This is an optimization exercise on Yosys and OpenROAD, whose aim is small area, a short achievable clock period and few clock cycles per item, not a production implementation. RTL that was checked went through simulation tests only; none was proved equivalent to the original. Some runs may be left out. An edit can pass the tests and still lose a function that they never use. For runs 6 to 10, only the layout was checked, not whether the RTL still works. Power is estimated from default activity; no workload was simulated.

### The metal 1 layer, run 1

Drawn at 3 px/um. Supply wires on this layer in gray. Cells faint in the background.
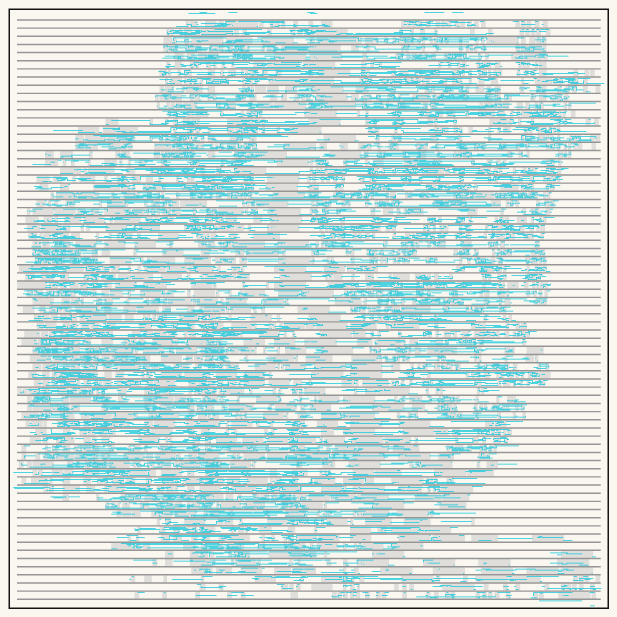
### Metal 2, run 1

Drawn at 2 px/um.
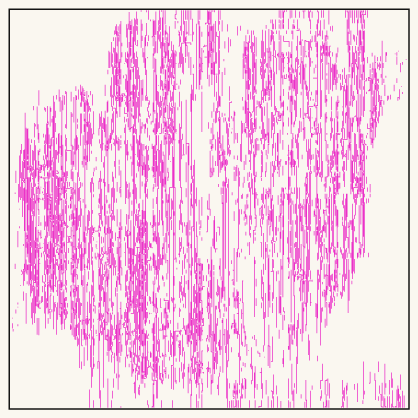
### Signal wires on met3, run 1

Drawn at 4 px/um. Cells faint in the background.
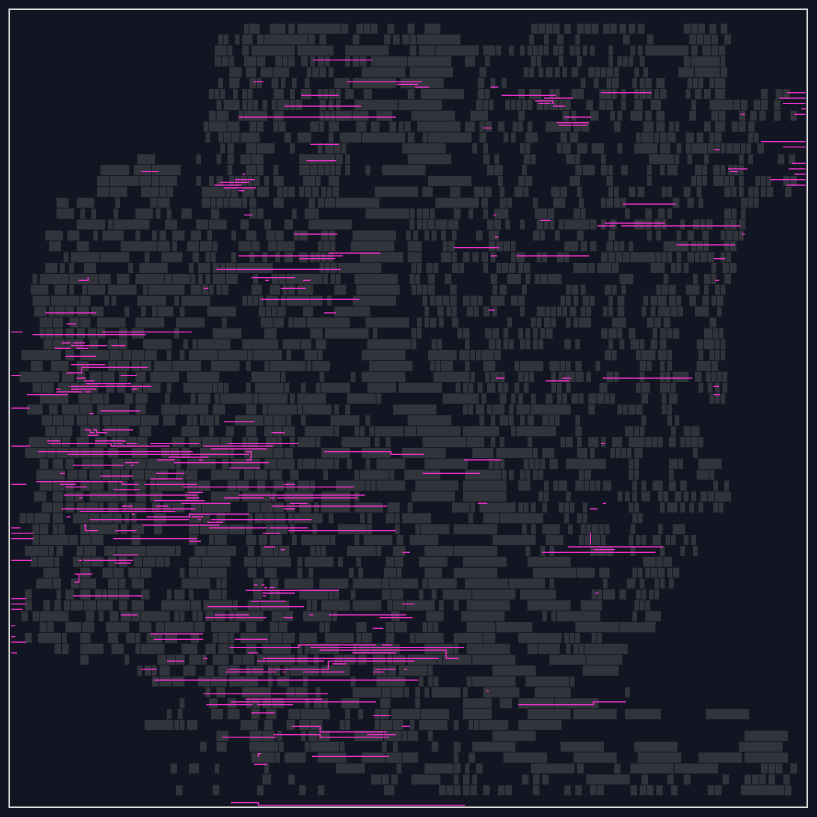
## flow/design.v in outline (module list and top-level ports)
// module madd_pipeline: 1446 lines
module madd_pipeline #(parameter data_width = 16, parameter n_blocks = 256, parameter full_width = 2 * data_width + 8, parameter n_channels = 16)
	(
		input wire clk,
		input wire reset,
		input wire enable,
		input  wire in_valid,
		output wire in_ready,
		output wire out_valid,
		input  wire out_ready,
		input  wire [$clog2(n_blocks) - 1 : 0] block_in,
		output wire [$clog2(n_blocks) - 1 : 0] block_out,
		input wire [4:0] shift,
		input wire shift_disable,
		input wire signedness,
		input wire saturate_disable,
		input wire signed [data_width - 1 : 0] arg_a_in,
		input wire signed [data_width - 1 : 0] arg_b_in,
		input wire signed [data_width - 1 : 0] arg_c_in,
		output wire signed [full_width - 1 : 0] result_out,
		input  wire [ch_addr_w - 1 : 0] dest_in,
		output wire [ch_addr_w - 1 : 0] dest_out,
		input  wire [4 - 1 : 0] commit_id_in,
		output wire [4 - 1 : 0] commit_id_out,
		input wire commit_flag_in,
		output wire commit_flag_out
	);
  // ...
==> flow/flow/run.sh <==
#!/bin/bash
# Own layout flow: the standard flow (standard.sh) with a few extra ORFS
# make variables, read one per line from flow/extra.mk. By default the port
# buffers that buffer_ports inserts are plain buf_2 cells (buffer_ports
# otherwise picks clkdlybuf4s50_1, a slow 10 um2 delay cell).
# The full output of the flow goes to flow_standard.log in this folder; each
# ORFS step keeps its own log under orfs/logs/.
set -euo pipefail
cd "$(dirname "$0")/.."
EXTRA=()
PORTBUF="BUFFER_PORTS_ARGS=-buffer_cell sky130_fd_sc_hd__buf_2"
if [[ -f flow/extra.mk ]]; then
  while IFS= read -r line; do
    [[ -z "$line" || "$line" == \#* ]] && continue
    if [[ "$line" == BUFFER_PORTS_ARGS=* ]]; then PORTBUF="$line"; continue; fi
    EXTRA+=("$line")
  done < flow/extra.mk
fi
bash standard.sh "$PORTBUF" ${EXTRA[@]+"${EXTRA[@]}"} finish > flow_standard.log 2>&1
==> flow/standard.sh <==
#!/bin/bash
# synth_recipe.tcl (not shown) runs the flow's synth.tcl, then flattens the netlist and writes it again
# the make line also repeats each setting of config.mk as NAME=value (left out here)
make -C /OpenROAD-flow-scripts/flow DESIGN_CONFIG=/design/flow/config.mk WORK_HOME=/design/flow/orfs CLKGATE_MAP_FILE= SYNTH_SCRIPT=/design/flow/synth_recipe.tcl "${@:-finish}"
==> flow/config.mk <==
export PLATFORM = sky130hd
export DESIGN_NAME = madd_pipeline
export DESIGN_NICKNAME = madd_pipeline
export VERILOG_FILES = /design/flow/design.v
export SDC_FILE = /design/flow/constraint.sdc
export NUM_CORES = 4
export LEC_CHECK = 0
export ABC_AREA = 1
export CAP_MARGIN = 20
export CORE_MARGIN = 2
export CORE_UTILIZATION = 40
export SETUP_SLACK_MARGIN = 2.3
export SLEW_MARGIN = 20
==> flow/constraint.sdc <==
create_clock -name core_clock -period 7.5 [get_ports {clk}]
set_input_delay 1.5000 -clock core_clock [delete_from_list [all_inputs] [get_ports {clk}]]
set_output_delay 1.5000 -clock core_clock [all_outputs]
set_load 0.01 [all_outputs]
==> flow_summary_export.csv, run 1 <==
group,metric,value,unit
finish,layout_commonest_cell,"nand2_1",
pwr,p_clk,446,uW
yosys,synth_top_area_share,18.9,%
finish,nFlopsAndLatches,97,
pwr,clockPowerShare,6.5,%
sta,rsz0062_at_grt,"true",
placement,place_congestion,0.923,
clock_tree,tritoncts,"done",
global_routing,grt_busiest_layer,"met2",
worst_setup_path,reg2reg_depth,4,
sta,period_share,69.3,%
floorplan,row_count,71,
drt,wire_per_inst,17.3,um
yosys,synth_commonest_cells,"nand2_1, inv_1, xor2_1",
sta,hold_violations,0,
worst_setup_path,crit_arrival,5.30,ns
finish,dominant_cells,"multi-input combinational cells",
outcome,status,"timing/DRC/antenna clean",
worst_setup_path,cp-start-kind,"primary input",
clock_tree,clk_pin_slew,0.07,ns
global_routing,antenna_found_initial,0,
clock_tree,htree_levels,3,
drt,route.met2.wl,23300,um
global_routing,grt_max_degree,67,
clock_tree,post-cts-setup-buffers,27,
floorplan,die_w,199,um
sta,clock.fmax,192,MHz
drt,routed.top_layer,"met4",
placement,dpl.hpwl,37100,um
sta,tns,0,ns
worst_setup_path,worst-path-buf-inv,6,
worst_setup_path,path_max_fanout,11,
floorplan,core,37600,um2
worst_setup_path,ff2ff_setup_slack,5.41,ns
worst_setup_path,critical_path_required,7.60,ns
pwr,pg_comb,5.42,mW
finish,finalNetCount,2541,
yosys,synth_top_family_by_area,"adder cells",
drt,wl_met3,2610,um
drt,drc,0,
worst_setup_path,critical_path_cell_count,19,
yosys,synth_seq_cells,97,
pwr,switching_share,51.3,%
worst_setup_path,cp_slowest_stage_delay,0.52,ns
finish,nonClkBufAreaFrac,9.71,%
placement,port-buffer-count,136,
pwr,seq_power_share,14.8,%
worst_setup_path,path_cells,"buf_8 -> clkinv_8 -> o21ai_4 -> buf_6 -> o22ai_1 -> xor2_1 -> fa_2 -> fa_1 -> inv_1 -> fa_1 -> inv_2 -> fa_1 -> inv_2 -> ha_4 -> a21oi_2 -> o31ai_2 -> a21oi_1 -> nand2_1 -> xor2_1",
finish,regArea,2900,um2
finish,multi_input_area_share,61.6,%
sta,worst_slew_pin_slew,0.983,ns
floorplan,taps,511,
pwr,p_switching,3.54,mW
worst_setup_path,end_kind,"flop",
yosys,syn_area_per_cell,7.26,um2
yosys,synth_edf_count,96,
floorplan,die_area,39700,um2
clock_tree,cts_max_path_buffers,2,
clock_tree,numCtsBuffers,9,
placement,dpl_cell_area,16400,um2
drt,via_per_inst,5.27,
finish,area_growth_syn_to_layout,21.6,%
clock_tree,hold_buffers,0,
global_routing,grt_first_pass_wirelength,71500,um
yosys,async_reset_ff_share,0,%
yosys,yosys_warnings,1,
finish,clockNetworkAreaShare,1.53,%
sta,holdWs,0.476,ns
pwr,powerDensity,372,nW/um2
finish,num-nonclk-inverters,370,
finish,buffers,260,
yosys,netlist_area,15200,um2
drt,drtPass1Iterations,5,
floorplan,start_util,40.5,%
clock_tree,cts_sinks,97,
global_routing,grt.total_usage,23.2,%
yosys,synth.yosys.seq_area_share,19.1,%
finish,multi_input_area,11400,um2
pwr,cellLeakagePower,8.81,nW
yosys,yosys-top-cells-area,"edfxtp_1, fa_1, nand2_1",
finish,multi_input_gates,1528,
finish,antenna_cells,0,
floorplan,dieHeight,199,um
floorplan,pin_count,137,
yosys,ys_types,47,
placement,pre_cts_slack,1.25,ns
pwr,power,6.89,mW
pwr,top_power_group,"combinational logic",
clock_tree,cts_resized,63,
pwr,p_int,3.35,mW
finish,n_fill_cell,3739,
finish,fin_area,18500,um2
drt,wl_met1,21000,um
yosys,yosysTopAreaCell,"edfxtp_1",
clock_tree,clock-root-buffer,"clkbuf_16",
sta,finalCriticalPeriod,5.20,ns
yosys,synthMuxAreaShare,0.591,%
drt,ant_nets,0,
placement,dp.cells,2652,
sta,setup_viol,0,
global_routing,grt_pass1_vias,13500,
sta,finalClockSkew,0.0137,ns
finish,mostFrequentLayoutCells,"nand2_1, inv_1, xor2_1",
sta,setup_ws,2.30,ns
finish,final_cells,2782,
yosys,synthSimpleGateAreaFrac,20.5,%
yosys,yosysMostFrequentCell,"nand2_1",
yosys,ys.flop_type,"edfxtp_1",
hold_path,holdPathStages,2,
yosys,syn_nets,2372,
pwr,pg_seq,1.02,mW
clock_tree,clk_latency,0.37,ns
sta,drv_slew,0,
finish,final_util,49.3,%
yosys,synth-compound-area-share,15.0,%
pwr,comb_power_share,78.7,%
finish,drive_gt1_share,20.7,%
hold_path,hp-class,"reg2reg",
worst_setup_path,critPathKind,"in2reg",
yosys,postSynthCellCount,2097,
worst_setup_path,crit_top_cell,"fa_1",
finish,sh_seq_area,15.7,%
drt,first_iter_violations,1039,
pwr,ir_drop,0.276,mV
global_routing,grt_overflow,0,
yosys,synth-xor-area-share,9.81,%
sta,slew_headroom,34.4,%
finish,clkbuf_count,9,
worst_setup_path,slowest_stage,"fa_1",
yosys,synth_fa_ha_area_share,23.1,%
run,max_cap_viol_count,0,
worst_setup_path,crit_family,"adder cells",
Testbench counts for the RTL of run 1, summed over its fixed seeds: cycles 24,008, items 24,000.
Back to the opening pictures, 'The metal 1 layer':
longest straight run	51.5 um
wire length on this layer	21.0 mm
main direction	horizontal
share of all routed wire	44%
nets with wire on the layer	2392
DR vias: 14700
met1 Use GR: 31.3%

Back to the opening pictures, 'Metal 2':
main direction	vertical
longest straight run	104 um
wire length on this layer	23.3 mm
met2 global-route usage: 39.6%
Post-Route WL: 48000 um

Back to the opening pictures, 'Signal wires on met3':
share of all routed wire	5.4%
wire length on this layer	2610 um
nets with wire on the layer	185
main direction	horizontal
met3 GRT Util: 2.08%

--- run 2 (diff from run 1) ---
--- a/flow/config.mk
+++ b/flow/config.mk
@@ -11,3 +11,3 @@
 export CORE_UTILIZATION = 40
-export SETUP_SLACK_MARGIN = 2.3
+export SETUP_SLACK_MARGIN = 1.8
 export SLEW_MARGIN = 20
### Signal wires on met4, run 2

Drawn at 2 px/um. Supply wires on this layer in gray. Cells faint in the background.
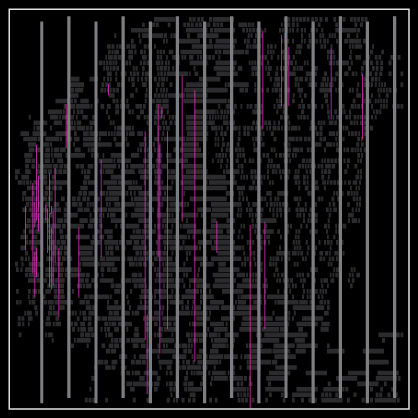
main direction	vertical
share of all routed wire	3.3%
wire length on this layer	1500 um
longest straight run	135 um
nets with wire on the layer	32
DR vias: 14100
Post-Route WL: 46000 um

### The metal 1 layer, run 2

Drawn at 3 px/um. Supply wires on this layer in gray. Cells faint in the background.
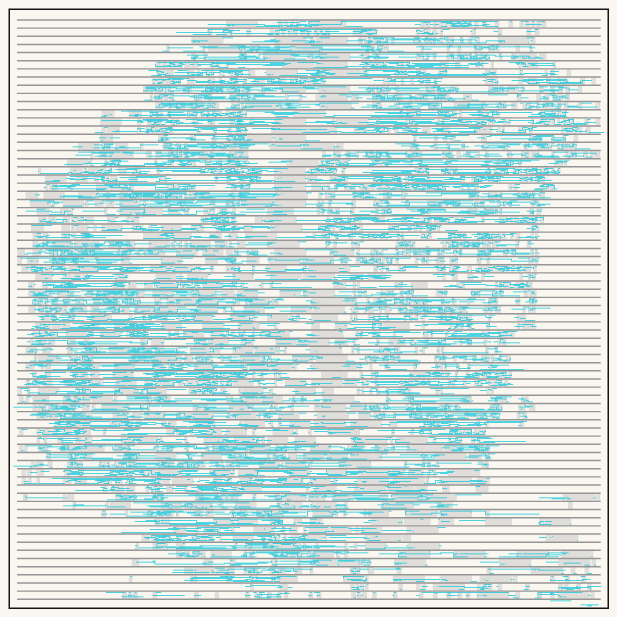
share of all routed wire	45%
nets with wire on the layer	2312
met1 Use GR: 32.0%

### Worst path highlighted, run 2

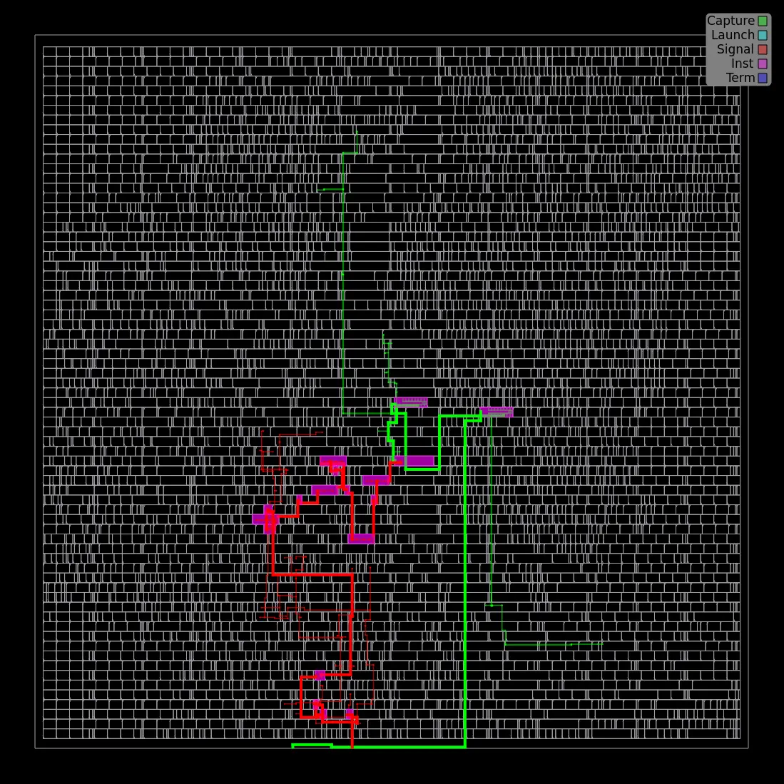
final instance count without filler cells: 2695
setup TNS: 0 ns
Util after Layout: 44.9%

### Signal wires on met3, run 2

Drawn at 4 px/um. Cells faint in the background.
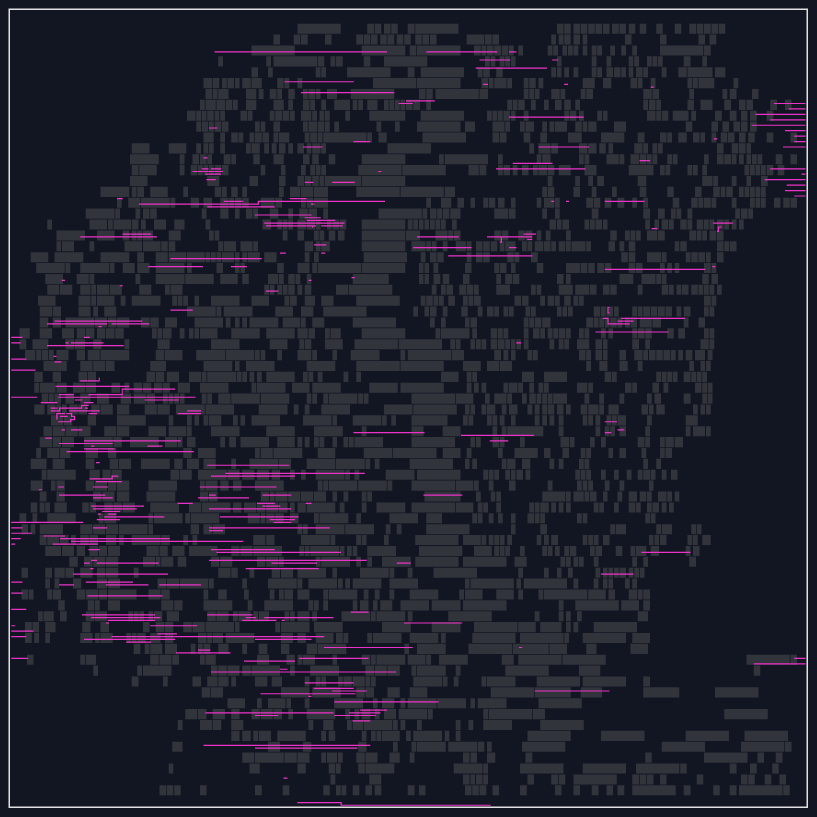
main direction	horizontal
nets with wire on the layer	186
wire length on this layer	2390 um
share of all routed wire	5.2%
met3 GRT Util: 1.97%

==> run 2 against run 1 <==
  * Worst hold slack improved by 0.0030 ns
  * Critical path depth decreased by 4
  * Utilization decreased by 4.4 points
  * Clock-buffer cell count unchanged
  * Register-to-register slack improved by 0.06 ns
  * Routed wire length decreased by 4.2%
  * Combinational power decreased by 16%
  * Highest routed layer unchanged
  * First-iteration DRC count decreased by 2.9%
  * Synthesized cell count unchanged
  * Clock skew increased by 0.0035 ns
  * Total power decreased by 13%
  * Synthesized area unchanged
==> flow_summary_export.csv, run 2 <==
group,metric,value,unit
drt,first_iter_violations,1009,
global_routing,grt_max_degree,69,
pwr,top_power_group,"combinational logic",
worst_setup_path,worst-path-buf-inv,7,
clock_tree,hold_buffers,0,
floorplan,core,37600,um2
yosys,synth_fa_ha_area_share,23.1,%
hold_path,holdPathStages,2,
worst_setup_path,crit_family,"adder cells",
finish,layout_commonest_cell,"nand2_1",
finish,multi_input_gates,1528,
finish,sh_seq_area,17.2,%
drt,wire_per_inst,17.1,um
sta,rsz0062_at_grt,"true",
placement,port-buffer-count,136,
worst_setup_path,slowest_stage,"fa_1",
placement,place_congestion,0.948,
finish,fin_area,16900,um2
finish,clkbuf_count,9,
finish,num-nonclk-inverters,369,
worst_setup_path,path_max_fanout,15,
yosys,ys.flop_type,"edfxtp_1",
global_routing,grt_overflow,0,
drt,route.met2.wl,21500,um
yosys,yosys-top-cells-area,"edfxtp_1, fa_1, nand2_1",
worst_setup_path,crit_arrival,5.65,ns
yosys,yosysMostFrequentCell,"nand2_1",
pwr,clockPowerShare,7.4,%
clock_tree,numCtsBuffers,9,
finish,area_growth_syn_to_layout,10.6,%
global_routing,grt_util_met2,39.1,%
sta,hold_violations,0,
yosys,yosysTopAreaCell,"edfxtp_1",
finish,regArea,2900,um2
pwr,pg_seq,994,uW
global_routing,grt_first_pass_wirelength,72700,um
global_routing,grt.total_usage,23.4,%
clock_tree,tritoncts,"done",
sta,setup_viol,0,
yosys,synthMuxAreaShare,0.591,%
finish,n_fill_cell,3861,
floorplan,die_area,39700,um2
pwr,p_int,2.82,mW
clock_tree,clk_pin_slew,0.07,ns
hold_path,hp-class,"reg2reg",
finish,clockNetworkAreaShare,1.69,%
drt,via_per_inst,5.22,
placement,dpl_cell_area,16300,um2
pwr,comb_power_share,76.0,%
sta,slew_headroom,32.0,%
drt,routed.top_layer,"met4",
placement,pre_cts_slack,1.19,ns
pwr,seq_power_share,16.6,%
clock_tree,cts_resized,8,
pwr,cellLeakagePower,8.25,nW
yosys,synth-xor-area-share,9.81,%
yosys,synth_edf_count,96,
run,max_cap_viol_count,0,
floorplan,die_w,199,um
clock_tree,cts_sinks,97,
finish,finalNetCount,2454,
clock_tree,clk_latency,0.37,ns
sta,clock.fmax,180,MHz
drt,drc,0,
pwr,p_clk,444,uW
drt,wl_met3,2390,um
worst_setup_path,critical_path_cell_count,15,
yosys,ys_types,47,
yosys,synth_commonest_cells,"nand2_1, inv_1, xor2_1",
global_routing,grt_busiest_layer,"met2",
clock_tree,cts_max_path_buffers,2,
floorplan,taps,511,
yosys,synth_seq_cells,97,
worst_setup_path,critPathKind,"in2reg",
finish,buffers,174,
sta,setup_ws,1.95,ns
finish,drive_gt1_share,11.9,%
worst_setup_path,cp_slowest_stage_delay,0.56,ns
clock_tree,htree_levels,3,
finish,antenna_cells,0,
pwr,p_switching,3.16,mW
finish,nonClkBufAreaFrac,5.85,%
yosys,postSynthCellCount,2097,
worst_setup_path,end_kind,"flop",
sta,worst_slew_pin_slew,1.02,ns
global_routing,grt_pass1_vias,13500,
sta,period_share,74.1,%
sta,holdWs,0.479,ns
outcome,status,"timing/DRC/antenna clean",
yosys,synth.yosys.seq_area_share,19.1,%
pwr,pg_comb,4.55,mW
sta,finalClockSkew,0.0172,ns
floorplan,start_util,40.5,%
clock_tree,clock-root-buffer,"clkbuf_16",
worst_setup_path,critical_path_required,7.59,ns
drt,wl_met1,20600,um
pwr,power,5.99,mW
yosys,netlist_area,15200,um2
sta,drv_slew,0,
yosys,async_reset_ff_share,0,%
finish,multi_input_area,10600,um2
finish,mostFrequentLayoutCells,"nand2_1, inv_1, xor2_1",
worst_setup_path,reg2reg_depth,4,
yosys,synth-compound-area-share,15.0,%
yosys,synth_top_family_by_area,"adder cells",
global_routing,antenna_found_initial,0,
worst_setup_path,ff2ff_setup_slack,5.47,ns
yosys,yosys_warnings,1,
yosys,synth_top_area_share,18.9,%
worst_setup_path,cp-start-kind,"primary input",
sta,finalCriticalPeriod,5.55,ns
yosys,synthSimpleGateAreaFrac,20.5,%
drt,drtPass1Iterations,8,
floorplan,row_count,71,
finish,nFlopsAndLatches,97,
yosys,syn_nets,2372,
worst_setup_path,crit_top_cell,"fa_1",
placement,dpl.hpwl,37700,um
placement,dp.cells,2659,
clock_tree,post-cts-setup-buffers,5,
yosys,syn_area_per_cell,7.26,um2
floorplan,pin_count,137,
finish,dominant_cells,"multi-input combinational cells",
drt,ant_nets,0,
pwr,switching_share,52.8,%
worst_setup_path,path_cells,"buf_2 -> inv_2 -> o21ai_1 -> buf_4 -> o22ai_1 -> xor2_1 -> fa_1 -> inv_1 -> fa_1 -> inv_1 -> fa_1 -> inv_1 -> fa_1 -> inv_1 -> fa_1",
--- run 3 (diff from run 2) ---
--- a/flow/config.mk
+++ b/flow/config.mk
@@ -10,4 +10,5 @@
 export CORE_MARGIN = 2
-export CORE_UTILIZATION = 40
-export SETUP_SLACK_MARGIN = 1.8
+export CORE_UTILIZATION = 55
+export PLACE_DENSITY = 0.75
+export SETUP_SLACK_MARGIN = 2.0
 export SLEW_MARGIN = 20
### Signal wires on met3, run 3

Drawn at 4 px/um. Cells faint in the background.
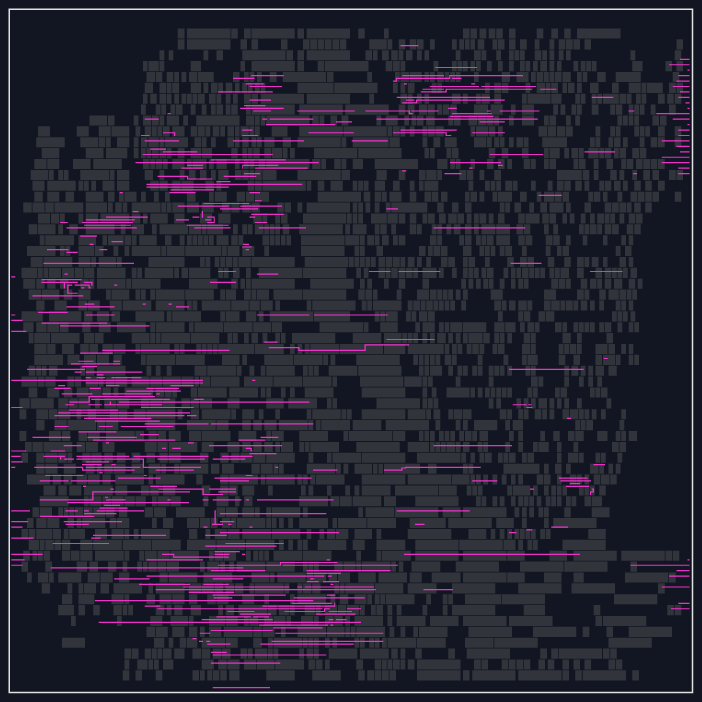
share of all routed wire	8.3%
main direction	horizontal
wire length on this layer	3680 um
longest straight run	65.3 um
nets with wire on the layer	268
Post-Route WL: 44300 um
DR vias: 14400
met3 GRT Util: 4.28%

### Signal wires on met4, run 3

Drawn at 2 px/um. Supply wires on this layer in gray. Cells faint in the background.
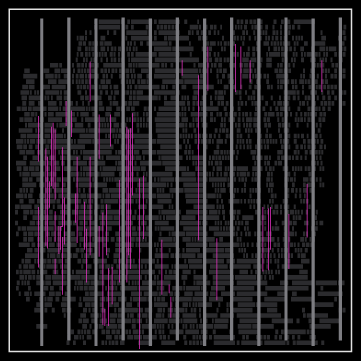
longest straight run	85.0 um
share of all routed wire	3.6%

### The metal 1 layer, run 3

Drawn at 3 px/um. Supply wires on this layer in gray. Cells faint in the background.
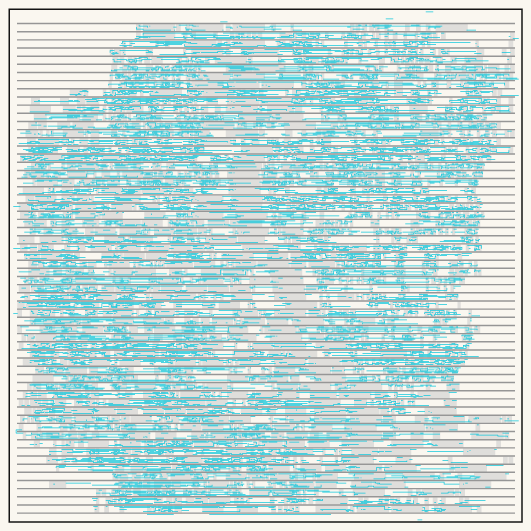
nets with wire on the layer	2293
wire length on this layer	18400 um
met1 Use GR: 41.1%

### Worst path highlighted, run 3

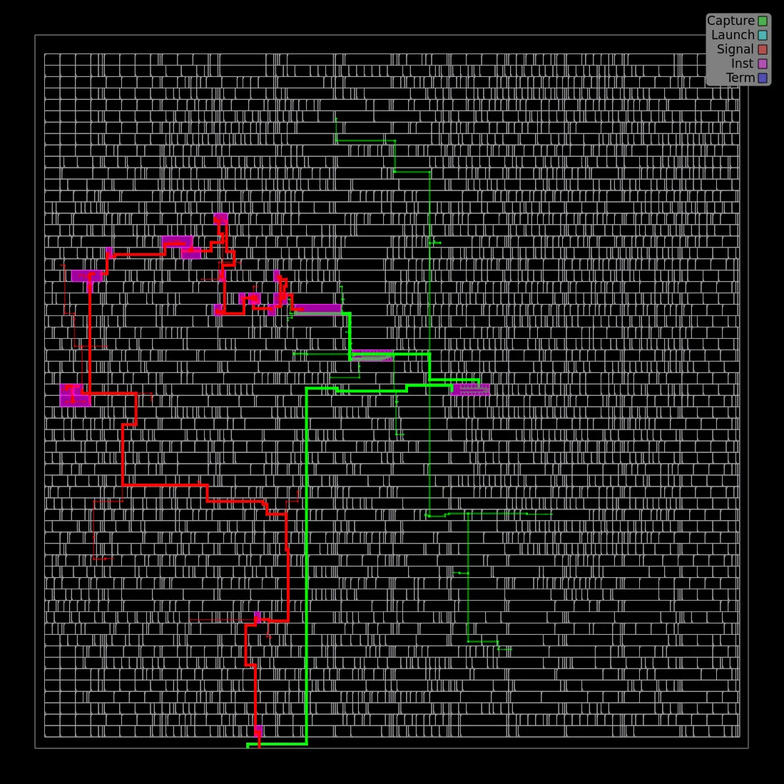
Util after Layout: 62.6%
final instance count without filler cells: 2554
Setup WS post-layout: 2.08 ns
fin crit period: 5.42 ns

==> run 3 against run 2 <==
  * Synthesized area unchanged
  * Critical path depth up 4
  * Total power up 4.9%
  * Sequential power up 0.4%
  * Synthesized cell count unchanged
  * Final area up 0.58%
  * Critical path type unchanged
  * Sequential cell count unchanged
  * Clock-buffer cell count unchanged
  * Die area down 27%
  * Global-route usage up 7.4 points
==> flow_summary_export.csv, run 3 <==
group,metric,value,unit
outcome,status,"timing/DRC/antenna clean",
sta,drv_slew,0,
placement,dpl.hpwl,35100,um
yosys,synth-xor-area-share,9.81,%
placement,pre_cts_slack,0.787,ns
placement,dp.cells,2516,
drt,routed.top_layer,"met4",
yosys,synth-compound-area-share,15.0,%
finish,multi_input_gates,1528,
yosys,synth_fa_ha_area_share,23.1,%
clock_tree,clock-root-buffer,"clkbuf_16",
worst_setup_path,slowest_stage,"fa_1",
yosys,yosysMostFrequentCell,"nand2_1",
finish,multi_input_area_share,63.7,%
finish,n_fill_cell,2489,
worst_setup_path,critPathKind,"in2reg",
finish,finalNetCount,2452,
clock_tree,clk_latency,0.36,ns
yosys,synth_top_area_share,18.9,%
pwr,pg_seq,998,uW
drt,wl_met1,18400,um
worst_setup_path,path_max_fanout,16,
finish,dominant_cells,"multi-input combinational cells",
pwr,p_switching,3.25,mW
clock_tree,tritoncts,"done",
worst_setup_path,path_cells,"buf_2 -> inv_1 -> o22ai_1 -> xor2_1 -> fa_1 -> inv_1 -> fa_1 -> inv_1 -> fa_1 -> ha_1 -> a21oi_2 -> nor2_1 -> o21ai_0 -> nand2_1 -> nand2_1 -> inv_1 -> o21ai_0 -> nand2_1 -> xor2_1",
pwr,comb_power_share,75.8,%
clock_tree,post-cts-setup-buffers,10,
finish,nFlopsAndLatches,97,
placement,place_congestion,0.975,
yosys,syn_nets,2372,
drt,drc,0,
global_routing,grt_max_degree,73,
yosys,async_reset_ff_share,0,%
drt,first_iter_violations,1418,
worst_setup_path,cp-start-kind,"primary input",
pwr,p_clk,523,uW
yosys,ys_types,47,
placement,port-buffer-count,136,
yosys,synth_edf_count,96,
pwr,seq_power_share,15.9,%
drt,ant_nets,0,
finish,regArea,2900,um2
finish,num-nonclk-inverters,368,
sta,finalClockSkew,0.0197,ns
finish,antenna_cells,0,
global_routing,grt_first_pass_wirelength,70600,um
yosys,synthSimpleGateAreaFrac,20.5,%
worst_setup_path,reg2reg_depth,4,
finish,drive_gt1_share,13.4,%
drt,via_per_inst,5.65,
pwr,cellLeakagePower,8.30,nW
hold_path,hp-class,"reg2reg",
drt,wl_met3,3680,um
worst_setup_path,crit_top_cell,"inv_1",
yosys,postSynthCellCount,2097,
worst_setup_path,ff2ff_setup_slack,5.45,ns
floorplan,die_area,29000,um2
finish,buffers,173,
pwr,ir_drop,0.263,mV
sta,hold_violations,0,
pwr,top_power_group,"combinational logic",
pwr,switching_share,51.7,%
sta,setup_viol,0,
finish,clkbuf_count,9,
yosys,synth.yosys.seq_area_share,19.1,%
sta,tns,0,ns
pwr,p_int,3.04,mW
floorplan,taps,372,
sta,slew_headroom,33.6,%
floorplan,dieHeight,170,um
global_routing,grt_pass1_vias,13800,
worst_setup_path,critical_path_required,7.60,ns
global_routing,antenna_found_initial,0,
finish,multi_input_area,10800,um2
worst_setup_path,cp_slowest_stage_delay,0.54,ns
pwr,powerDensity,371,nW/um2
clock_tree,numCtsBuffers,9,
pwr,pg_comb,4.76,mW
worst_setup_path,end_kind,"flop",
drt,drtPass1Iterations,6,
placement,dpl_cell_area,16100,um2
floorplan,start_util,56.2,%
yosys,synth_top_family_by_area,"adder cells",
yosys,synthMuxAreaShare,0.591,%
finish,nonClkBufAreaFrac,6.04,%
worst_setup_path,critical_path_cell_count,19,
clock_tree,cts_sinks,97,
clock_tree,cts_resized,26,
worst_setup_path,crit_arrival,5.53,ns
clock_tree,hold_buffers,0,
sta,period_share,72.3,%
finish,area_growth_syn_to_layout,11.3,%
sta,rsz0062_at_grt,"false",
yosys,synth_seq_cells,97,
global_routing,grt_overflow,0,
drt,wire_per_inst,17.3,um
yosys,yosysTopAreaCell,"edfxtp_1",
sta,worst_slew_pin_slew,0.995,ns
floorplan,core,27100,um2
clock_tree,cts_max_path_buffers,2,
worst_setup_path,crit_family,"adder cells",
finish,fin_area,17000,um2
sta,clock.fmax,184,MHz
drt,route.met2.wl,20600,um
global_routing,grt_busiest_layer,"met2",
clock_tree,htree_levels,3,
global_routing,grt.total_usage,30.8,%
yosys,yosys-top-cells-area,"edfxtp_1, fa_1, nand2_1",
finish,mostFrequentLayoutCells,"nand2_1, inv_1, xor2_1",
global_routing,grt_util_met2,51.6,%
finish,clockNetworkAreaShare,1.96,%
floorplan,pin_count,137,
run,max_cap_viol_count,0,
hold_path,holdPathStages,2,
yosys,syn_area_per_cell,7.26,um2
floorplan,row_count,60,
yosys,netlist_area,15200,um2
sta,holdWs,0.488,ns
pwr,clockPowerShare,8.3,%
yosys,synth_commonest_cells,"nand2_1, inv_1, xor2_1",
clock_tree,clk_pin_slew,0.07,ns
pwr,power,6.28,mW
finish,layout_commonest_cell,"nand2_1",
worst_setup_path,worst-path-buf-inv,5,
yosys,ys.flop_type,"edfxtp_1",
yosys,yosys_warnings,1,
finish,sh_seq_area,17.1,%
floorplan,die_w,170,um
--- run 4 (diff from run 3) ---
--- a/flow/flow/run.sh
+++ b/flow/flow/run.sh
@@ -5,4 +5,7 @@
 # otherwise picks clkdlybuf4s50_1, a slow 10 um2 delay cell).
-# The full output of the flow goes to flow_standard.log in this folder; each
-# ORFS step keeps its own log under orfs/logs/.
+# Between synthesis and floorplan, flow/fixinv.py re-chooses the polarity of
+# the full adders to drop the inverters that Yosys leaves between them; it
+# changes no register and no other cell.
+# Logs: flow_synth.log (synthesis), fixinv.log, flow_standard.log (the rest);
+# each ORFS step also keeps its own log under orfs/logs/.
 set -euo pipefail
@@ -18,2 +21,7 @@
 fi
+RES="$PWD/orfs/results/${FLOW_PLATFORM:-sky130hd}/madd_pipeline/base"
+bash standard.sh "$PORTBUF" ${EXTRA[@]+"${EXTRA[@]}"} "$RES/1_2_yosys.v" > flow_synth.log 2>&1
+python3 flow/fixinv.py "$RES/1_2_yosys.v" "$RES/1_2_yosys.fixinv.v" > fixinv.log 2>&1
+cp "$RES/1_2_yosys.v" "$RES/1_2_yosys.orig.v"
+mv "$RES/1_2_yosys.fixinv.v" "$RES/1_2_yosys.v"
 bash standard.sh "$PORTBUF" ${EXTRA[@]+"${EXTRA[@]}"} finish > flow_standard.log 2>&1
==> flow/flow/fixinv.py (new file) <==
#!/usr/bin/env python3
"""Re-choose the polarity of the full adders in a flat sky130 gate netlist.

A full adder is self-dual: FA(~a, ~b, ~c) = (~sum, ~cout). Yosys' extract_fa
often leaves an inverter between two full adders; flipping a full adder (feeding
it the complements of its inputs, so that its outputs carry the complements of
their old values) can remove such inverters. This picks, greedily, the flips
that need the fewest inverters, then rebuilds the inverters: one per signal whose
loads need its complement. Only sky130_fd_sc_hd__inv_1 cells whose nets are not
ports and not named in assign statements are rebuilt; every other cell, and
every register, is left as it is.

usage: fixinv.py IN.v OUT.v
"""
import re
import sys

src = open(sys.argv[1]).read()
cell_re = re.compile(r'^(\s+)(sky130_fd_sc_hd__\w+)\s+(\S+)\s*\((.*?)\);\n', re.S | re.M)
pin_re = re.compile(r'\.(\w+)\(([^()]*)\)')
OUTS = {'X', 'Y', 'Q', 'Q_N', 'SUM', 'COUT', 'HI', 'LO'}
INV = 'sky130_fd_sc_hd__inv_1'
FA = 'sky130_fd_sc_hd__fa_1'

cells = []
for m in cell_re.finditer(src):
    pins = [(p, n.strip()) for p, n in pin_re.findall(m.group(4))]
    cells.append(dict(span=m.span(), ind=m.group(1), typ=m.group(2), name=m.group(3), pins=pins))

protected = set()
hdr = src[:cells[0]['span'][0]] if cells else src
ports = re.search(r'module\s+\w+\s*\((.*?)\);', src, re.S).group(1)
for decl in re.finditer(r'^\s*(input|output|inout)\s*(\[[^\]]*\])?\s*([^;]*);', src, re.M):
    for nm in decl.group(3).split(','):
        nm = nm.strip()
        if decl.group(2):
            hi, lo = [int(x) for x in decl.group(2)[1:-1].split(':')]
            for i in range(min(hi, lo), max(hi, lo) + 1):
                protected.add(f'{nm}[{i}]')
        protected.add(nm)
for a in re.finditer(r'^\s*assign\s+(.*?);', src, re.M | re.S):
    for tok in re.findall(r'\\\S+|[A-Za-z_][\w$]*(?:\s*\[\d+\])?', a.group(1)):
        protected.add(tok.replace(' ', ''))

driver = {}
for c in cells:
    for p, n in c['pins']:
        if p in OUTS:
            driver[n] = (c, p)

def is_free_inv(c):
    if c['typ'] != INV:
        return False
    d = dict(c['pins'])
    return d['A'] not in protected and d['Y'] not in protected

free_inv = [c for c in cells if is_free_inv(c)]
free_ids = set(id(c) for c in free_inv)

root_cache = {}
def root(n):
    """(root net, parity) of net n through free inverters."""
    if n in root_cache:
        return root_cache[n]
    d = driver.get(n)
    if d and id(d[0]) in free_ids:
        r, par = root(dict(d[0]['pins'])['A'])
        res = (r, par ^ 1)
    else:
        res = (n, 0)
    root_cache[n] = res
    return res

# loads: (cell, pin, root, parity) for every input pin of a kept cell
fas = [c for c in cells if c['typ'] == FA]
fa_idx = {id(c): i for i, c in enumerate(fas)}
loads = {}      # root -> list of [cell, pin, parity]
for c in cells:
    if id(c) in free_ids:
        continue
    for p, n in c['pins']:
        if p in OUTS:
            continue
        r, par = root(n)
        loads.setdefault(r, []).append((c, p, par))
# protected nets driven through free inverters are not possible (excluded above)

fa_out_root = {}  # root net -> fa index (its driver)
for i, c in enumerate(fas):
    for p, n in c['pins']:
        if p in ('SUM', 'COUT'):
            fa_out_root[n] = i

flip = [0] * len(fas)
frozen = set(i for i, c in enumerate(fas)
             if any(p in OUTS and n in protected for p, n in c['pins']))

def phase(r):
    i = fa_out_root.get(r)
    return flip[i] if i is not None else 0

def need_inv(r):
    ph = phase(r)
    for c, p, par in loads.get(r, []):
        q = par ^ (flip[fa_idx[id(c)]] if id(c) in fa_idx else 0)
        if q != ph:
            return 1
    return 0

def roots_of_fa(i):
    c = fas[i]
    rs = set()
    for p, n in c['pins']:
        if p in OUTS:
            rs.add(n)
        else:
            rs.add(root(n)[0])
    return rs

before = sum(need_inv(r) for r in loads)
improved = True
rounds = 0
while improved and rounds < 20:
    improved = False
    rounds += 1
    for i in range(len(fas)):
        if i in frozen:
            continue
        rs = roots_of_fa(i)
        old = sum(need_inv(r) for r in rs)
        flip[i] ^= 1
        new = sum(need_inv(r) for r in rs)
        if new < old:
            improved = True
        else:
            flip[i] ^= 1
after = sum(need_inv(r) for r in loads)

# rebuild
def esc(n):
    # escaped identifiers end at white space
    return n + ' ' if n.startswith('\\') else n

inv_net = {}
new_cells = []
new_wires = []
k = [0]
def inv_of(r):
    if r not in inv_net:
        k[0] += 1
        y = f'fixinv_{k[0]}_y'
        inv_net[r] = y
        new_wires.append(y)
        new_cells.append(f'  {INV} fixinv_{k[0]} (\n    .A({esc(r)}),\n    .Y({y})\n  );\n')
    return inv_net[r]

out = []
pos = 0
for c in cells:
    s, e = c['span']
    out.append(src[pos:s])
    pos = e
    if id(c) in free_ids:
        continue
    f = flip[fa_idx[id(c)]] if id(c) in fa_idx else 0
    pins = []
    for p, n in c['pins']:
        if p in OUTS:
            pins.append((p, n))
            continue
        r, par = root(n)
        q = par ^ f
        ph = phase(r)
        pins.append((p, r if q == ph else inv_of(r)))
    body = ',\n'.join(f'{c["ind"]}  .{p}({esc(n)})' for p, n in pins)
    out.append(f'{c["ind"]}{c["typ"]} {c["name"]} (\n{body}\n{c["ind"]});\n')
rest = src[pos:]
i = rest.rfind('endmodule')
out.append(rest[:i] + ''.join(new_cells) + rest[i:])
text = ''.join(out)
# declare the new wires after the module header
j = text.index(');', text.index('module')) + 2
text = text[:j] + '\n' + ''.join(f'  wire {w};\n' for w in new_wires) + text[j:]
open(sys.argv[2], 'w').write(text)
print(f'fixinv: {len(fas)} full adders, {sum(flip)} flipped; inverters rebuilt: '
      f'{len(free_inv)} -> {len(new_cells)} (cost {before} -> {after})', file=sys.stderr)
--- a/flow/config.mk
+++ b/flow/config.mk
@@ -10,5 +10,4 @@
 export CORE_MARGIN = 2
-export CORE_UTILIZATION = 55
-export PLACE_DENSITY = 0.75
-export SETUP_SLACK_MARGIN = 2.0
+export CORE_UTILIZATION = 40
+export SETUP_SLACK_MARGIN = 2.2
 export SLEW_MARGIN = 20
### Signal wires on met3, run 4

Drawn at 4 px/um. Cells faint in the background.
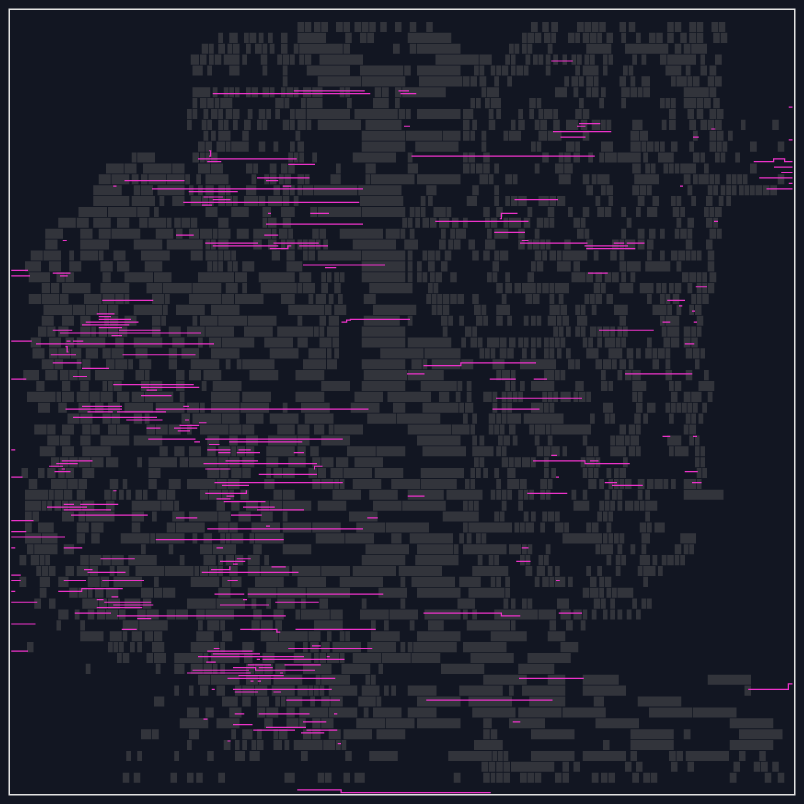
share of all routed wire	5.1%
main direction	horizontal
longest straight run	52.9 um
nets with wire on the layer	194
wire length on this layer	2340 um
DR vias: 13800
Post-Route WL: 45700 um
met3 GRT Util: 2.25%

### Metal 2, run 4

Drawn at 2 px/um.
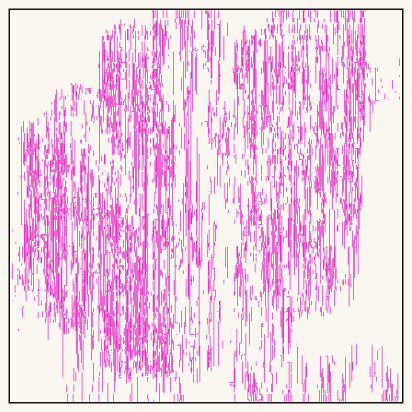
nets with wire on the layer	1916
share of all routed wire	48%
main direction	vertical
wire length on this layer	21.9 mm
met2 global-route usage: 39.4%

### Signal wires on met4, run 4

Drawn at 2 px/um. Supply wires on this layer in gray. Cells faint in the background.
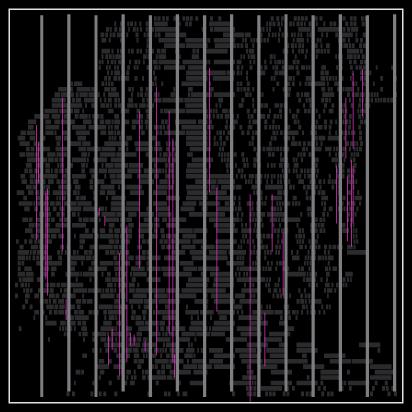
share of all routed wire	3.1%
wire length on this layer	1420 um
longest straight run	134 um
nets with wire on the layer	31

### The metal 1 layer, run 4

Drawn at 3 px/um. Supply wires on this layer in gray. Cells faint in the background.
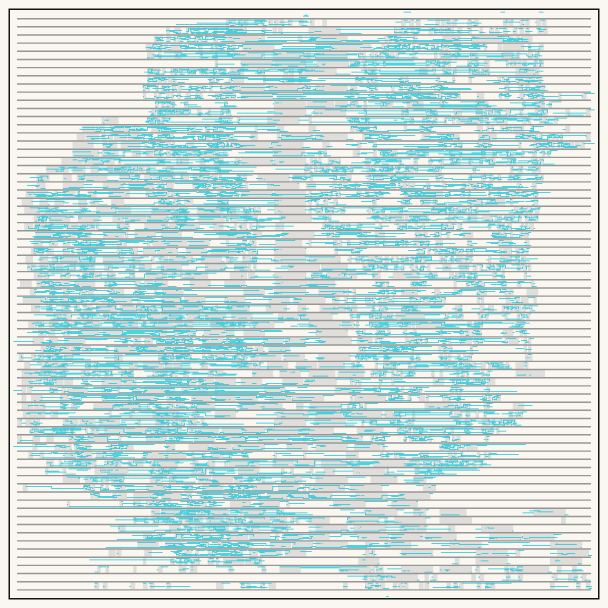
nets with wire on the layer	2169
share of all routed wire	44%
met1 Use GR: 31.8%

==> run 4 against run 3 <==
  * Combinational power is 7.1% higher
  * Sequential cell count stayed put
  * Register-to-register slack better by 0.03 ns
  * Total power is 5.0% higher
  * Largest cell class unchanged
  * Still clean on timing, DRC and antenna
  * Largest power group unchanged
  * Final area is 1.5% higher
  * Final cell count is 0.67% lower
  * Global-route usage is 7.4 points lower
==> flow_summary_export.csv, run 4 <==
group,metric,value,unit
sta,rsz0062_at_grt,"true",
finish,sh_seq_area,16.9,%
worst_setup_path,crit_arrival,5.29,ns
drt,drc,0,
worst_setup_path,path_max_fanout,16,
sta,tns,0,ns
yosys,netlist_area,14700,um2
worst_setup_path,crit_top_cell,"fa_1",
sta,period_share,69.2,%
worst_setup_path,cp-start-kind,"primary input",
worst_setup_path,path_cells,"buf_2 -> inv_1 -> o22ai_1 -> xor2_1 -> fa_1 -> inv_1 -> fa_1 -> fa_1 -> fa_1 -> ha_4 -> inv_1 -> o31ai_1 -> a21oi_1 -> nand2_1 -> xor2_1",
sta,clock.fmax,193,MHz
finish,finalNetCount,2339,
yosys,postSynthCellCount,1967,
finish,n_fill_cell,3673,
yosys,syn_area_per_cell,7.50,um2
floorplan,row_count,70,
clock_tree,hold_buffers,0,
global_routing,antenna_found_initial,0,
finish,buffers,188,
pwr,p_int,3.28,mW
global_routing,grt_pass1_vias,13100,
finish,mostFrequentLayoutCells,"nand2_1, inv_1, xor2_1",
pwr,power,6.60,mW
global_routing,grt_max_degree,73,
pwr,top_power_group,"combinational logic",
clock_tree,numCtsBuffers,9,
worst_setup_path,end_kind,"flop",
pwr,seq_power_share,15.6,%
sta,setup_ws,2.31,ns
clock_tree,post-cts-setup-buffers,13,
finish,final_cells,2537,
placement,place_congestion,0.915,
clock_tree,clk_pin_slew,0.06,ns
worst_setup_path,slowest_stage,"fa_1",
sta,setup_viol,0,
pwr,ir_drop,0.253,mV
clock_tree,cts_sinks,97,
sta,slew_headroom,34.2,%
finish,regArea,2900,um2
finish,drive_gt1_share,17.5,%
finish,dominant_cells,"multi-input combinational cells",
run,max_cap_viol_count,0,
clock_tree,clock-root-buffer,"clkbuf_16",
global_routing,grt_first_pass_wirelength,70700,um
drt,wl_met1,20000,um
sta,hold_violations,0,
finish,layout_commonest_cell,"nand2_1",
sta,worst_slew_pin_slew,0.985,ns
drt,first_iter_violations,1059,
pwr,p_clk,467,uW
floorplan,taps,468,
worst_setup_path,reg2reg_depth,4,
finish,clkbuf_count,9,
finish,antenna_cells,0,
clock_tree,cts_resized,52,
finish,nFlopsAndLatches,97,
placement,pre_cts_slack,1.34,ns
hold_path,hp-class,"reg2reg",
worst_setup_path,cp_slowest_stage_delay,0.54,ns
floorplan,die_w,196,um
worst_setup_path,worst-path-buf-inv,4,
pwr,switching_share,50.3,%
pwr,clockPowerShare,7.1,%
finish,clockNetworkAreaShare,1.76,%
floorplan,core,36400,um2
worst_setup_path,critPathKind,"in2reg",
pwr,comb_power_share,77.3,%
finish,multi_input_area,11300,um2
placement,dp.cells,2482,
yosys,yosys_warnings,1,
pwr,pg_seq,1.03,mW
yosys,syn_nets,2242,
finish,num-nonclk-inverters,238,
global_routing,grt_overflow,0,
outcome,status,"timing/DRC/antenna clean",
pwr,cellLeakagePower,7.81,nW
floorplan,dieHeight,196,um
finish,area_growth_syn_to_layout,16.7,%
hold_path,holdPathStages,2,
finish,multi_input_area_share,65.8,%
worst_setup_path,critical_path_cell_count,15,
sta,finalClockSkew,0.0128,ns
pwr,p_switching,3.32,mW
drt,wire_per_inst,18.0,um
floorplan,pin_count,137,
floorplan,start_util,40.5,%
pwr,powerDensity,383,nW/um2
sta,drv_slew,0,
drt,routed.top_layer,"met4",
worst_setup_path,crit_family,"adder cells",
sta,holdWs,0.483,ns
sta,finalCriticalPeriod,5.19,ns
finish,final_util,47.2,%
placement,dpl_cell_area,15800,um2
clock_tree,clk_latency,0.36,ns
drt,wl_met3,2340,um
finish,fin_area,17200,um2
global_routing,grt.total_usage,23.4,%
drt,via_per_inst,5.43,
worst_setup_path,critical_path_required,7.60,ns
pwr,pg_comb,5.10,mW
drt,route.met2.wl,21900,um
drt,drtPass1Iterations,6,
worst_setup_path,ff2ff_setup_slack,5.48,ns
finish,multi_input_gates,1530,
clock_tree,tritoncts,"done",
placement,dpl.hpwl,36300,um
--- run 5 (diff from run 4) ---
--- a/flow/config.mk
+++ b/flow/config.mk
@@ -11,3 +11,3 @@
 export CORE_UTILIZATION = 40
-export SETUP_SLACK_MARGIN = 2.2
+export SETUP_SLACK_MARGIN = 2.0
 export SLEW_MARGIN = 20
### Signal wires on met3, run 5

Drawn at 4 px/um. Cells faint in the background.
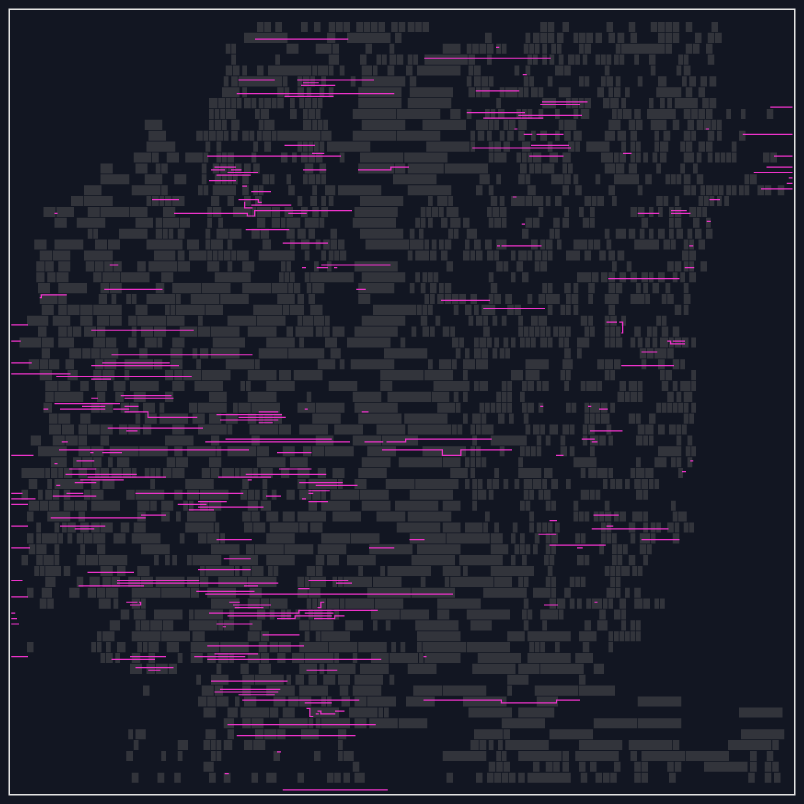
main direction	horizontal
wire length on this layer	2280 um
DR vias: 13600
Post-Route WL: 45000 um

### Signal wires on met4, run 5

Drawn at 2 px/um. Supply wires on this layer in gray. Cells faint in the background.
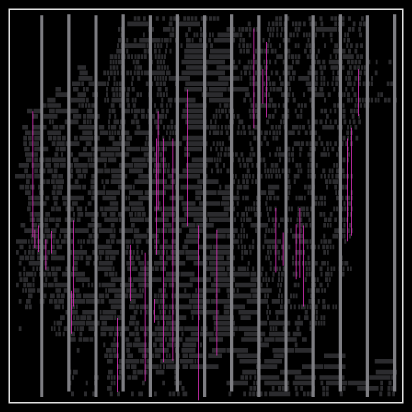
wire length on this layer	1240 um
main direction	vertical

### Metal 2, run 5

Drawn at 2 px/um.
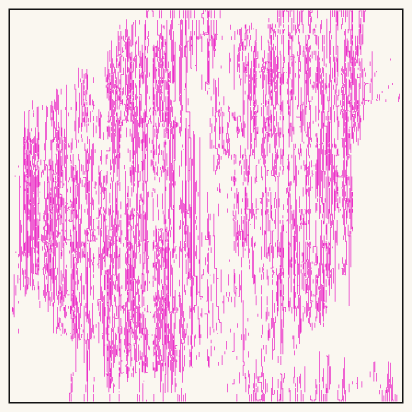
share of all routed wire	48%
main direction	vertical
met2 global-route usage: 40.0%

### Worst path highlighted, run 5

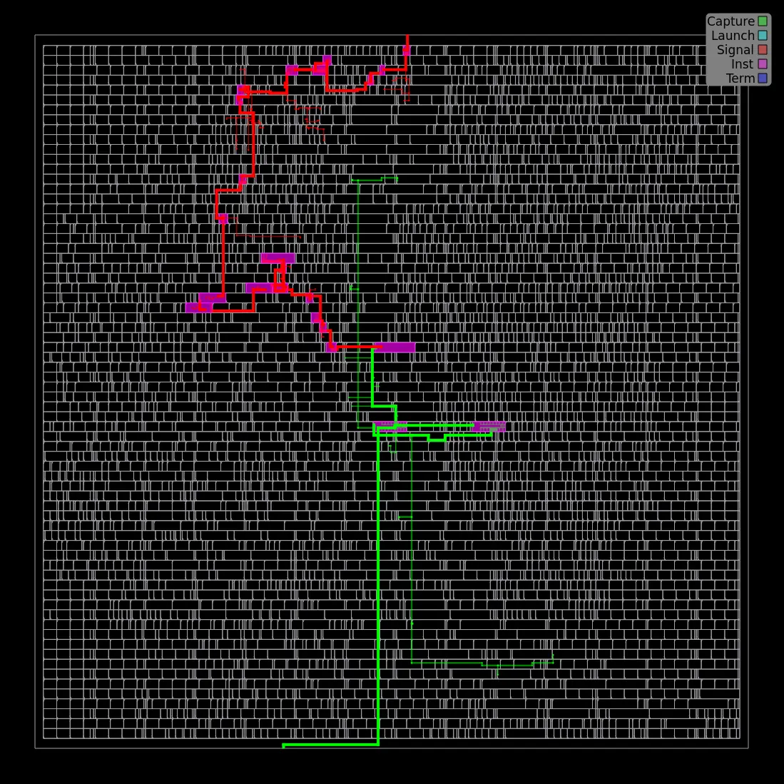
fin crit period: 5.32 ns
final instance count without filler cells: 2517
Setup WS post-layout: 2.18 ns
Util after Layout: 45.4%

==> run 5 against run 4 <==
  * Still clean
  * Maximum frequency fell by 2.5%
  * Routed wire length down 1.4%
  * Clock-buffer cell count is 1 higher
  * Global-route usage increased by 0.17 points
  * Sequential power hardly changed
  * Sequential share of layout area increased by 0.69 points
  * Critical endpoint is now lo_q[14]$_DFFE_PP_
  * Highest routed layer unchanged
==> flow_summary_export.csv, run 5 <==
group,metric,value,unit
global_routing,grt_pass1_vias,13300,
global_routing,met1_usage,31.7,%
clock_tree,post-cts-setup-buffers,8,
yosys,syn_area_per_cell,7.50,um2
clock_tree,hold_buffers,0,
clock_tree,clk_pin_slew,0.07,ns
drt,first_iter_violations,940,
placement,port-buffer-count,136,
sta,holdWs,0.469,ns
run,max_cap_viol_count,0,
floorplan,die_w,196,um
finish,multi_input_gates,1528,
yosys,postSynthCellCount,1967,
placement,dp.cells,2489,
worst_setup_path,worst-path-buf-inv,5,
clock_tree,cts_resized,13,
finish,n_fill_cell,3708,
pwr,p_clk,490,uW
sta,tns,0,ns
global_routing,grt_busiest_layer,"met2",
floorplan,pin_count,137,
sta,finalClockSkew,0.00687,ns
worst_setup_path,crit_top_cell,"fa_1",
global_routing,antenna_found_initial,0,
finish,sh_seq_area,17.6,%
finish,multi_input_area_share,65.3,%
finish,mostFrequentLayoutCells,"nand2_1, inv_1, xor2_1",
drt,routed.top_layer,"met4",
finish,antenna_cells,0,
finish,layout_commonest_cell,"nand2_1",
worst_setup_path,critical_path_cell_count,20,
finish,num-nonclk-inverters,238,
pwr,p_int,3.03,mW
finish,clockNetworkAreaShare,1.94,%
worst_setup_path,crit_family,"adder cells",
sta,slew_headroom,31.2,%
pwr,cellLeakagePower,7.63,nW
finish,multi_input_area,10800,um2
clock_tree,cts_max_path_buffers,2,
drt,ant_nets,0,
placement,dpl.hpwl,36100,um
pwr,ir_drop,0.202,mV
worst_setup_path,slowest_stage,"fa_1",
clock_tree,clk_latency,0.35,ns
finish,clkbuf_count,10,
global_routing,grt.total_usage,23.6,%
floorplan,dieHeight,196,um
sta,setup_viol,0,
worst_setup_path,cp-start-kind,"primary input",
finish,fin_area,16500,um2
global_routing,grt_overflow,0,
finish,drive_gt1_share,13.7,%
pwr,clockPowerShare,8.0,%
worst_setup_path,ff2ff_setup_slack,5.44,ns
global_routing,grt_max_degree,71,
floorplan,taps,468,
pwr,pg_seq,999,uW
finish,regArea,2900,um2
clock_tree,numCtsBuffers,9,
worst_setup_path,end_kind,"flop",
pwr,top_power_group,"combinational logic",
worst_setup_path,path_cells,"buf_2 -> nor2_1 -> inv_1 -> nor2_2 -> buf_6 -> clkinv_4 -> o21ai_0 -> o21ai_0 -> o21ai_1 -> o22ai_1 -> fa_1 -> fa_1 -> fa_1 -> ha_4 -> inv_1 -> o21bai_2 -> a21oi_1 -> o21bai_1 -> a21oi_1 -> o21bai_1",
clock_tree,cts_sinks,97,
pwr,pg_comb,4.65,mW
drt,drtPass1Iterations,7,
placement,dpl_cell_area,15800,um2
outcome,status,"timing/DRC/antenna clean",
drt,via_per_inst,5.41,
finish,nonClkBufAreaFrac,5.96,%
clock_tree,htree_levels,3,
worst_setup_path,path_max_fanout,19,
drt,wl_met3,2280,um
sta,clock.fmax,188,MHz
global_routing,grt_first_pass_wirelength,71600,um
sta,rsz0062_at_grt,"false",
yosys,netlist_area,14700,um2
placement,place_congestion,0.928,
hold_path,holdPathStages,2,
floorplan,start_util,40.5,%
clock_tree,tritoncts,"done",
sta,worst_slew_pin_slew,1.03,ns
pwr,p_switching,3.12,mW
finish,finalNetCount,2319,
floorplan,row_count,70,
worst_setup_path,critPathKind,"in2reg",
worst_setup_path,cp_slowest_stage_delay,0.53,ns
pwr,comb_power_share,75.8,%
placement,pre_cts_slack,1.30,ns
finish,area_growth_syn_to_layout,12.1,%
yosys,yosys_warnings,1,
pwr,switching_share,50.8,%
sta,period_share,71.0,%
## Run 6: large edit since run 5, in outline
flow/design.v: 1448 -> 1452 lines; modules unchanged: 0
  madd_pipeline: edited, 1446 -> 1450 lines
==> flow/flow/run.sh (replaced) <==
#!/bin/bash
# Own layout flow: the standard flow (standard.sh) with a few extra ORFS
# make variables, read one per line from flow/extra.mk. By default the port
# buffers that buffer_ports inserts are plain buf_2 cells (buffer_ports
# otherwise picks clkdlybuf4s50_1, a slow 10 um2 delay cell).
# The full output of the flow goes to flow_standard.log in this folder; each
# ORFS step keeps its own log under orfs/logs/.
set -euo pipefail
cd "$(dirname "$0")/.."
EXTRA=()
PORTBUF="BUFFER_PORTS_ARGS=-buffer_cell sky130_fd_sc_hd__buf_2"
if [[ -f flow/extra.mk ]]; then
  while IFS= read -r line; do
    [[ -z "$line" || "$line" == \#* ]] && continue
    if [[ "$line" == BUFFER_PORTS_ARGS=* ]]; then PORTBUF="$line"; continue; fi
    EXTRA+=("$line")
  done < flow/extra.mk
fi
bash standard.sh "$PORTBUF" ${EXTRA[@]+"${EXTRA[@]}"} finish > flow_standard.log 2>&1
removed: flow/flow/fixinv.py
### Signal wires on met3, run 6

Drawn at 4 px/um. Cells faint in the background.
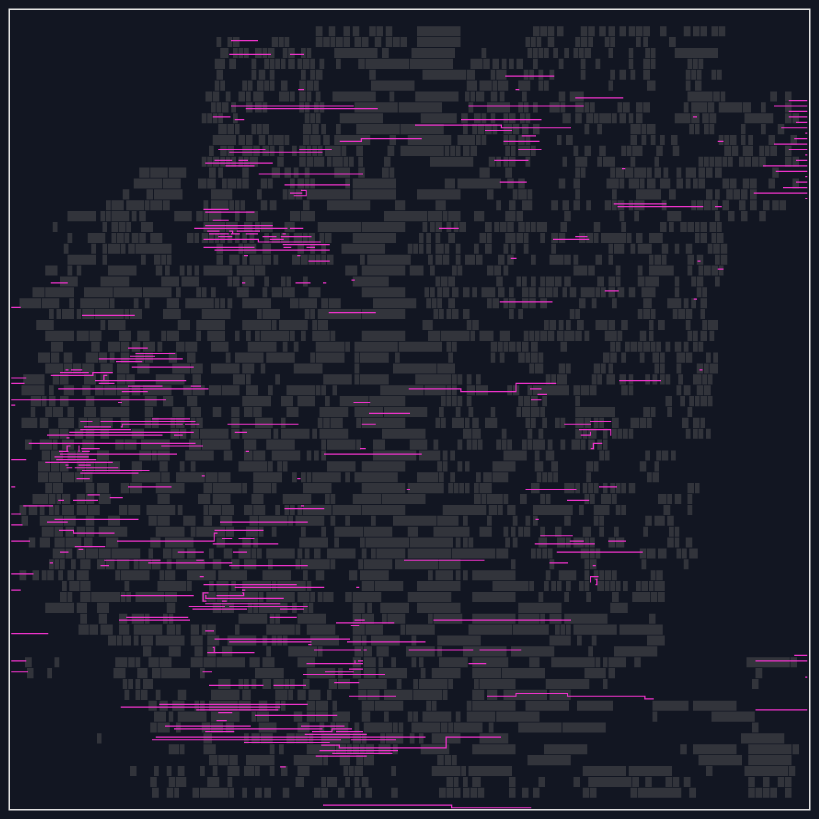
wire length on this layer	2890 um
share of all routed wire	6.2%
nets with wire on the layer	203
longest straight run	67.2 um
main direction	horizontal
DR vias: 14200
met3 GRT Util: 2.91%
Post-Route WL: 46900 um

### Metal 2, run 6

Drawn at 2 px/um.
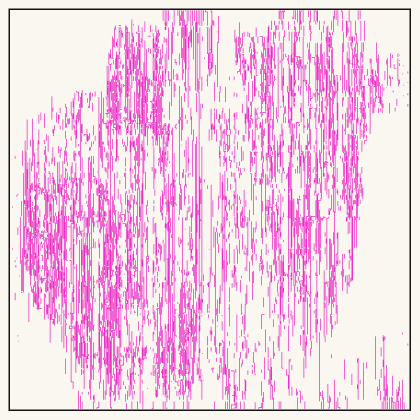
share of all routed wire	47%
nets with wire on the layer	1969
met2 global-route usage: 39.8%

### Worst path highlighted, run 6

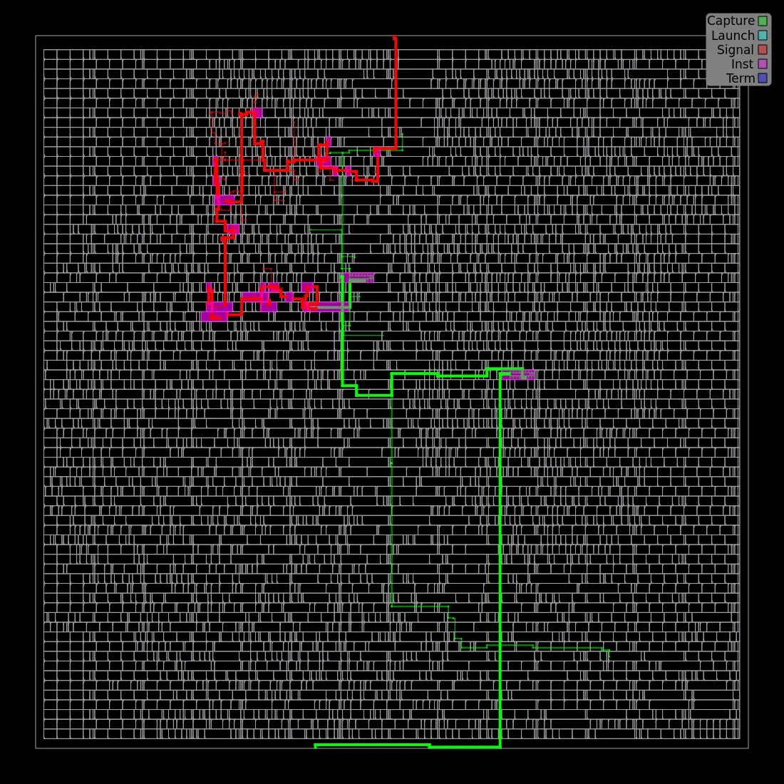
Util after Layout: 45.8%
fin crit period: 5.38 ns

### The metal 1 layer, run 6

Drawn at 3 px/um. Supply wires on this layer in gray. Cells faint in the background.
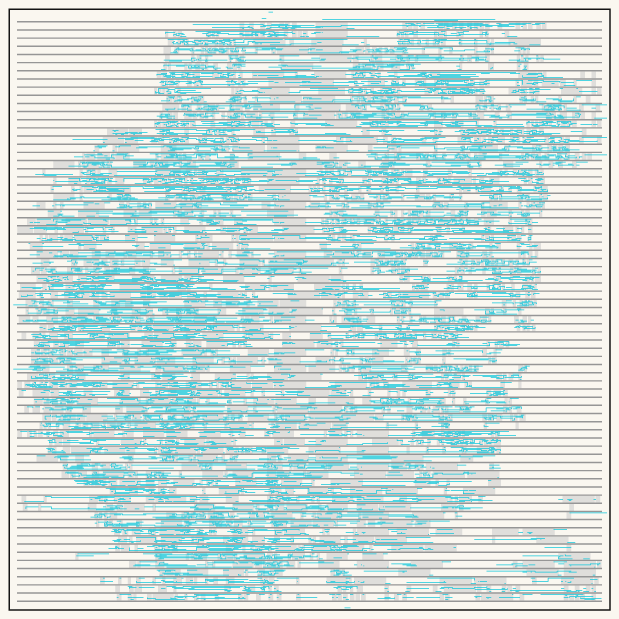
nets with wire on the layer	2284
longest straight run	57.5 um
wire length on this layer	20.6 mm
main direction	horizontal
share of all routed wire	44%
met1 Use GR: 31.3%

==> run 6 against run 5 <==
  * Still clean on timing, DRC and antenna
  * Synthesized cell count grew 6.3%
  * First-iteration DRC count grew 3.5%
  * Critical path depth is the same
  * Final area grew 4.3%
  * Setup slack lost 0.053 ns
  * Combinational power shrank 4%
  * Sequential cell count grew 2
  * Final cell count grew 7.2%
  * Clock-buffer cell count is the same
  * Die area grew 3.9%
  * Critical endpoint is now lo_q[11]$_DFFE_PP_
  * Largest power group unchanged
==> flow_summary_export.csv, run 6 <==
group,metric,value,unit
clock_tree,clk_latency,0.37,ns
placement,place_congestion,0.957,
yosys,netlist_area,15300,um2
sta,finalClockSkew,0.0121,ns
yosys,yosys-top-cells-area,"edfxtp_1, fa_1, nand2_1",
floorplan,die_w,200,um
finish,finalNetCount,2459,
yosys,synth_top_area_share,19.2,%
yosys,synth.yosys.seq_area_share,19.3,%
yosys,yosys_warnings,1,
worst_setup_path,crit_family,"adder cells",
worst_setup_path,end_kind,"flop",
yosys,synth_edf_count,98,
worst_setup_path,path_max_fanout,23,
worst_setup_path,crit_top_cell,"inv_1",
worst_setup_path,ff2ff_setup_slack,5.43,ns
worst_setup_path,critical_path_cell_count,20,
finish,mostFrequentLayoutCells,"nand2_1, inv_1, o21ai_0",
finish,sh_seq_area,17.2,%
placement,port-buffer-count,136,
worst_setup_path,crit_arrival,5.48,ns
sta,holdWs,0.496,ns
pwr,pg_comb,4.48,mW
finish,clkbuf_count,10,
floorplan,core,37700,um2
yosys,synth-xor-area-share,9.29,%
floorplan,pin_count,137,
global_routing,antenna_found_initial,0,
drt,wl_met1,20600,um
global_routing,grt_first_pass_wirelength,73300,um
sta,setup_viol,0,
worst_setup_path,reg2reg_depth,4,
hold_path,holdPathStages,2,
sta,period_share,71.7,%
finish,fin_area,17200,um2
finish,drive_gt1_share,13.9,%
clock_tree,htree_levels,3,
yosys,syn_area_per_cell,7.33,um2
worst_setup_path,cp_slowest_stage_delay,0.44,ns
finish,num-nonclk-inverters,363,
clock_tree,clock-root-buffer,"clkbuf_16",
clock_tree,numCtsBuffers,9,
finish,regArea,2960,um2
finish,multi_input_gates,1525,
drt,ant_nets,0,
floorplan,dieHeight,200,um
finish,nonClkBufAreaFrac,6.21,%
global_routing,grt_busiest_layer,"met2",
drt,drtPass1Iterations,7,
drt,wl_met3,2890,um
yosys,synthMuxAreaShare,0.588,%
placement,pre_cts_slack,1.20,ns
pwr,p_switching,3.10,mW
outcome,status,"timing/DRC/antenna clean",
finish,n_fill_cell,3920,
finish,final_cells,2698,
yosys,syn_nets,2368,
drt,route.met2.wl,22200,um
clock_tree,cts_resized,12,
finish,clockNetworkAreaShare,1.61,%
pwr,powerDensity,344,nW/um2
global_routing,grt_overflow,0,
sta,worst_slew_pin_slew,0.879,ns
yosys,yosysTopAreaCell,"edfxtp_1",
global_routing,grt.total_usage,23.6,%
clock_tree,cts_max_path_buffers,2,
pwr,top_power_group,"combinational logic",
finish,antenna_cells,0,
yosys,async_reset_ff_share,0,%
yosys,synth_top_family_by_area,"adder cells",
pwr,cellLeakagePower,8.16,nW
finish,dominant_cells,"multi-input combinational cells",
pwr,ir_drop,0.152,mV
yosys,synth-compound-area-share,15.8,%
placement,dpl.hpwl,37600,um
worst_setup_path,path_cells,"buf_2 -> nor2_1 -> inv_1 -> nor2_1 -> buf_6 -> clkinvlp_4 -> ha_2 -> inv_1 -> nor3_1 -> o311ai_1 -> fa_1 -> inv_1 -> fa_1 -> fa_1 -> ha_1 -> inv_1 -> o21bai_1 -> and2_1 -> nor2_1 -> xor2_1",
finish,area_growth_syn_to_layout,12.4,%
worst_setup_path,critical_path_required,7.60,ns
finish,layout_commonest_cell,"nand2_1",
clock_tree,clk_pin_slew,0.06,ns
worst_setup_path,worst-path-buf-inv,7,
placement,dp.cells,2657,
floorplan,taps,511,
placement,dpl_cell_area,16400,um2
yosys,synthSimpleGateAreaFrac,20.1,%
yosys,synth_commonest_cells,"nand2_1, inv_1, o21ai_0",
sta,setup_ws,2.12,ns
worst_setup_path,critPathKind,"in2reg",
finish,buffers,184,
yosys,ys_types,52,
yosys,synth_seq_cells,99,
yosys,postSynthCellCount,2091,
sta,slew_headroom,41.3,%
drt,drc,0,
floorplan,row_count,71,
global_routing,grt_max_degree,71,
finish,nFlopsAndLatches,99,
sta,clock.fmax,186,MHz
yosys,ys.flop_type,"edfxtp_1",
global_routing,grt_pass1_vias,13700,
worst_setup_path,slowest_stage,"fa_1",
yosys,synth_fa_ha_area_share,23.1,%
## Run 7: large edit since run 6, in outline
flow/design.v: 1452 -> 1504 lines; modules unchanged: 0
  madd_pipeline: edited, 1450 -> 1502 lines
### Signal wires on met3, run 7

Drawn at 4 px/um. Cells faint in the background.
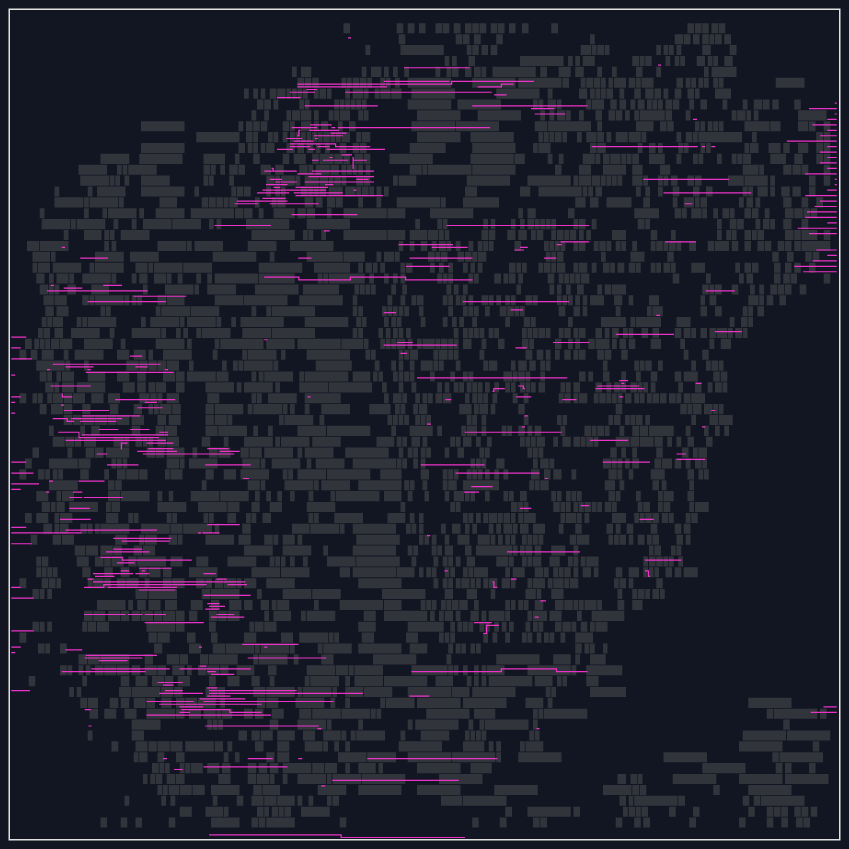
longest straight run	38.4 um
share of all routed wire	5.2%
met3 GRT Util: 2.48%
DR vias: 15500
Post-Route WL: 52200 um

### Worst path highlighted, run 7

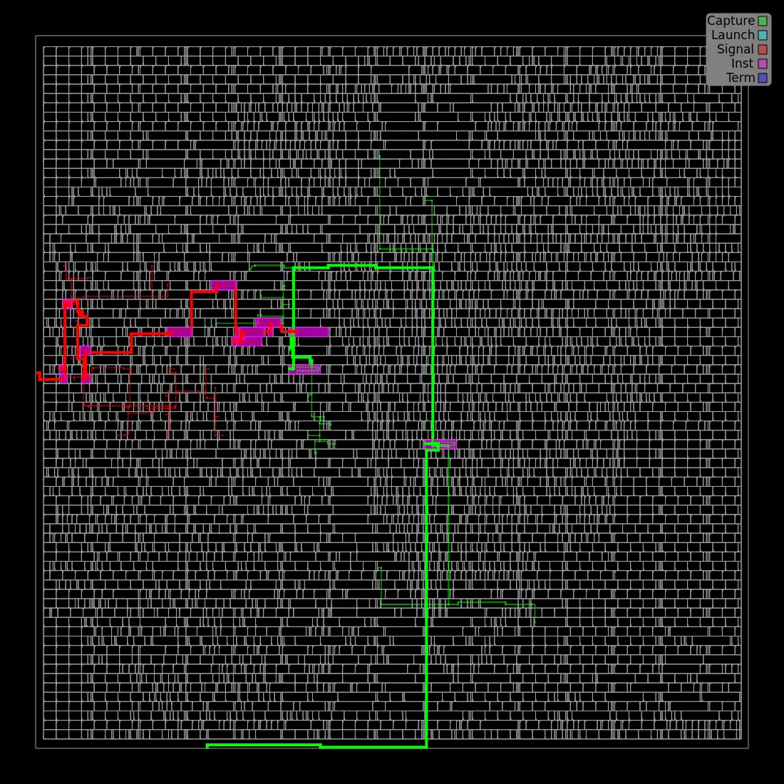
fin crit period: 5.37 ns
Util after Layout: 45.0%

### Metal 2, run 7

Drawn at 2 px/um.
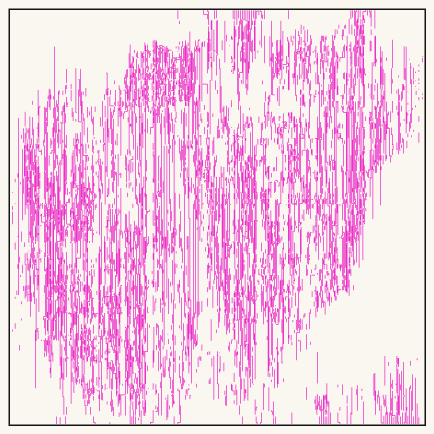
main direction	vertical
share of all routed wire	48%
wire length on this layer	25.1 mm
met2 global-route usage: 40.3%

### The metal 1 layer, run 7

Drawn at 3 px/um. Supply wires on this layer in gray. Cells faint in the background.
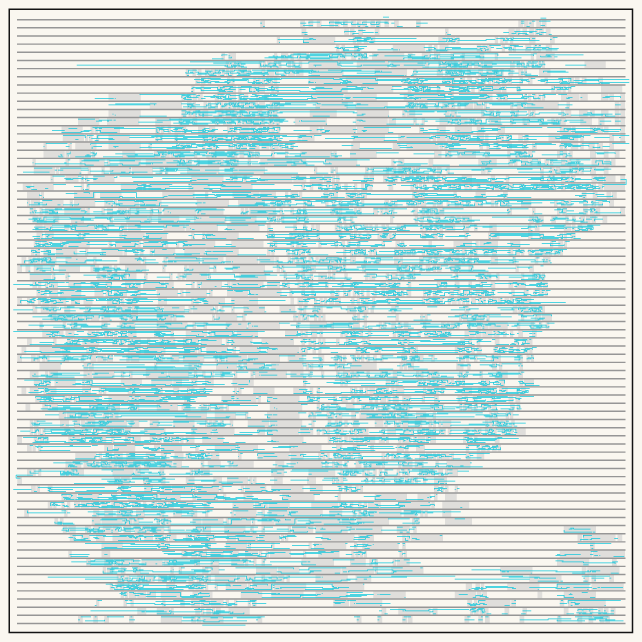
main direction	horizontal
nets with wire on the layer	2526
wire length on this layer	22.4 mm
share of all routed wire	43%
longest straight run	52.4 um
met1 Use GR: 30.9%

==> run 7 against run 6 <==
  * Global-route usage rose by 0.11 points
  * Clock-buffer cell count fell by 1
  * Critical path depth is 6 lower
  * Sequential cell count rose by 11
  * Combinational power about the same
  * Critical endpoint is now r1_q[20]$_DFFE_PP_
  * Largest power group unchanged
  * Highest routed layer unchanged
==> flow_summary_export.csv, run 7 <==
group,metric,value,unit
clock_tree,cts_sinks,110,
drt,via_per_inst,5.25,
worst_setup_path,path_cells,"buf_2 -> nor2_1 -> inv_1 -> nand2_1 -> o22ai_1 -> xor2_1 -> fa_1 -> fa_1 -> inv_1 -> fa_1 -> inv_1 -> fa_1 -> inv_1 -> fa_1",
global_routing,grt_first_pass_wirelength,80900,um
clock_tree,hold_buffers,0,
pwr,switching_share,53.3,%
worst_setup_path,ff2ff_setup_slack,5.28,ns
drt,drtPass1Iterations,6,
pwr,comb_power_share,74.6,%
floorplan,dieHeight,207,um
pwr,clockPowerShare,8.1,%
yosys,syn_area_per_cell,7.07,um2
yosys,netlist_area,16500,um2
drt,wl_met3,2710,um
yosys,synthMuxAreaShare,0.788,%
drt,first_iter_violations,999,
finish,final_cells,2955,
pwr,ir_drop,0.151,mV
pwr,cellLeakagePower,9.05,nW
finish,n_fill_cell,4166,
finish,dominant_cells,"multi-input combinational cells",
worst_setup_path,cp-start-kind,"primary input",
clock_tree,tritoncts,"done",
worst_setup_path,crit_family,"adder cells",
worst_setup_path,end_kind,"flop",
worst_setup_path,crit_top_cell,"fa_1",
pwr,pg_seq,1.04,mW
clock_tree,clk_pin_slew,0.08,ns
worst_setup_path,critical_path_cell_count,14,
sta,setup_ws,2.13,ns
finish,multi_input_area_share,62.7,%
hold_path,holdPathStages,2,
finish,finalNetCount,2693,
sta,finalClockSkew,0.0118,ns
sta,slew_headroom,31.6,%
finish,nonClkBufAreaFrac,5.45,%
yosys,synth.yosys.seq_area_share,19.9,%
yosys,synth-xor-area-share,8.48,%
finish,buffers,175,
sta,holdWs,0.473,ns
finish,area_growth_syn_to_layout,11.3,%
sta,clock.fmax,186,MHz
global_routing,grt.total_usage,23.7,%
clock_tree,numCtsBuffers,9,
finish,nFlopsAndLatches,110,
yosys,synthSimpleGateAreaFrac,24.1,%
floorplan,pin_count,137,
finish,num-nonclk-inverters,422,
outcome,status,"timing/DRC/antenna clean",
finish,layout_commonest_cell,"nand2_1",
sta,period_share,71.5,%
placement,place_congestion,0.934,
finish,mostFrequentLayoutCells,"nand2_1, inv_1, o21ai_0",
clock_tree,cts_resized,12,
yosys,synth_top_family_by_area,"simple AND/OR/NAND/NOR gates",
sta,hold_violations,0,
yosys,postSynthCellCount,2335,
floorplan,row_count,74,
yosys,synth_edf_count,109,
finish,multi_input_gates,1701,
placement,dp.cells,2914,
yosys,yosysMostFrequentCell,"nand2_1",
drt,ant_nets,0,
sta,tns,0,ns
yosys,ys_types,46,
floorplan,core,40800,um2
finish,sh_seq_area,17.9,%
pwr,pg_comb,4.49,mW
pwr,p_int,2.82,mW
yosys,yosys_warnings,1,
pwr,p_switching,3.21,mW
worst_setup_path,path_max_fanout,17,
worst_setup_path,crit_arrival,5.47,ns
yosys,syn_nets,2609,
floorplan,die_w,207,um
pwr,top_power_group,"combinational logic",
drt,route.met2.wl,25100,um
worst_setup_path,slowest_stage,"fa_1",
worst_setup_path,reg2reg_depth,4,
sta,drv_slew,0,
worst_setup_path,worst-path-buf-inv,5,
global_routing,antenna_found_initial,0,
yosys,synth_fa_ha_area_share,21.2,%
yosys,synth_seq_cells,110,
drt,wl_met1,22400,um
global_routing,grt_overflow,0,
drt,drc,0,
yosys,ys.flop_type,"edfxtp_1",
yosys,async_reset_ff_share,0,%
finish,clockNetworkAreaShare,1.61,%
pwr,powerDensity,328,nW/um2
--- run 8: outline of the changes from run 7 ---
flow/design.v: 1504 -> 1472 lines; modules unchanged: 0
  madd_pipeline: edited, 1502 -> 1470 lines
### The metal 1 layer, run 8

Drawn at 3 px/um. Supply wires on this layer in gray. Cells faint in the background.
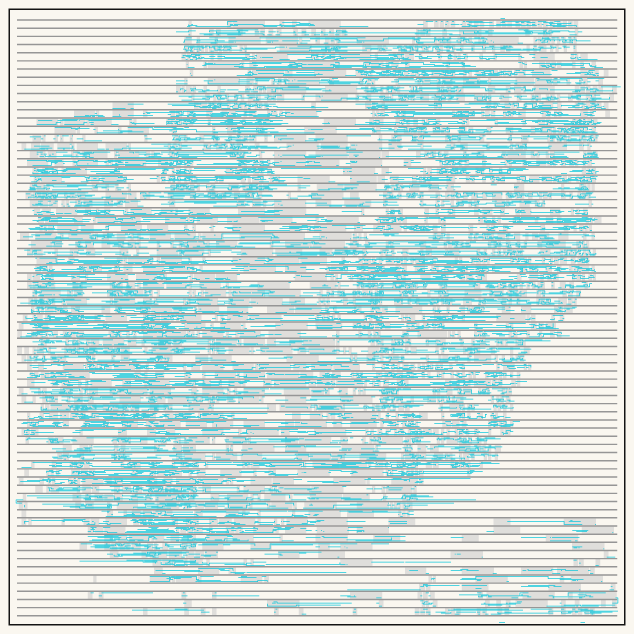
wire length on this layer	22.8 mm
main direction	horizontal
nets with wire on the layer	2451
met1 Use GR: 33.8%
Post-Route WL: 52600 um
DR vias: 15300

### Signal wires on met3, run 8

Drawn at 4 px/um. Cells faint in the background.
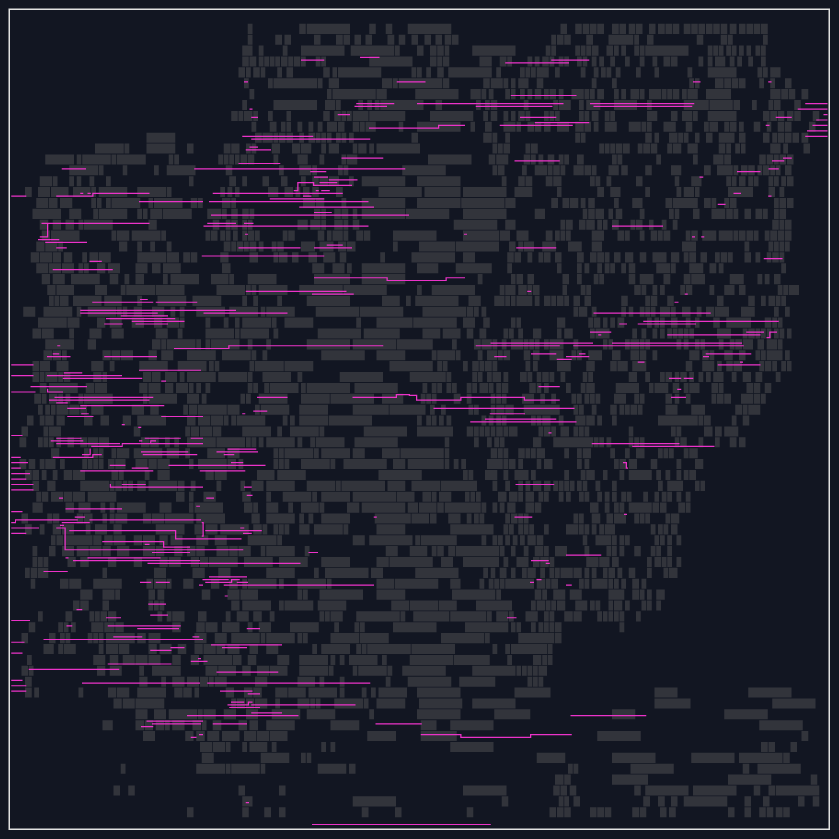
nets with wire on the layer	193
main direction	horizontal
wire length on this layer	3070 um
longest straight run	52.4 um
met3 GRT Util: 2.62%

### Metal 2, run 8

Drawn at 2 px/um.
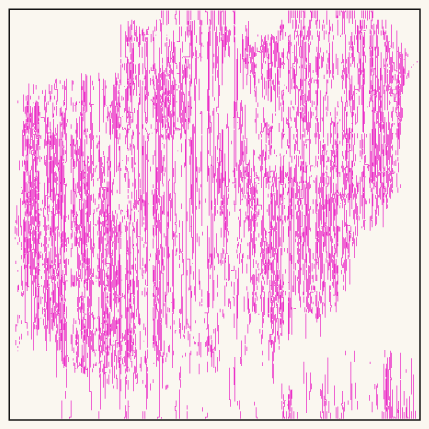
wire length on this layer	24.8 mm
share of all routed wire	47%
met2 global-route usage: 41.4%

### Worst path highlighted, run 8

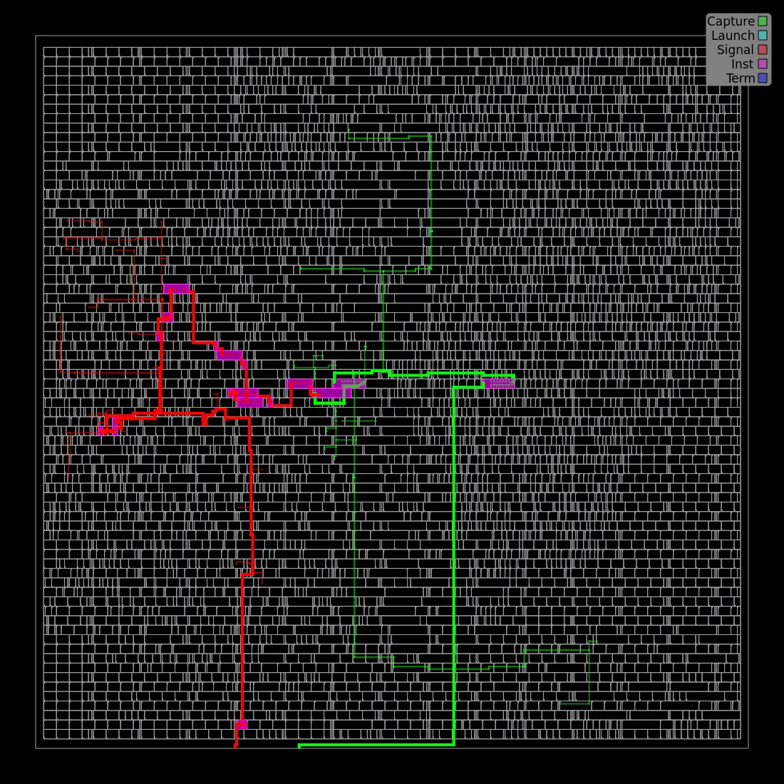
Setup WS post-layout: 2.09 ns
Util after Layout: 45.9%
final instance count without filler cells: 2850
fin crit period: 5.41 ns

==> run 8 against run 7 <==
  * Setup slack worse by 0.046 ns
  * Sequential power hardly changed
  * Critical path depth is 1 higher
  * Register-to-register slack better by 0.03 ns
  * Via count is 1.5% lower
  * Synthesized cell count is 3.8% lower
  * Worst hold slack better by 0.0063 ns
  * Final area is 0.78% lower
==> flow_summary_export.csv, run 8 <==
group,metric,value,unit
drt,wl_met1,22800,um
drt,wire_per_inst,18.4,um
finish,buffers,170,
yosys,yosys_warnings,1,
worst_setup_path,cp-start-kind,"primary input",
clock_tree,tritoncts,"done",
global_routing,grt_overflow,0,
placement,place_congestion,0.950,
drt,ant_nets,0,
yosys,yosys-top-cells-area,"edfxtp_1, fa_1, nand2_1",
yosys,synth.yosys.seq_area_share,19.7,%
yosys,postSynthCellCount,2246,
pwr,powerDensity,352,nW/um2
worst_setup_path,crit_arrival,5.53,ns
yosys,synthMuxAreaShare,0.559,%
yosys,async_reset_ff_share,0,%
worst_setup_path,path_cells,"clkbuf_4 -> nor2_1 -> inv_1 -> nand2_1 -> o22ai_1 -> xor2_1 -> fa_1 -> inv_1 -> fa_1 -> inv_1 -> fa_1 -> inv_1 -> fa_1 -> inv_1 -> fa_1",
yosys,synth_top_family_by_area,"adder cells",
finish,fin_area,18200,um2
drt,route.met2.wl,24800,um
yosys,ys.flop_type,"edfxtp_1",
global_routing,antenna_found_initial,0,
worst_setup_path,ff2ff_setup_slack,5.31,ns
finish,sh_seq_area,17.4,%
placement,port-buffer-count,136,
yosys,synth-compound-area-share,14.4,%
drt,routed.top_layer,"met4",
finish,n_fill_cell,4125,
clock_tree,clk_pin_slew,0.08,ns
finish,nonClkBufAreaFrac,5.16,%
sta,setup_viol,0,
sta,hold_violations,0,
run,max_cap_viol_count,0,
yosys,synth_seq_cells,106,
yosys,syn_nets,2521,
finish,nFlopsAndLatches,106,
pwr,p_int,2.99,mW
finish,antenna_cells,0,
drt,first_iter_violations,1447,
worst_setup_path,worst-path-buf-inv,6,
placement,dpl_cell_area,17100,um2
yosys,synth_fa_ha_area_share,21.8,%
finish,dominant_cells,"multi-input combinational cells",
pwr,cellLeakagePower,8.71,nW
placement,pre_cts_slack,1.14,ns
clock_tree,hold_buffers,0,
drt,via_per_inst,5.36,
floorplan,pin_count,137,
sta,holdWs,0.479,ns
outcome,status,"timing/DRC/antenna clean",
floorplan,start_util,40.5,%
worst_setup_path,crit_family,"adder cells",
clock_tree,cts_resized,18,
finish,drive_gt1_share,14.1,%
floorplan,die_area,41900,um2
sta,drv_slew,0,
yosys,netlist_area,16100,um2
hold_path,holdPathStages,2,
global_routing,grt.total_usage,25.1,%
worst_setup_path,critPathKind,"in2reg",
sta,rsz0062_at_grt,"false",
clock_tree,cts_max_path_buffers,2,
yosys,syn_area_per_cell,7.17,um2
sta,worst_slew_pin_slew,1.01,ns
finish,num-nonclk-inverters,411,
pwr,switching_share,53.4,%
global_routing,grt_busiest_layer,"met2",
finish,multi_input_area_share,63.5,%
pwr,pg_comb,4.86,mW
floorplan,core,39700,um2
global_routing,grt_pass1_vias,14800,
drt,drtPass1Iterations,8,
clock_tree,cts_sinks,106,
placement,dpl.hpwl,41700,um
yosys,synth_top_area_share,19.6,%
finish,clkbuf_count,9,
worst_setup_path,path_max_fanout,16,
worst_setup_path,critical_path_required,7.62,ns
sta,period_share,72.2,%
yosys,synthSimpleGateAreaFrac,21.6,%
clock_tree,post-cts-setup-buffers,2,
finish,multi_input_gates,1622,
yosys,yosysTopAreaCell,"edfxtp_1",
drt,wl_met3,3070,um
floorplan,taps,525,
worst_setup_path,critical_path_cell_count,15,
finish,clockNetworkAreaShare,1.67,%
floorplan,die_w,205,um
clock_tree,clock-root-buffer,"clkbuf_16",
yosys,synth-xor-area-share,9.39,%
clock_tree,clk_latency,0.38,ns
worst_setup_path,reg2reg_depth,4,
yosys,synth_commonest_cells,"nand2_1, inv_1, o21ai_0",
clock_tree,numCtsBuffers,9,
hold_path,hp-class,"reg2reg",
sta,clock.fmax,185,MHz
pwr,comb_power_share,75.7,%
pwr,pg_seq,1.07,mW
worst_setup_path,slowest_stage,"fa_1",
pwr,clockPowerShare,7.6,%
floorplan,dieHeight,205,um
finish,multi_input_area,11600,um2
placement,dp.cells,2812,
worst_setup_path,end_kind,"flop",
pwr,top_power_group,"combinational logic",
finish,finalNetCount,2595,
sta,finalClockSkew,0.0106,ns
pwr,p_clk,489,uW
finish,area_growth_syn_to_layout,13.3,%
global_routing,grt_first_pass_wirelength,81400,um
yosys,ys_types,51,
sta,tns,0,ns
floorplan,row_count,73,
yosys,yosysMostFrequentCell,"nand2_1",
pwr,p_switching,3.43,mW
worst_setup_path,cp_slowest_stage_delay,0.55,ns
clock_tree,htree_levels,3,
drt,drc,0,
pwr,seq_power_share,16.7,%
sta,slew_headroom,32.5,%
pwr,power,6.42,mW
yosys,synth_edf_count,105,
finish,regArea,3170,um2
global_routing,grt_max_degree,54,
finish,mostFrequentLayoutCells,"nand2_1, inv_1, o21ai_0",
--- run 9: outline of the changes from run 8 ---
flow/design.v: 1472 -> 1444 lines; modules unchanged: 0
  madd_pipeline: edited, 1470 -> 1442 lines
--- a/flow/flow/run.sh
+++ b/flow/flow/run.sh
@@ -4,6 +4,9 @@
 # buffers that buffer_ports inserts are plain buf_2 cells (buffer_ports
 # otherwise picks clkdlybuf4s50_1, a slow 10 um2 delay cell).
-# The full output of the flow goes to flow_standard.log in this folder; each
-# ORFS step keeps its own log under orfs/logs/.
+# Between synthesis and floorplan, flow/fixinv.py re-chooses the polarity of
+# the full adders to drop the inverters that Yosys leaves between them; it
+# changes no register and no other cell.
+# Logs: flow_synth.log (synthesis), fixinv.log, flow_standard.log (the rest);
+# each ORFS step also keeps its own log under orfs/logs/.
 set -euo pipefail
 cd "$(dirname "$0")/.."
@@ -17,3 +20,8 @@
   done < flow/extra.mk
 fi
+RES="$PWD/orfs/results/${FLOW_PLATFORM:-sky130hd}/madd_pipeline/base"
+bash standard.sh "$PORTBUF" ${EXTRA[@]+"${EXTRA[@]}"} "$RES/1_2_yosys.v" > flow_synth.log 2>&1
+python3 flow/fixinv.py "$RES/1_2_yosys.v" "$RES/1_2_yosys.fixinv.v" > fixinv.log 2>&1
+cp "$RES/1_2_yosys.v" "$RES/1_2_yosys.orig.v"
+mv "$RES/1_2_yosys.fixinv.v" "$RES/1_2_yosys.v"
 bash standard.sh "$PORTBUF" ${EXTRA[@]+"${EXTRA[@]}"} finish > flow_standard.log 2>&1
==> flow/flow/fixinv.py (new file) <==
#!/usr/bin/env python3
"""Re-choose the polarity of the full adders in a flat sky130 gate netlist.

A full adder is self-dual: FA(~a, ~b, ~c) = (~sum, ~cout). Yosys' extract_fa
often leaves an inverter between two full adders; flipping a full adder (feeding
it the complements of its inputs, so that its outputs carry the complements of
their old values) can remove such inverters. This picks, greedily, the flips
that need the fewest inverters, then rebuilds the inverters: one per signal whose
loads need its complement. Only sky130_fd_sc_hd__inv_1 cells whose nets are not
ports and not named in assign statements are rebuilt; every other cell, and
every register, is left as it is.

usage: fixinv.py IN.v OUT.v
"""
import re
import sys

src = open(sys.argv[1]).read()
cell_re = re.compile(r'^(\s+)(sky130_fd_sc_hd__\w+)\s+(\S+)\s*\((.*?)\);\n', re.S | re.M)
pin_re = re.compile(r'\.(\w+)\(([^()]*)\)')
OUTS = {'X', 'Y', 'Q', 'Q_N', 'SUM', 'COUT', 'HI', 'LO'}
INV = 'sky130_fd_sc_hd__inv_1'
FA = 'sky130_fd_sc_hd__fa_1'

cells = []
for m in cell_re.finditer(src):
    pins = [(p, n.strip()) for p, n in pin_re.findall(m.group(4))]
    cells.append(dict(span=m.span(), ind=m.group(1), typ=m.group(2), name=m.group(3), pins=pins))

protected = set()
hdr = src[:cells[0]['span'][0]] if cells else src
ports = re.search(r'module\s+\w+\s*\((.*?)\);', src, re.S).group(1)
for decl in re.finditer(r'^\s*(input|output|inout)\s*(\[[^\]]*\])?\s*([^;]*);', src, re.M):
    for nm in decl.group(3).split(','):
        nm = nm.strip()
        if decl.group(2):
            hi, lo = [int(x) for x in decl.group(2)[1:-1].split(':')]
            for i in range(min(hi, lo), max(hi, lo) + 1):
                protected.add(f'{nm}[{i}]')
        protected.add(nm)
for a in re.finditer(r'^\s*assign\s+(.*?);', src, re.M | re.S):
    for tok in re.findall(r'\\\S+|[A-Za-z_][\w$]*(?:\s*\[\d+\])?', a.group(1)):
        protected.add(tok.replace(' ', ''))

driver = {}
for c in cells:
    for p, n in c['pins']:
        if p in OUTS:
            driver[n] = (c, p)

def is_free_inv(c):
    if c['typ'] != INV:
        return False
    d = dict(c['pins'])
    return d['A'] not in protected and d['Y'] not in protected

free_inv = [c for c in cells if is_free_inv(c)]
free_ids = set(id(c) for c in free_inv)

root_cache = {}
def root(n):
    """(root net, parity) of net n through free inverters."""
    if n in root_cache:
        return root_cache[n]
    d = driver.get(n)
    if d and id(d[0]) in free_ids:
        r, par = root(dict(d[0]['pins'])['A'])
        res = (r, par ^ 1)
    else:
        res = (n, 0)
    root_cache[n] = res
    return res

# loads: (cell, pin, root, parity) for every input pin of a kept cell
fas = [c for c in cells if c['typ'] == FA]
fa_idx = {id(c): i for i, c in enumerate(fas)}
loads = {}      # root -> list of [cell, pin, parity]
for c in cells:
    if id(c) in free_ids:
        continue
    for p, n in c['pins']:
        if p in OUTS:
            continue
        r, par = root(n)
        loads.setdefault(r, []).append((c, p, par))
# protected nets driven through free inverters are not possible (excluded above)

fa_out_root = {}  # root net -> fa index (its driver)
for i, c in enumerate(fas):
    for p, n in c['pins']:
        if p in ('SUM', 'COUT'):
            fa_out_root[n] = i

flip = [0] * len(fas)
frozen = set(i for i, c in enumerate(fas)
             if any(p in OUTS and n in protected for p, n in c['pins']))

def phase(r):
    i = fa_out_root.get(r)
    return flip[i] if i is not None else 0

def need_inv(r):
    ph = phase(r)
    for c, p, par in loads.get(r, []):
        q = par ^ (flip[fa_idx[id(c)]] if id(c) in fa_idx else 0)
        if q != ph:
            return 1
    return 0

def roots_of_fa(i):
    c = fas[i]
    rs = set()
    for p, n in c['pins']:
        if p in OUTS:
            rs.add(n)
        else:
            rs.add(root(n)[0])
    return rs

before = sum(need_inv(r) for r in loads)
improved = True
rounds = 0
while improved and rounds < 20:
    improved = False
    rounds += 1
    for i in range(len(fas)):
        if i in frozen:
            continue
        rs = roots_of_fa(i)
        old = sum(need_inv(r) for r in rs)
        flip[i] ^= 1
        new = sum(need_inv(r) for r in rs)
        if new < old:
            improved = True
        else:
            flip[i] ^= 1
after = sum(need_inv(r) for r in loads)

# rebuild
def esc(n):
    # escaped identifiers end at white space
    return n + ' ' if n.startswith('\\') else n

inv_net = {}
new_cells = []
new_wires = []
k = [0]
def inv_of(r):
    if r not in inv_net:
        k[0] += 1
        y = f'fixinv_{k[0]}_y'
        inv_net[r] = y
        new_wires.append(y)
        new_cells.append(f'  {INV} fixinv_{k[0]} (\n    .A({esc(r)}),\n    .Y({y})\n  );\n')
    return inv_net[r]

out = []
pos = 0
for c in cells:
    s, e = c['span']
    out.append(src[pos:s])
    pos = e
    if id(c) in free_ids:
        continue
    f = flip[fa_idx[id(c)]] if id(c) in fa_idx else 0
    pins = []
    for p, n in c['pins']:
        if p in OUTS:
            pins.append((p, n))
            continue
        r, par = root(n)
        q = par ^ f
        ph = phase(r)
        pins.append((p, r if q == ph else inv_of(r)))
    body = ',\n'.join(f'{c["ind"]}  .{p}({esc(n)})' for p, n in pins)
    out.append(f'{c["ind"]}{c["typ"]} {c["name"]} (\n{body}\n{c["ind"]});\n')
rest = src[pos:]
i = rest.rfind('endmodule')
out.append(rest[:i] + ''.join(new_cells) + rest[i:])
text = ''.join(out)
# declare the new wires after the module header
j = text.index(');', text.index('module')) + 2
text = text[:j] + '\n' + ''.join(f'  wire {w};\n' for w in new_wires) + text[j:]
open(sys.argv[2], 'w').write(text)
print(f'fixinv: {len(fas)} full adders, {sum(flip)} flipped; inverters rebuilt: '
      f'{len(free_inv)} -> {len(new_cells)} (cost {before} -> {after})', file=sys.stderr)
### Worst path highlighted, run 9

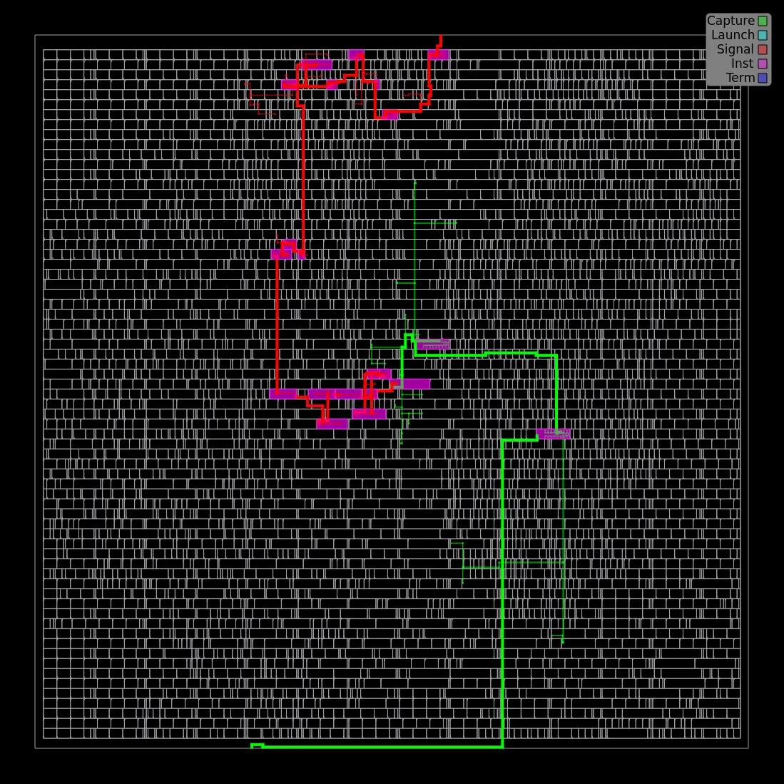
fin crit period: 5.47 ns
Setup WS post-layout: 2.03 ns
final instance count without filler cells: 2527

### Signal wires on met4, run 9

Drawn at 2 px/um. Supply wires on this layer in gray. Cells faint in the background.
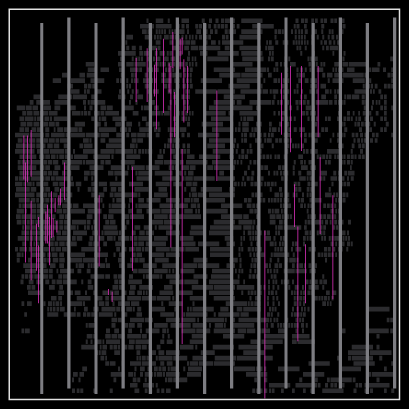
longest straight run	97.2 um
nets with wire on the layer	44
Post-Route WL: 45800 um
DR vias: 13900

### Metal 2, run 9

Drawn at 2 px/um.
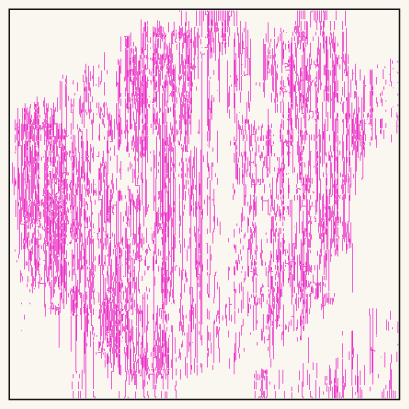
wire length on this layer	21.7 mm
main direction	vertical
nets with wire on the layer	1889
longest straight run	112 um
met2 global-route usage: 39.1%

### Signal wires on met3, run 9

Drawn at 4 px/um. Cells faint in the background.
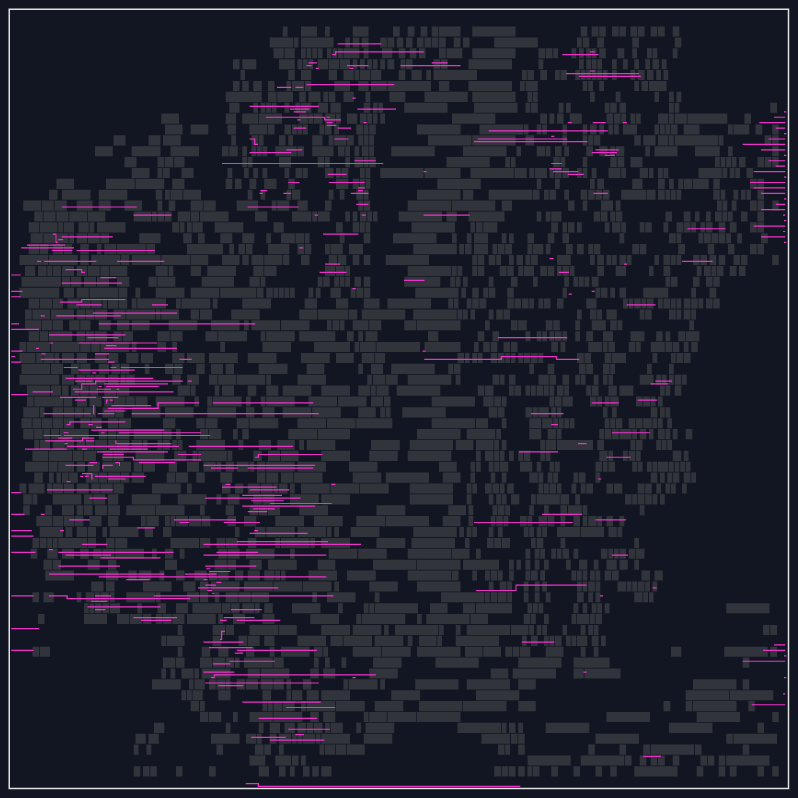
nets with wire on the layer	227
longest straight run	65.3 um
share of all routed wire	6.1%
main direction	horizontal
met3 GRT Util: 2.26%

==> run 9 against run 8 <==
  * First-iteration DRC count down 14%
  * Synthesized cell count down 15%
  * Setup slack got worse by 0.055 ns
  * Largest cell class unchanged
  * Worst hold slack lost 0.0024 ns
  * Largest power group unchanged
  * Still clean
  * Combinational power increased by 5.3%
  * Clock power down 5.9%
  * Via count is 9.3% lower
  * Global-route usage is 1.6 points lower
  * Maximum frequency decreased by 1.0%
  * Final cell count shrank 11%
  * Clock skew about the same
  * Non-clock buffer count up 71
==> flow_summary_export.csv, run 9 <==
group,metric,value,unit
floorplan,core,35700,um2
drt,routed.top_layer,"met4",
finish,multi_input_area_share,63.7,%
worst_setup_path,critical_path_required,7.60,ns
finish,num-nonclk-inverters,222,
worst_setup_path,reg2reg_depth,4,
sta,clock.fmax,183,MHz
drt,route.met2.wl,21700,um
clock_tree,tritoncts,"done",
yosys,syn_area_per_cell,7.58,um2
worst_setup_path,path_cells,"buf_8 -> nor2_4 -> inv_2 -> nor2_4 -> buf_4 -> buf_6 -> mux2i_4 -> o21ai_0 -> mux2i_1 -> o221ai_2 -> fa_1 -> fa_2 -> fa_1 -> fa_1 -> ha_4 -> a21oi_2 -> o21ai_2 -> xor2_1",
placement,pre_cts_slack,0.897,ns
clock_tree,htree_levels,3,
clock_tree,post-cts-setup-buffers,28,
sta,rsz0062_at_grt,"true",
drt,first_iter_violations,1249,
finish,clkbuf_count,10,
floorplan,die_area,37800,um2
pwr,comb_power_share,77.7,%
finish,nFlopsAndLatches,94,
finish,dominant_cells,"multi-input combinational cells",
pwr,p_clk,460,uW
global_routing,grt_busiest_layer,"met2",
clock_tree,cts_max_path_buffers,2,
drt,wire_per_inst,18.1,um
pwr,p_switching,3.24,mW
sta,worst_slew_pin_slew,0.867,ns
sta,setup_viol,0,
finish,finalNetCount,2338,
placement,dpl.hpwl,35200,um
pwr,pg_comb,5.12,mW
yosys,yosys_warnings,1,
pwr,pg_seq,1.01,mW
sta,slew_headroom,42.2,%
finish,area_growth_syn_to_layout,18.9,%
global_routing,grt_max_degree,69,
floorplan,start_util,40.7,%
floorplan,row_count,69,
finish,regArea,2810,um2
global_routing,met1_usage,32.3,%
clock_tree,clock-root-buffer,"clkbuf_16",
worst_setup_path,worst-path-buf-inv,4,
worst_setup_path,crit_family,"adder cells",
sta,holdWs,0.477,ns
hold_path,holdPathStages,2,
finish,multi_input_gates,1493,
floorplan,pin_count,137,
placement,port-buffer-count,136,
global_routing,grt.total_usage,23.5,%
yosys,syn_nets,2190,
finish,largest_register_ffs,18,
outcome,status,"timing/DRC/antenna clean",
worst_setup_path,critPathKind,"in2reg",
pwr,switching_share,49.1,%
pwr,ir_drop,0.316,mV
worst_setup_path,end_kind,"flop",
global_routing,grt_pass1_vias,13000,
clock_tree,clk_latency,0.35,ns
sta,hold_violations,0,
drt,wl_met1,20000,um
sta,finalClockSkew,0.0101,ns
clock_tree,cts_resized,66,
pwr,p_int,3.35,mW
placement,dp.cells,2422,
drt,wl_met3,2790,um
placement,dpl_cell_area,15600,um2
finish,layout_commonest_cell,"nand2_1",
global_routing,grt_overflow,0,
clock_tree,hold_buffers,0,
drt,via_per_inst,5.48,
worst_setup_path,slowest_stage,"fa_1",
finish,mostFrequentLayoutCells,"nand2_1, inv_1, xor2_1",
placement,place_congestion,0.931,
finish,sh_seq_area,16.3,%
worst_setup_path,critical_path_cell_count,18,
finish,final_util,48.4,%
clock_tree,cts_sinks,94,
drt,drc,0,
sta,period_share,72.9,%
worst_setup_path,crit_top_cell,"fa_1",
pwr,seq_power_share,15.3,%
finish,antenna_cells,0,
worst_setup_path,crit_arrival,5.56,ns
sta,tns,0,ns
clock_tree,numCtsBuffers,9,
worst_setup_path,path_max_fanout,11,
finish,drive_gt1_share,19.1,%
worst_setup_path,cp_slowest_stage_delay,0.60,ns
worst_setup_path,ff2ff_setup_slack,5.44,ns
finish,buffers,241,
finish,fin_area,17200,um2
finish,nonClkBufAreaFrac,9.63,%
run,max_cap_viol_count,0,
pwr,powerDensity,382,nW/um2
pwr,power,6.59,mW
floorplan,die_w,194,um
worst_setup_path,cp-start-kind,"primary input",
sta,drv_slew,0,
hold_path,hp-class,"reg2reg",
drt,ant_nets,0,
pwr,cellLeakagePower,7.85,nW
drt,drtPass1Iterations,24,
floorplan,taps,461,
finish,multi_input_area,11000,um2
yosys,postSynthCellCount,1913,
finish,n_fill_cell,3483,
pwr,clockPowerShare,7.0,%
global_routing,grt_first_pass_wirelength,71000,um
global_routing,antenna_found_initial,0,
clock_tree,clk_pin_slew,0.07,ns
finish,clockNetworkAreaShare,1.72,%
floorplan,dieHeight,194,um
yosys,netlist_area,14500,um2
pwr,top_power_group,"combinational logic",
--- run 10: outline of the changes from run 9 ---
flow/design.v: 1444 -> 1448 lines; modules unchanged: 0
  madd_pipeline: edited, 1442 -> 1446 lines
==> flow/flow/run.sh (replaced) <==
#!/bin/bash
# Own layout flow: the standard flow (standard.sh) with a few extra ORFS
# make variables, read one per line from flow/extra.mk. By default the port
# buffers that buffer_ports inserts are plain buf_2 cells (buffer_ports
# otherwise picks clkdlybuf4s50_1, a slow 10 um2 delay cell).
# The full output of the flow goes to flow_standard.log in this folder; each
# ORFS step keeps its own log under orfs/logs/.
set -euo pipefail
cd "$(dirname "$0")/.."
EXTRA=()
PORTBUF="BUFFER_PORTS_ARGS=-buffer_cell sky130_fd_sc_hd__buf_2"
if [[ -f flow/extra.mk ]]; then
  while IFS= read -r line; do
    [[ -z "$line" || "$line" == \#* ]] && continue
    if [[ "$line" == BUFFER_PORTS_ARGS=* ]]; then PORTBUF="$line"; continue; fi
    EXTRA+=("$line")
  done < flow/extra.mk
fi
bash standard.sh "$PORTBUF" ${EXTRA[@]+"${EXTRA[@]}"} finish > flow_standard.log 2>&1
removed: flow/flow/fixinv.py
### The metal 1 layer, run 10

Drawn at 3 px/um. Supply wires on this layer in gray. Cells faint in the background.
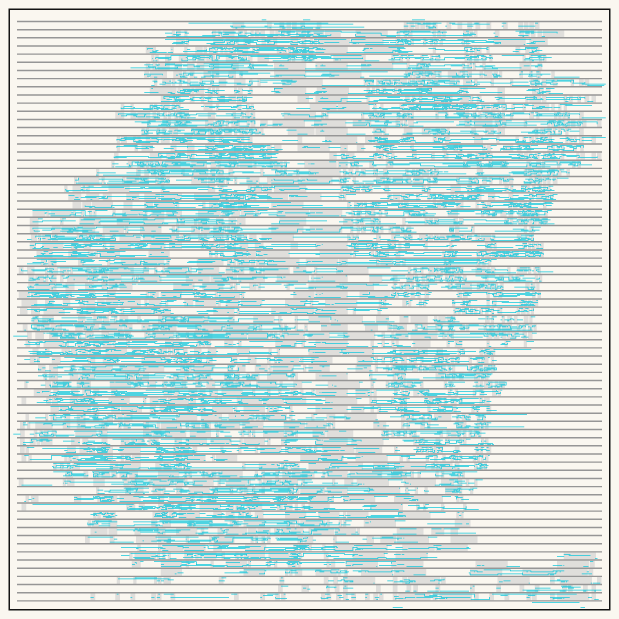
wire length on this layer	21.0 mm
share of all routed wire	45%
met1 Use GR: 31.6%
Post-Route WL: 47100 um
DR vias: 14300

### Signal wires on met4, run 10

Drawn at 2 px/um. Supply wires on this layer in gray. Cells faint in the background.
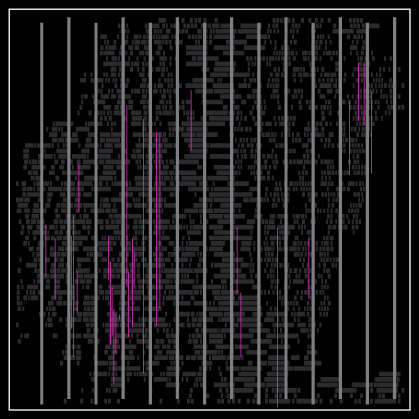
main direction	vertical
longest straight run	127 um
nets with wire on the layer	26

### Metal 2, run 10

Drawn at 2 px/um.
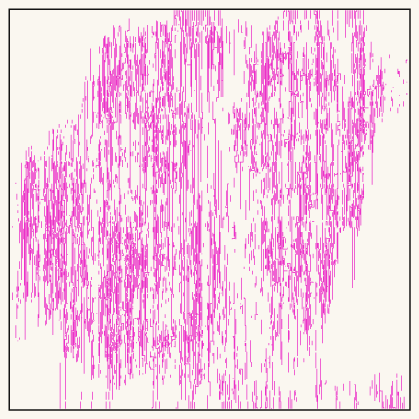
wire length on this layer	22.1 mm
nets with wire on the layer	2006
longest straight run	91.8 um
met2 global-route usage: 38.8%

### Signal wires on met3, run 10

Drawn at 4 px/um. Cells faint in the background.
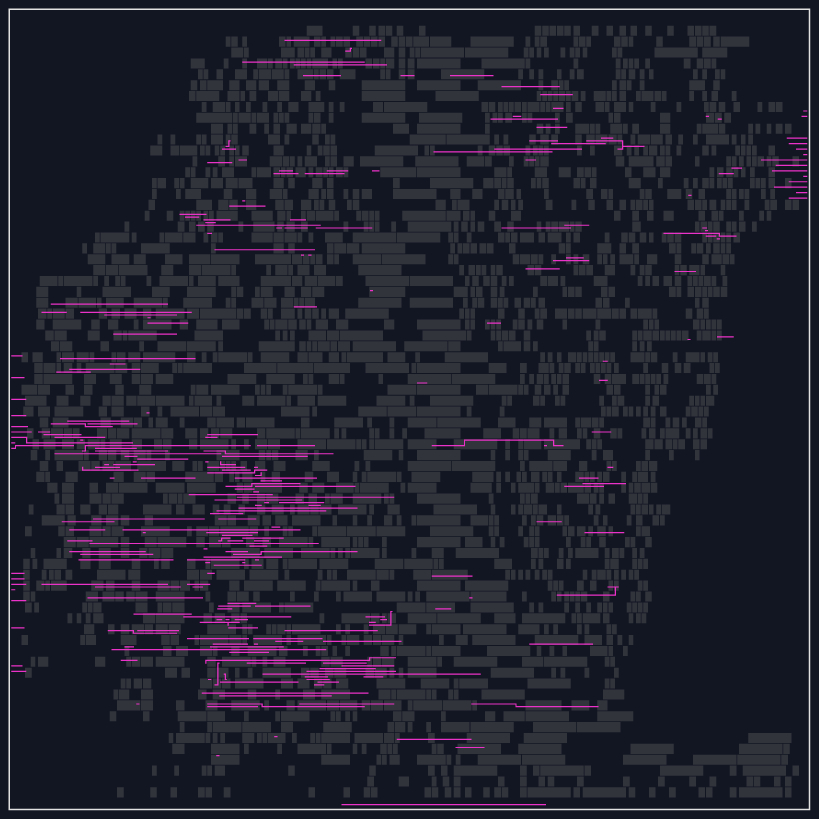
nets with wire on the layer	191
main direction	horizontal
wire length on this layer	2790 um
met3 GRT Util: 2.82%

==> run 10 against run 9 <==
  * Non-clock buffer count down 46
  * Via count up 3.0%
  * Maximum frequency is 0.87% higher
  * Synthesized area is 5.6% higher
  * Total power down 4.0%
  * Sequential share of layout area grew 0.30 points
  * Sequential cell count grew 3
  * Sequential power hardly changed
  * Final area rose by 1.3%
  * First-iteration DRC count shrank 12%
  * Critical path type unchanged
  * Largest cell class unchanged
  * Highest routed layer unchanged
==> flow_summary_export.csv, run 10 <==
group,metric,value,unit
yosys,synth-compound-area-share,14.6,%
outcome,status,"timing/DRC/antenna clean",
global_routing,grt_first_pass_wirelength,72500,um
sta,worst_slew_pin_slew,1.01,ns
yosys,synth-xor-area-share,9.69,%
finish,sh_seq_area,16.6,%
yosys,yosysTopAreaCell,"edfxtp_1",
clock_tree,hold_buffers,0,
worst_setup_path,end_kind,"flop",
sta,setup_viol,0,
clock_tree,cts_max_path_buffers,2,
drt,via_per_inst,5.25,
floorplan,die_area,39900,um2
yosys,postSynthCellCount,2101,
floorplan,row_count,71,
pwr,p_clk,452,uW
finish,n_fill_cell,3858,
clock_tree,numCtsBuffers,9,
yosys,synthSimpleGateAreaFrac,21.4,%
pwr,top_power_group,"combinational logic",
yosys,ys.flop_type,"edfxtp_1",
finish,final_util,46.4,%
finish,multi_input_area,11100,um2
finish,num-nonclk-inverters,353,
finish,layout_commonest_cell,"nand2_1",
pwr,seq_power_share,15.7,%
sta,rsz0062_at_grt,"true",
sta,finalClockSkew,0.00969,ns
clock_tree,post-cts-setup-buffers,10,
drt,wire_per_inst,17.3,um
placement,place_congestion,0.942,
finish,multi_input_gates,1544,
sta,slew_headroom,32.5,%
drt,drtPass1Iterations,6,
global_routing,grt_pass1_vias,13600,
yosys,synth_commonest_cells,"nand2_1, inv_1, o21ai_0",
worst_setup_path,slowest_stage,"fa_1",
worst_setup_path,critical_path_cell_count,15,
placement,dpl.hpwl,36900,um
drt,drc,0,
pwr,p_switching,3.24,mW
drt,ant_nets,0,
sta,tns,0,ns
sta,hold_violations,0,
worst_setup_path,ff2ff_setup_slack,5.48,ns
worst_setup_path,critPathKind,"in2reg",
worst_setup_path,crit_arrival,5.50,ns
finish,mostFrequentLayoutCells,"nand2_1, inv_1, xor2_1",
hold_path,holdPathStages,2,
finish,area_growth_syn_to_layout,14.1,%
yosys,yosysMostFrequentCell,"nand2_1",
yosys,synth_fa_ha_area_share,23.1,%
clock_tree,cts_resized,46,
finish,clkbuf_count,9,
yosys,yosys-top-cells-area,"edfxtp_1, fa_1, nand2_1",
clock_tree,clk_pin_slew,0.06,ns
worst_setup_path,reg2reg_depth,4,
drt,route.met2.wl,22100,um
finish,drive_gt1_share,16.3,%
worst_setup_path,path_max_fanout,17,
floorplan,dieHeight,200,um
finish,clockNetworkAreaShare,1.68,%
finish,buffers,195,
hold_path,hp-class,"reg2reg",
floorplan,pin_count,137,
yosys,synth_top_family_by_area,"adder cells",
yosys,async_reset_ff_share,0,%
finish,dominant_cells,"multi-input combinational cells",
worst_setup_path,critical_path_required,7.58,ns
finish,regArea,2900,um2
global_routing,grt_max_degree,74,
yosys,synth_top_area_share,18.8,%
finish,final_cells,2715,
yosys,netlist_area,15300,um2
clock_tree,clk_latency,0.35,ns
placement,dp.cells,2657,
placement,pre_cts_slack,1.14,ns
yosys,ys_types,50,
sta,clock.fmax,185,MHz
sta,finalCriticalPeriod,5.42,ns
clock_tree,htree_levels,3,
worst_setup_path,path_cells,"buf_2 -> clkinv_2 -> nand2_1 -> o21ai_4 -> o22ai_1 -> xor2_1 -> fa_1 -> inv_1 -> fa_1 -> inv_1 -> fa_1 -> inv_1 -> fa_1 -> inv_1 -> fa_1",
yosys,synthMuxAreaShare,0.523,%
worst_setup_path,cp_slowest_stage_delay,0.57,ns
sta,holdWs,0.466,ns
worst_setup_path,crit_family,"adder cells",
global_routing,antenna_found_initial,0,
clock_tree,tritoncts,"done",
yosys,syn_nets,2378,
clock_tree,cts_sinks,97,
yosys,synth_seq_cells,97,
drt,routed.top_layer,"met4",
global_routing,grt_busiest_layer,"met2",
pwr,powerDensity,362,nW/um2
finish,fin_area,17500,um2
placement,port-buffer-count,136,
pwr,comb_power_share,77.1,%
pwr,clockPowerShare,7.1,%
yosys,syn_area_per_cell,7.29,um2
run,max_cap_viol_count,0,
yosys,synth_edf_count,96,
pwr,cellLeakagePower,8.41,nW
finish,nonClkBufAreaFrac,6.71,%
sta,setup_ws,2.08,ns
clock_tree,clock-root-buffer,"clkbuf_16",
finish,multi_input_area_share,63.5,%
finish,nFlopsAndLatches,97,
pwr,p_int,3.09,mW
floorplan,core,37700,um2
global_routing,grt_overflow,0,
drt,first_iter_violations,1093,
sta,drv_slew,0,
worst_setup_path,crit_top_cell,"fa_1",
finish,antenna_cells,0,
floorplan,taps,511,
pwr,ir_drop,0.292,mV
sta,period_share,72.3,%
placement,dpl_cell_area,16400,um2
worst_setup_path,cp-start-kind,"primary input",

what the ideal ports hide:
In the flow no input, the clock included, has a driving cell. The finished layouts below were timed again as built, in two steps. Step 1 assumes that a clkbuf_16 drives the clock port and a buf_2 every other input. Step 2 moves the port delays by t, midway between the first and last clock arrival at a register: inputs arrive t later, outputs are due t later. That takes back most of the time a late clock gives input paths. a / b / c = no drivers / after step 1 / after step 2; a / b = the first two.
run	t (ns)	setup slack, ns	worst setup path at the end	worst register clock-pin slew, ns
run 1	0.405	2.302 / 2.298 / 1.893	input to register	0.08 / 0.08
run 2	0.400	1.946 / 1.963 / 1.563	input to register	0.09 / 0.09
run 3	0.399	2.075 / 2.104 / 1.705	input to register	0.09 / 0.09
run 4	0.401	2.310 / 2.337 / 1.935	input to register	0.08 / 0.08
run 5	0.390	2.177 / 2.190 / 1.800	input to register	0.07 / 0.07
run 6	0.405	2.124 / 2.132 / 1.727	input to register	0.08 / 0.08
run 7	0.416	2.135 / 2.133 / 1.744	input to register	0.08 / 0.08
run 8	0.422	2.088 / 2.112 / 1.690	input to register	0.09 / 0.09
run 9	0.392	2.034 / 2.040 / 1.648	input to register	0.07 / 0.07
run 10	0.390	2.081 / 2.103 / 1.713	input to register	0.07 / 0.07
After both steps setup and hold are still met in every run listed. The setup slack of run 1, which loses most, moves by -0.004 ns with the drivers and by -0.409 ns with both steps.
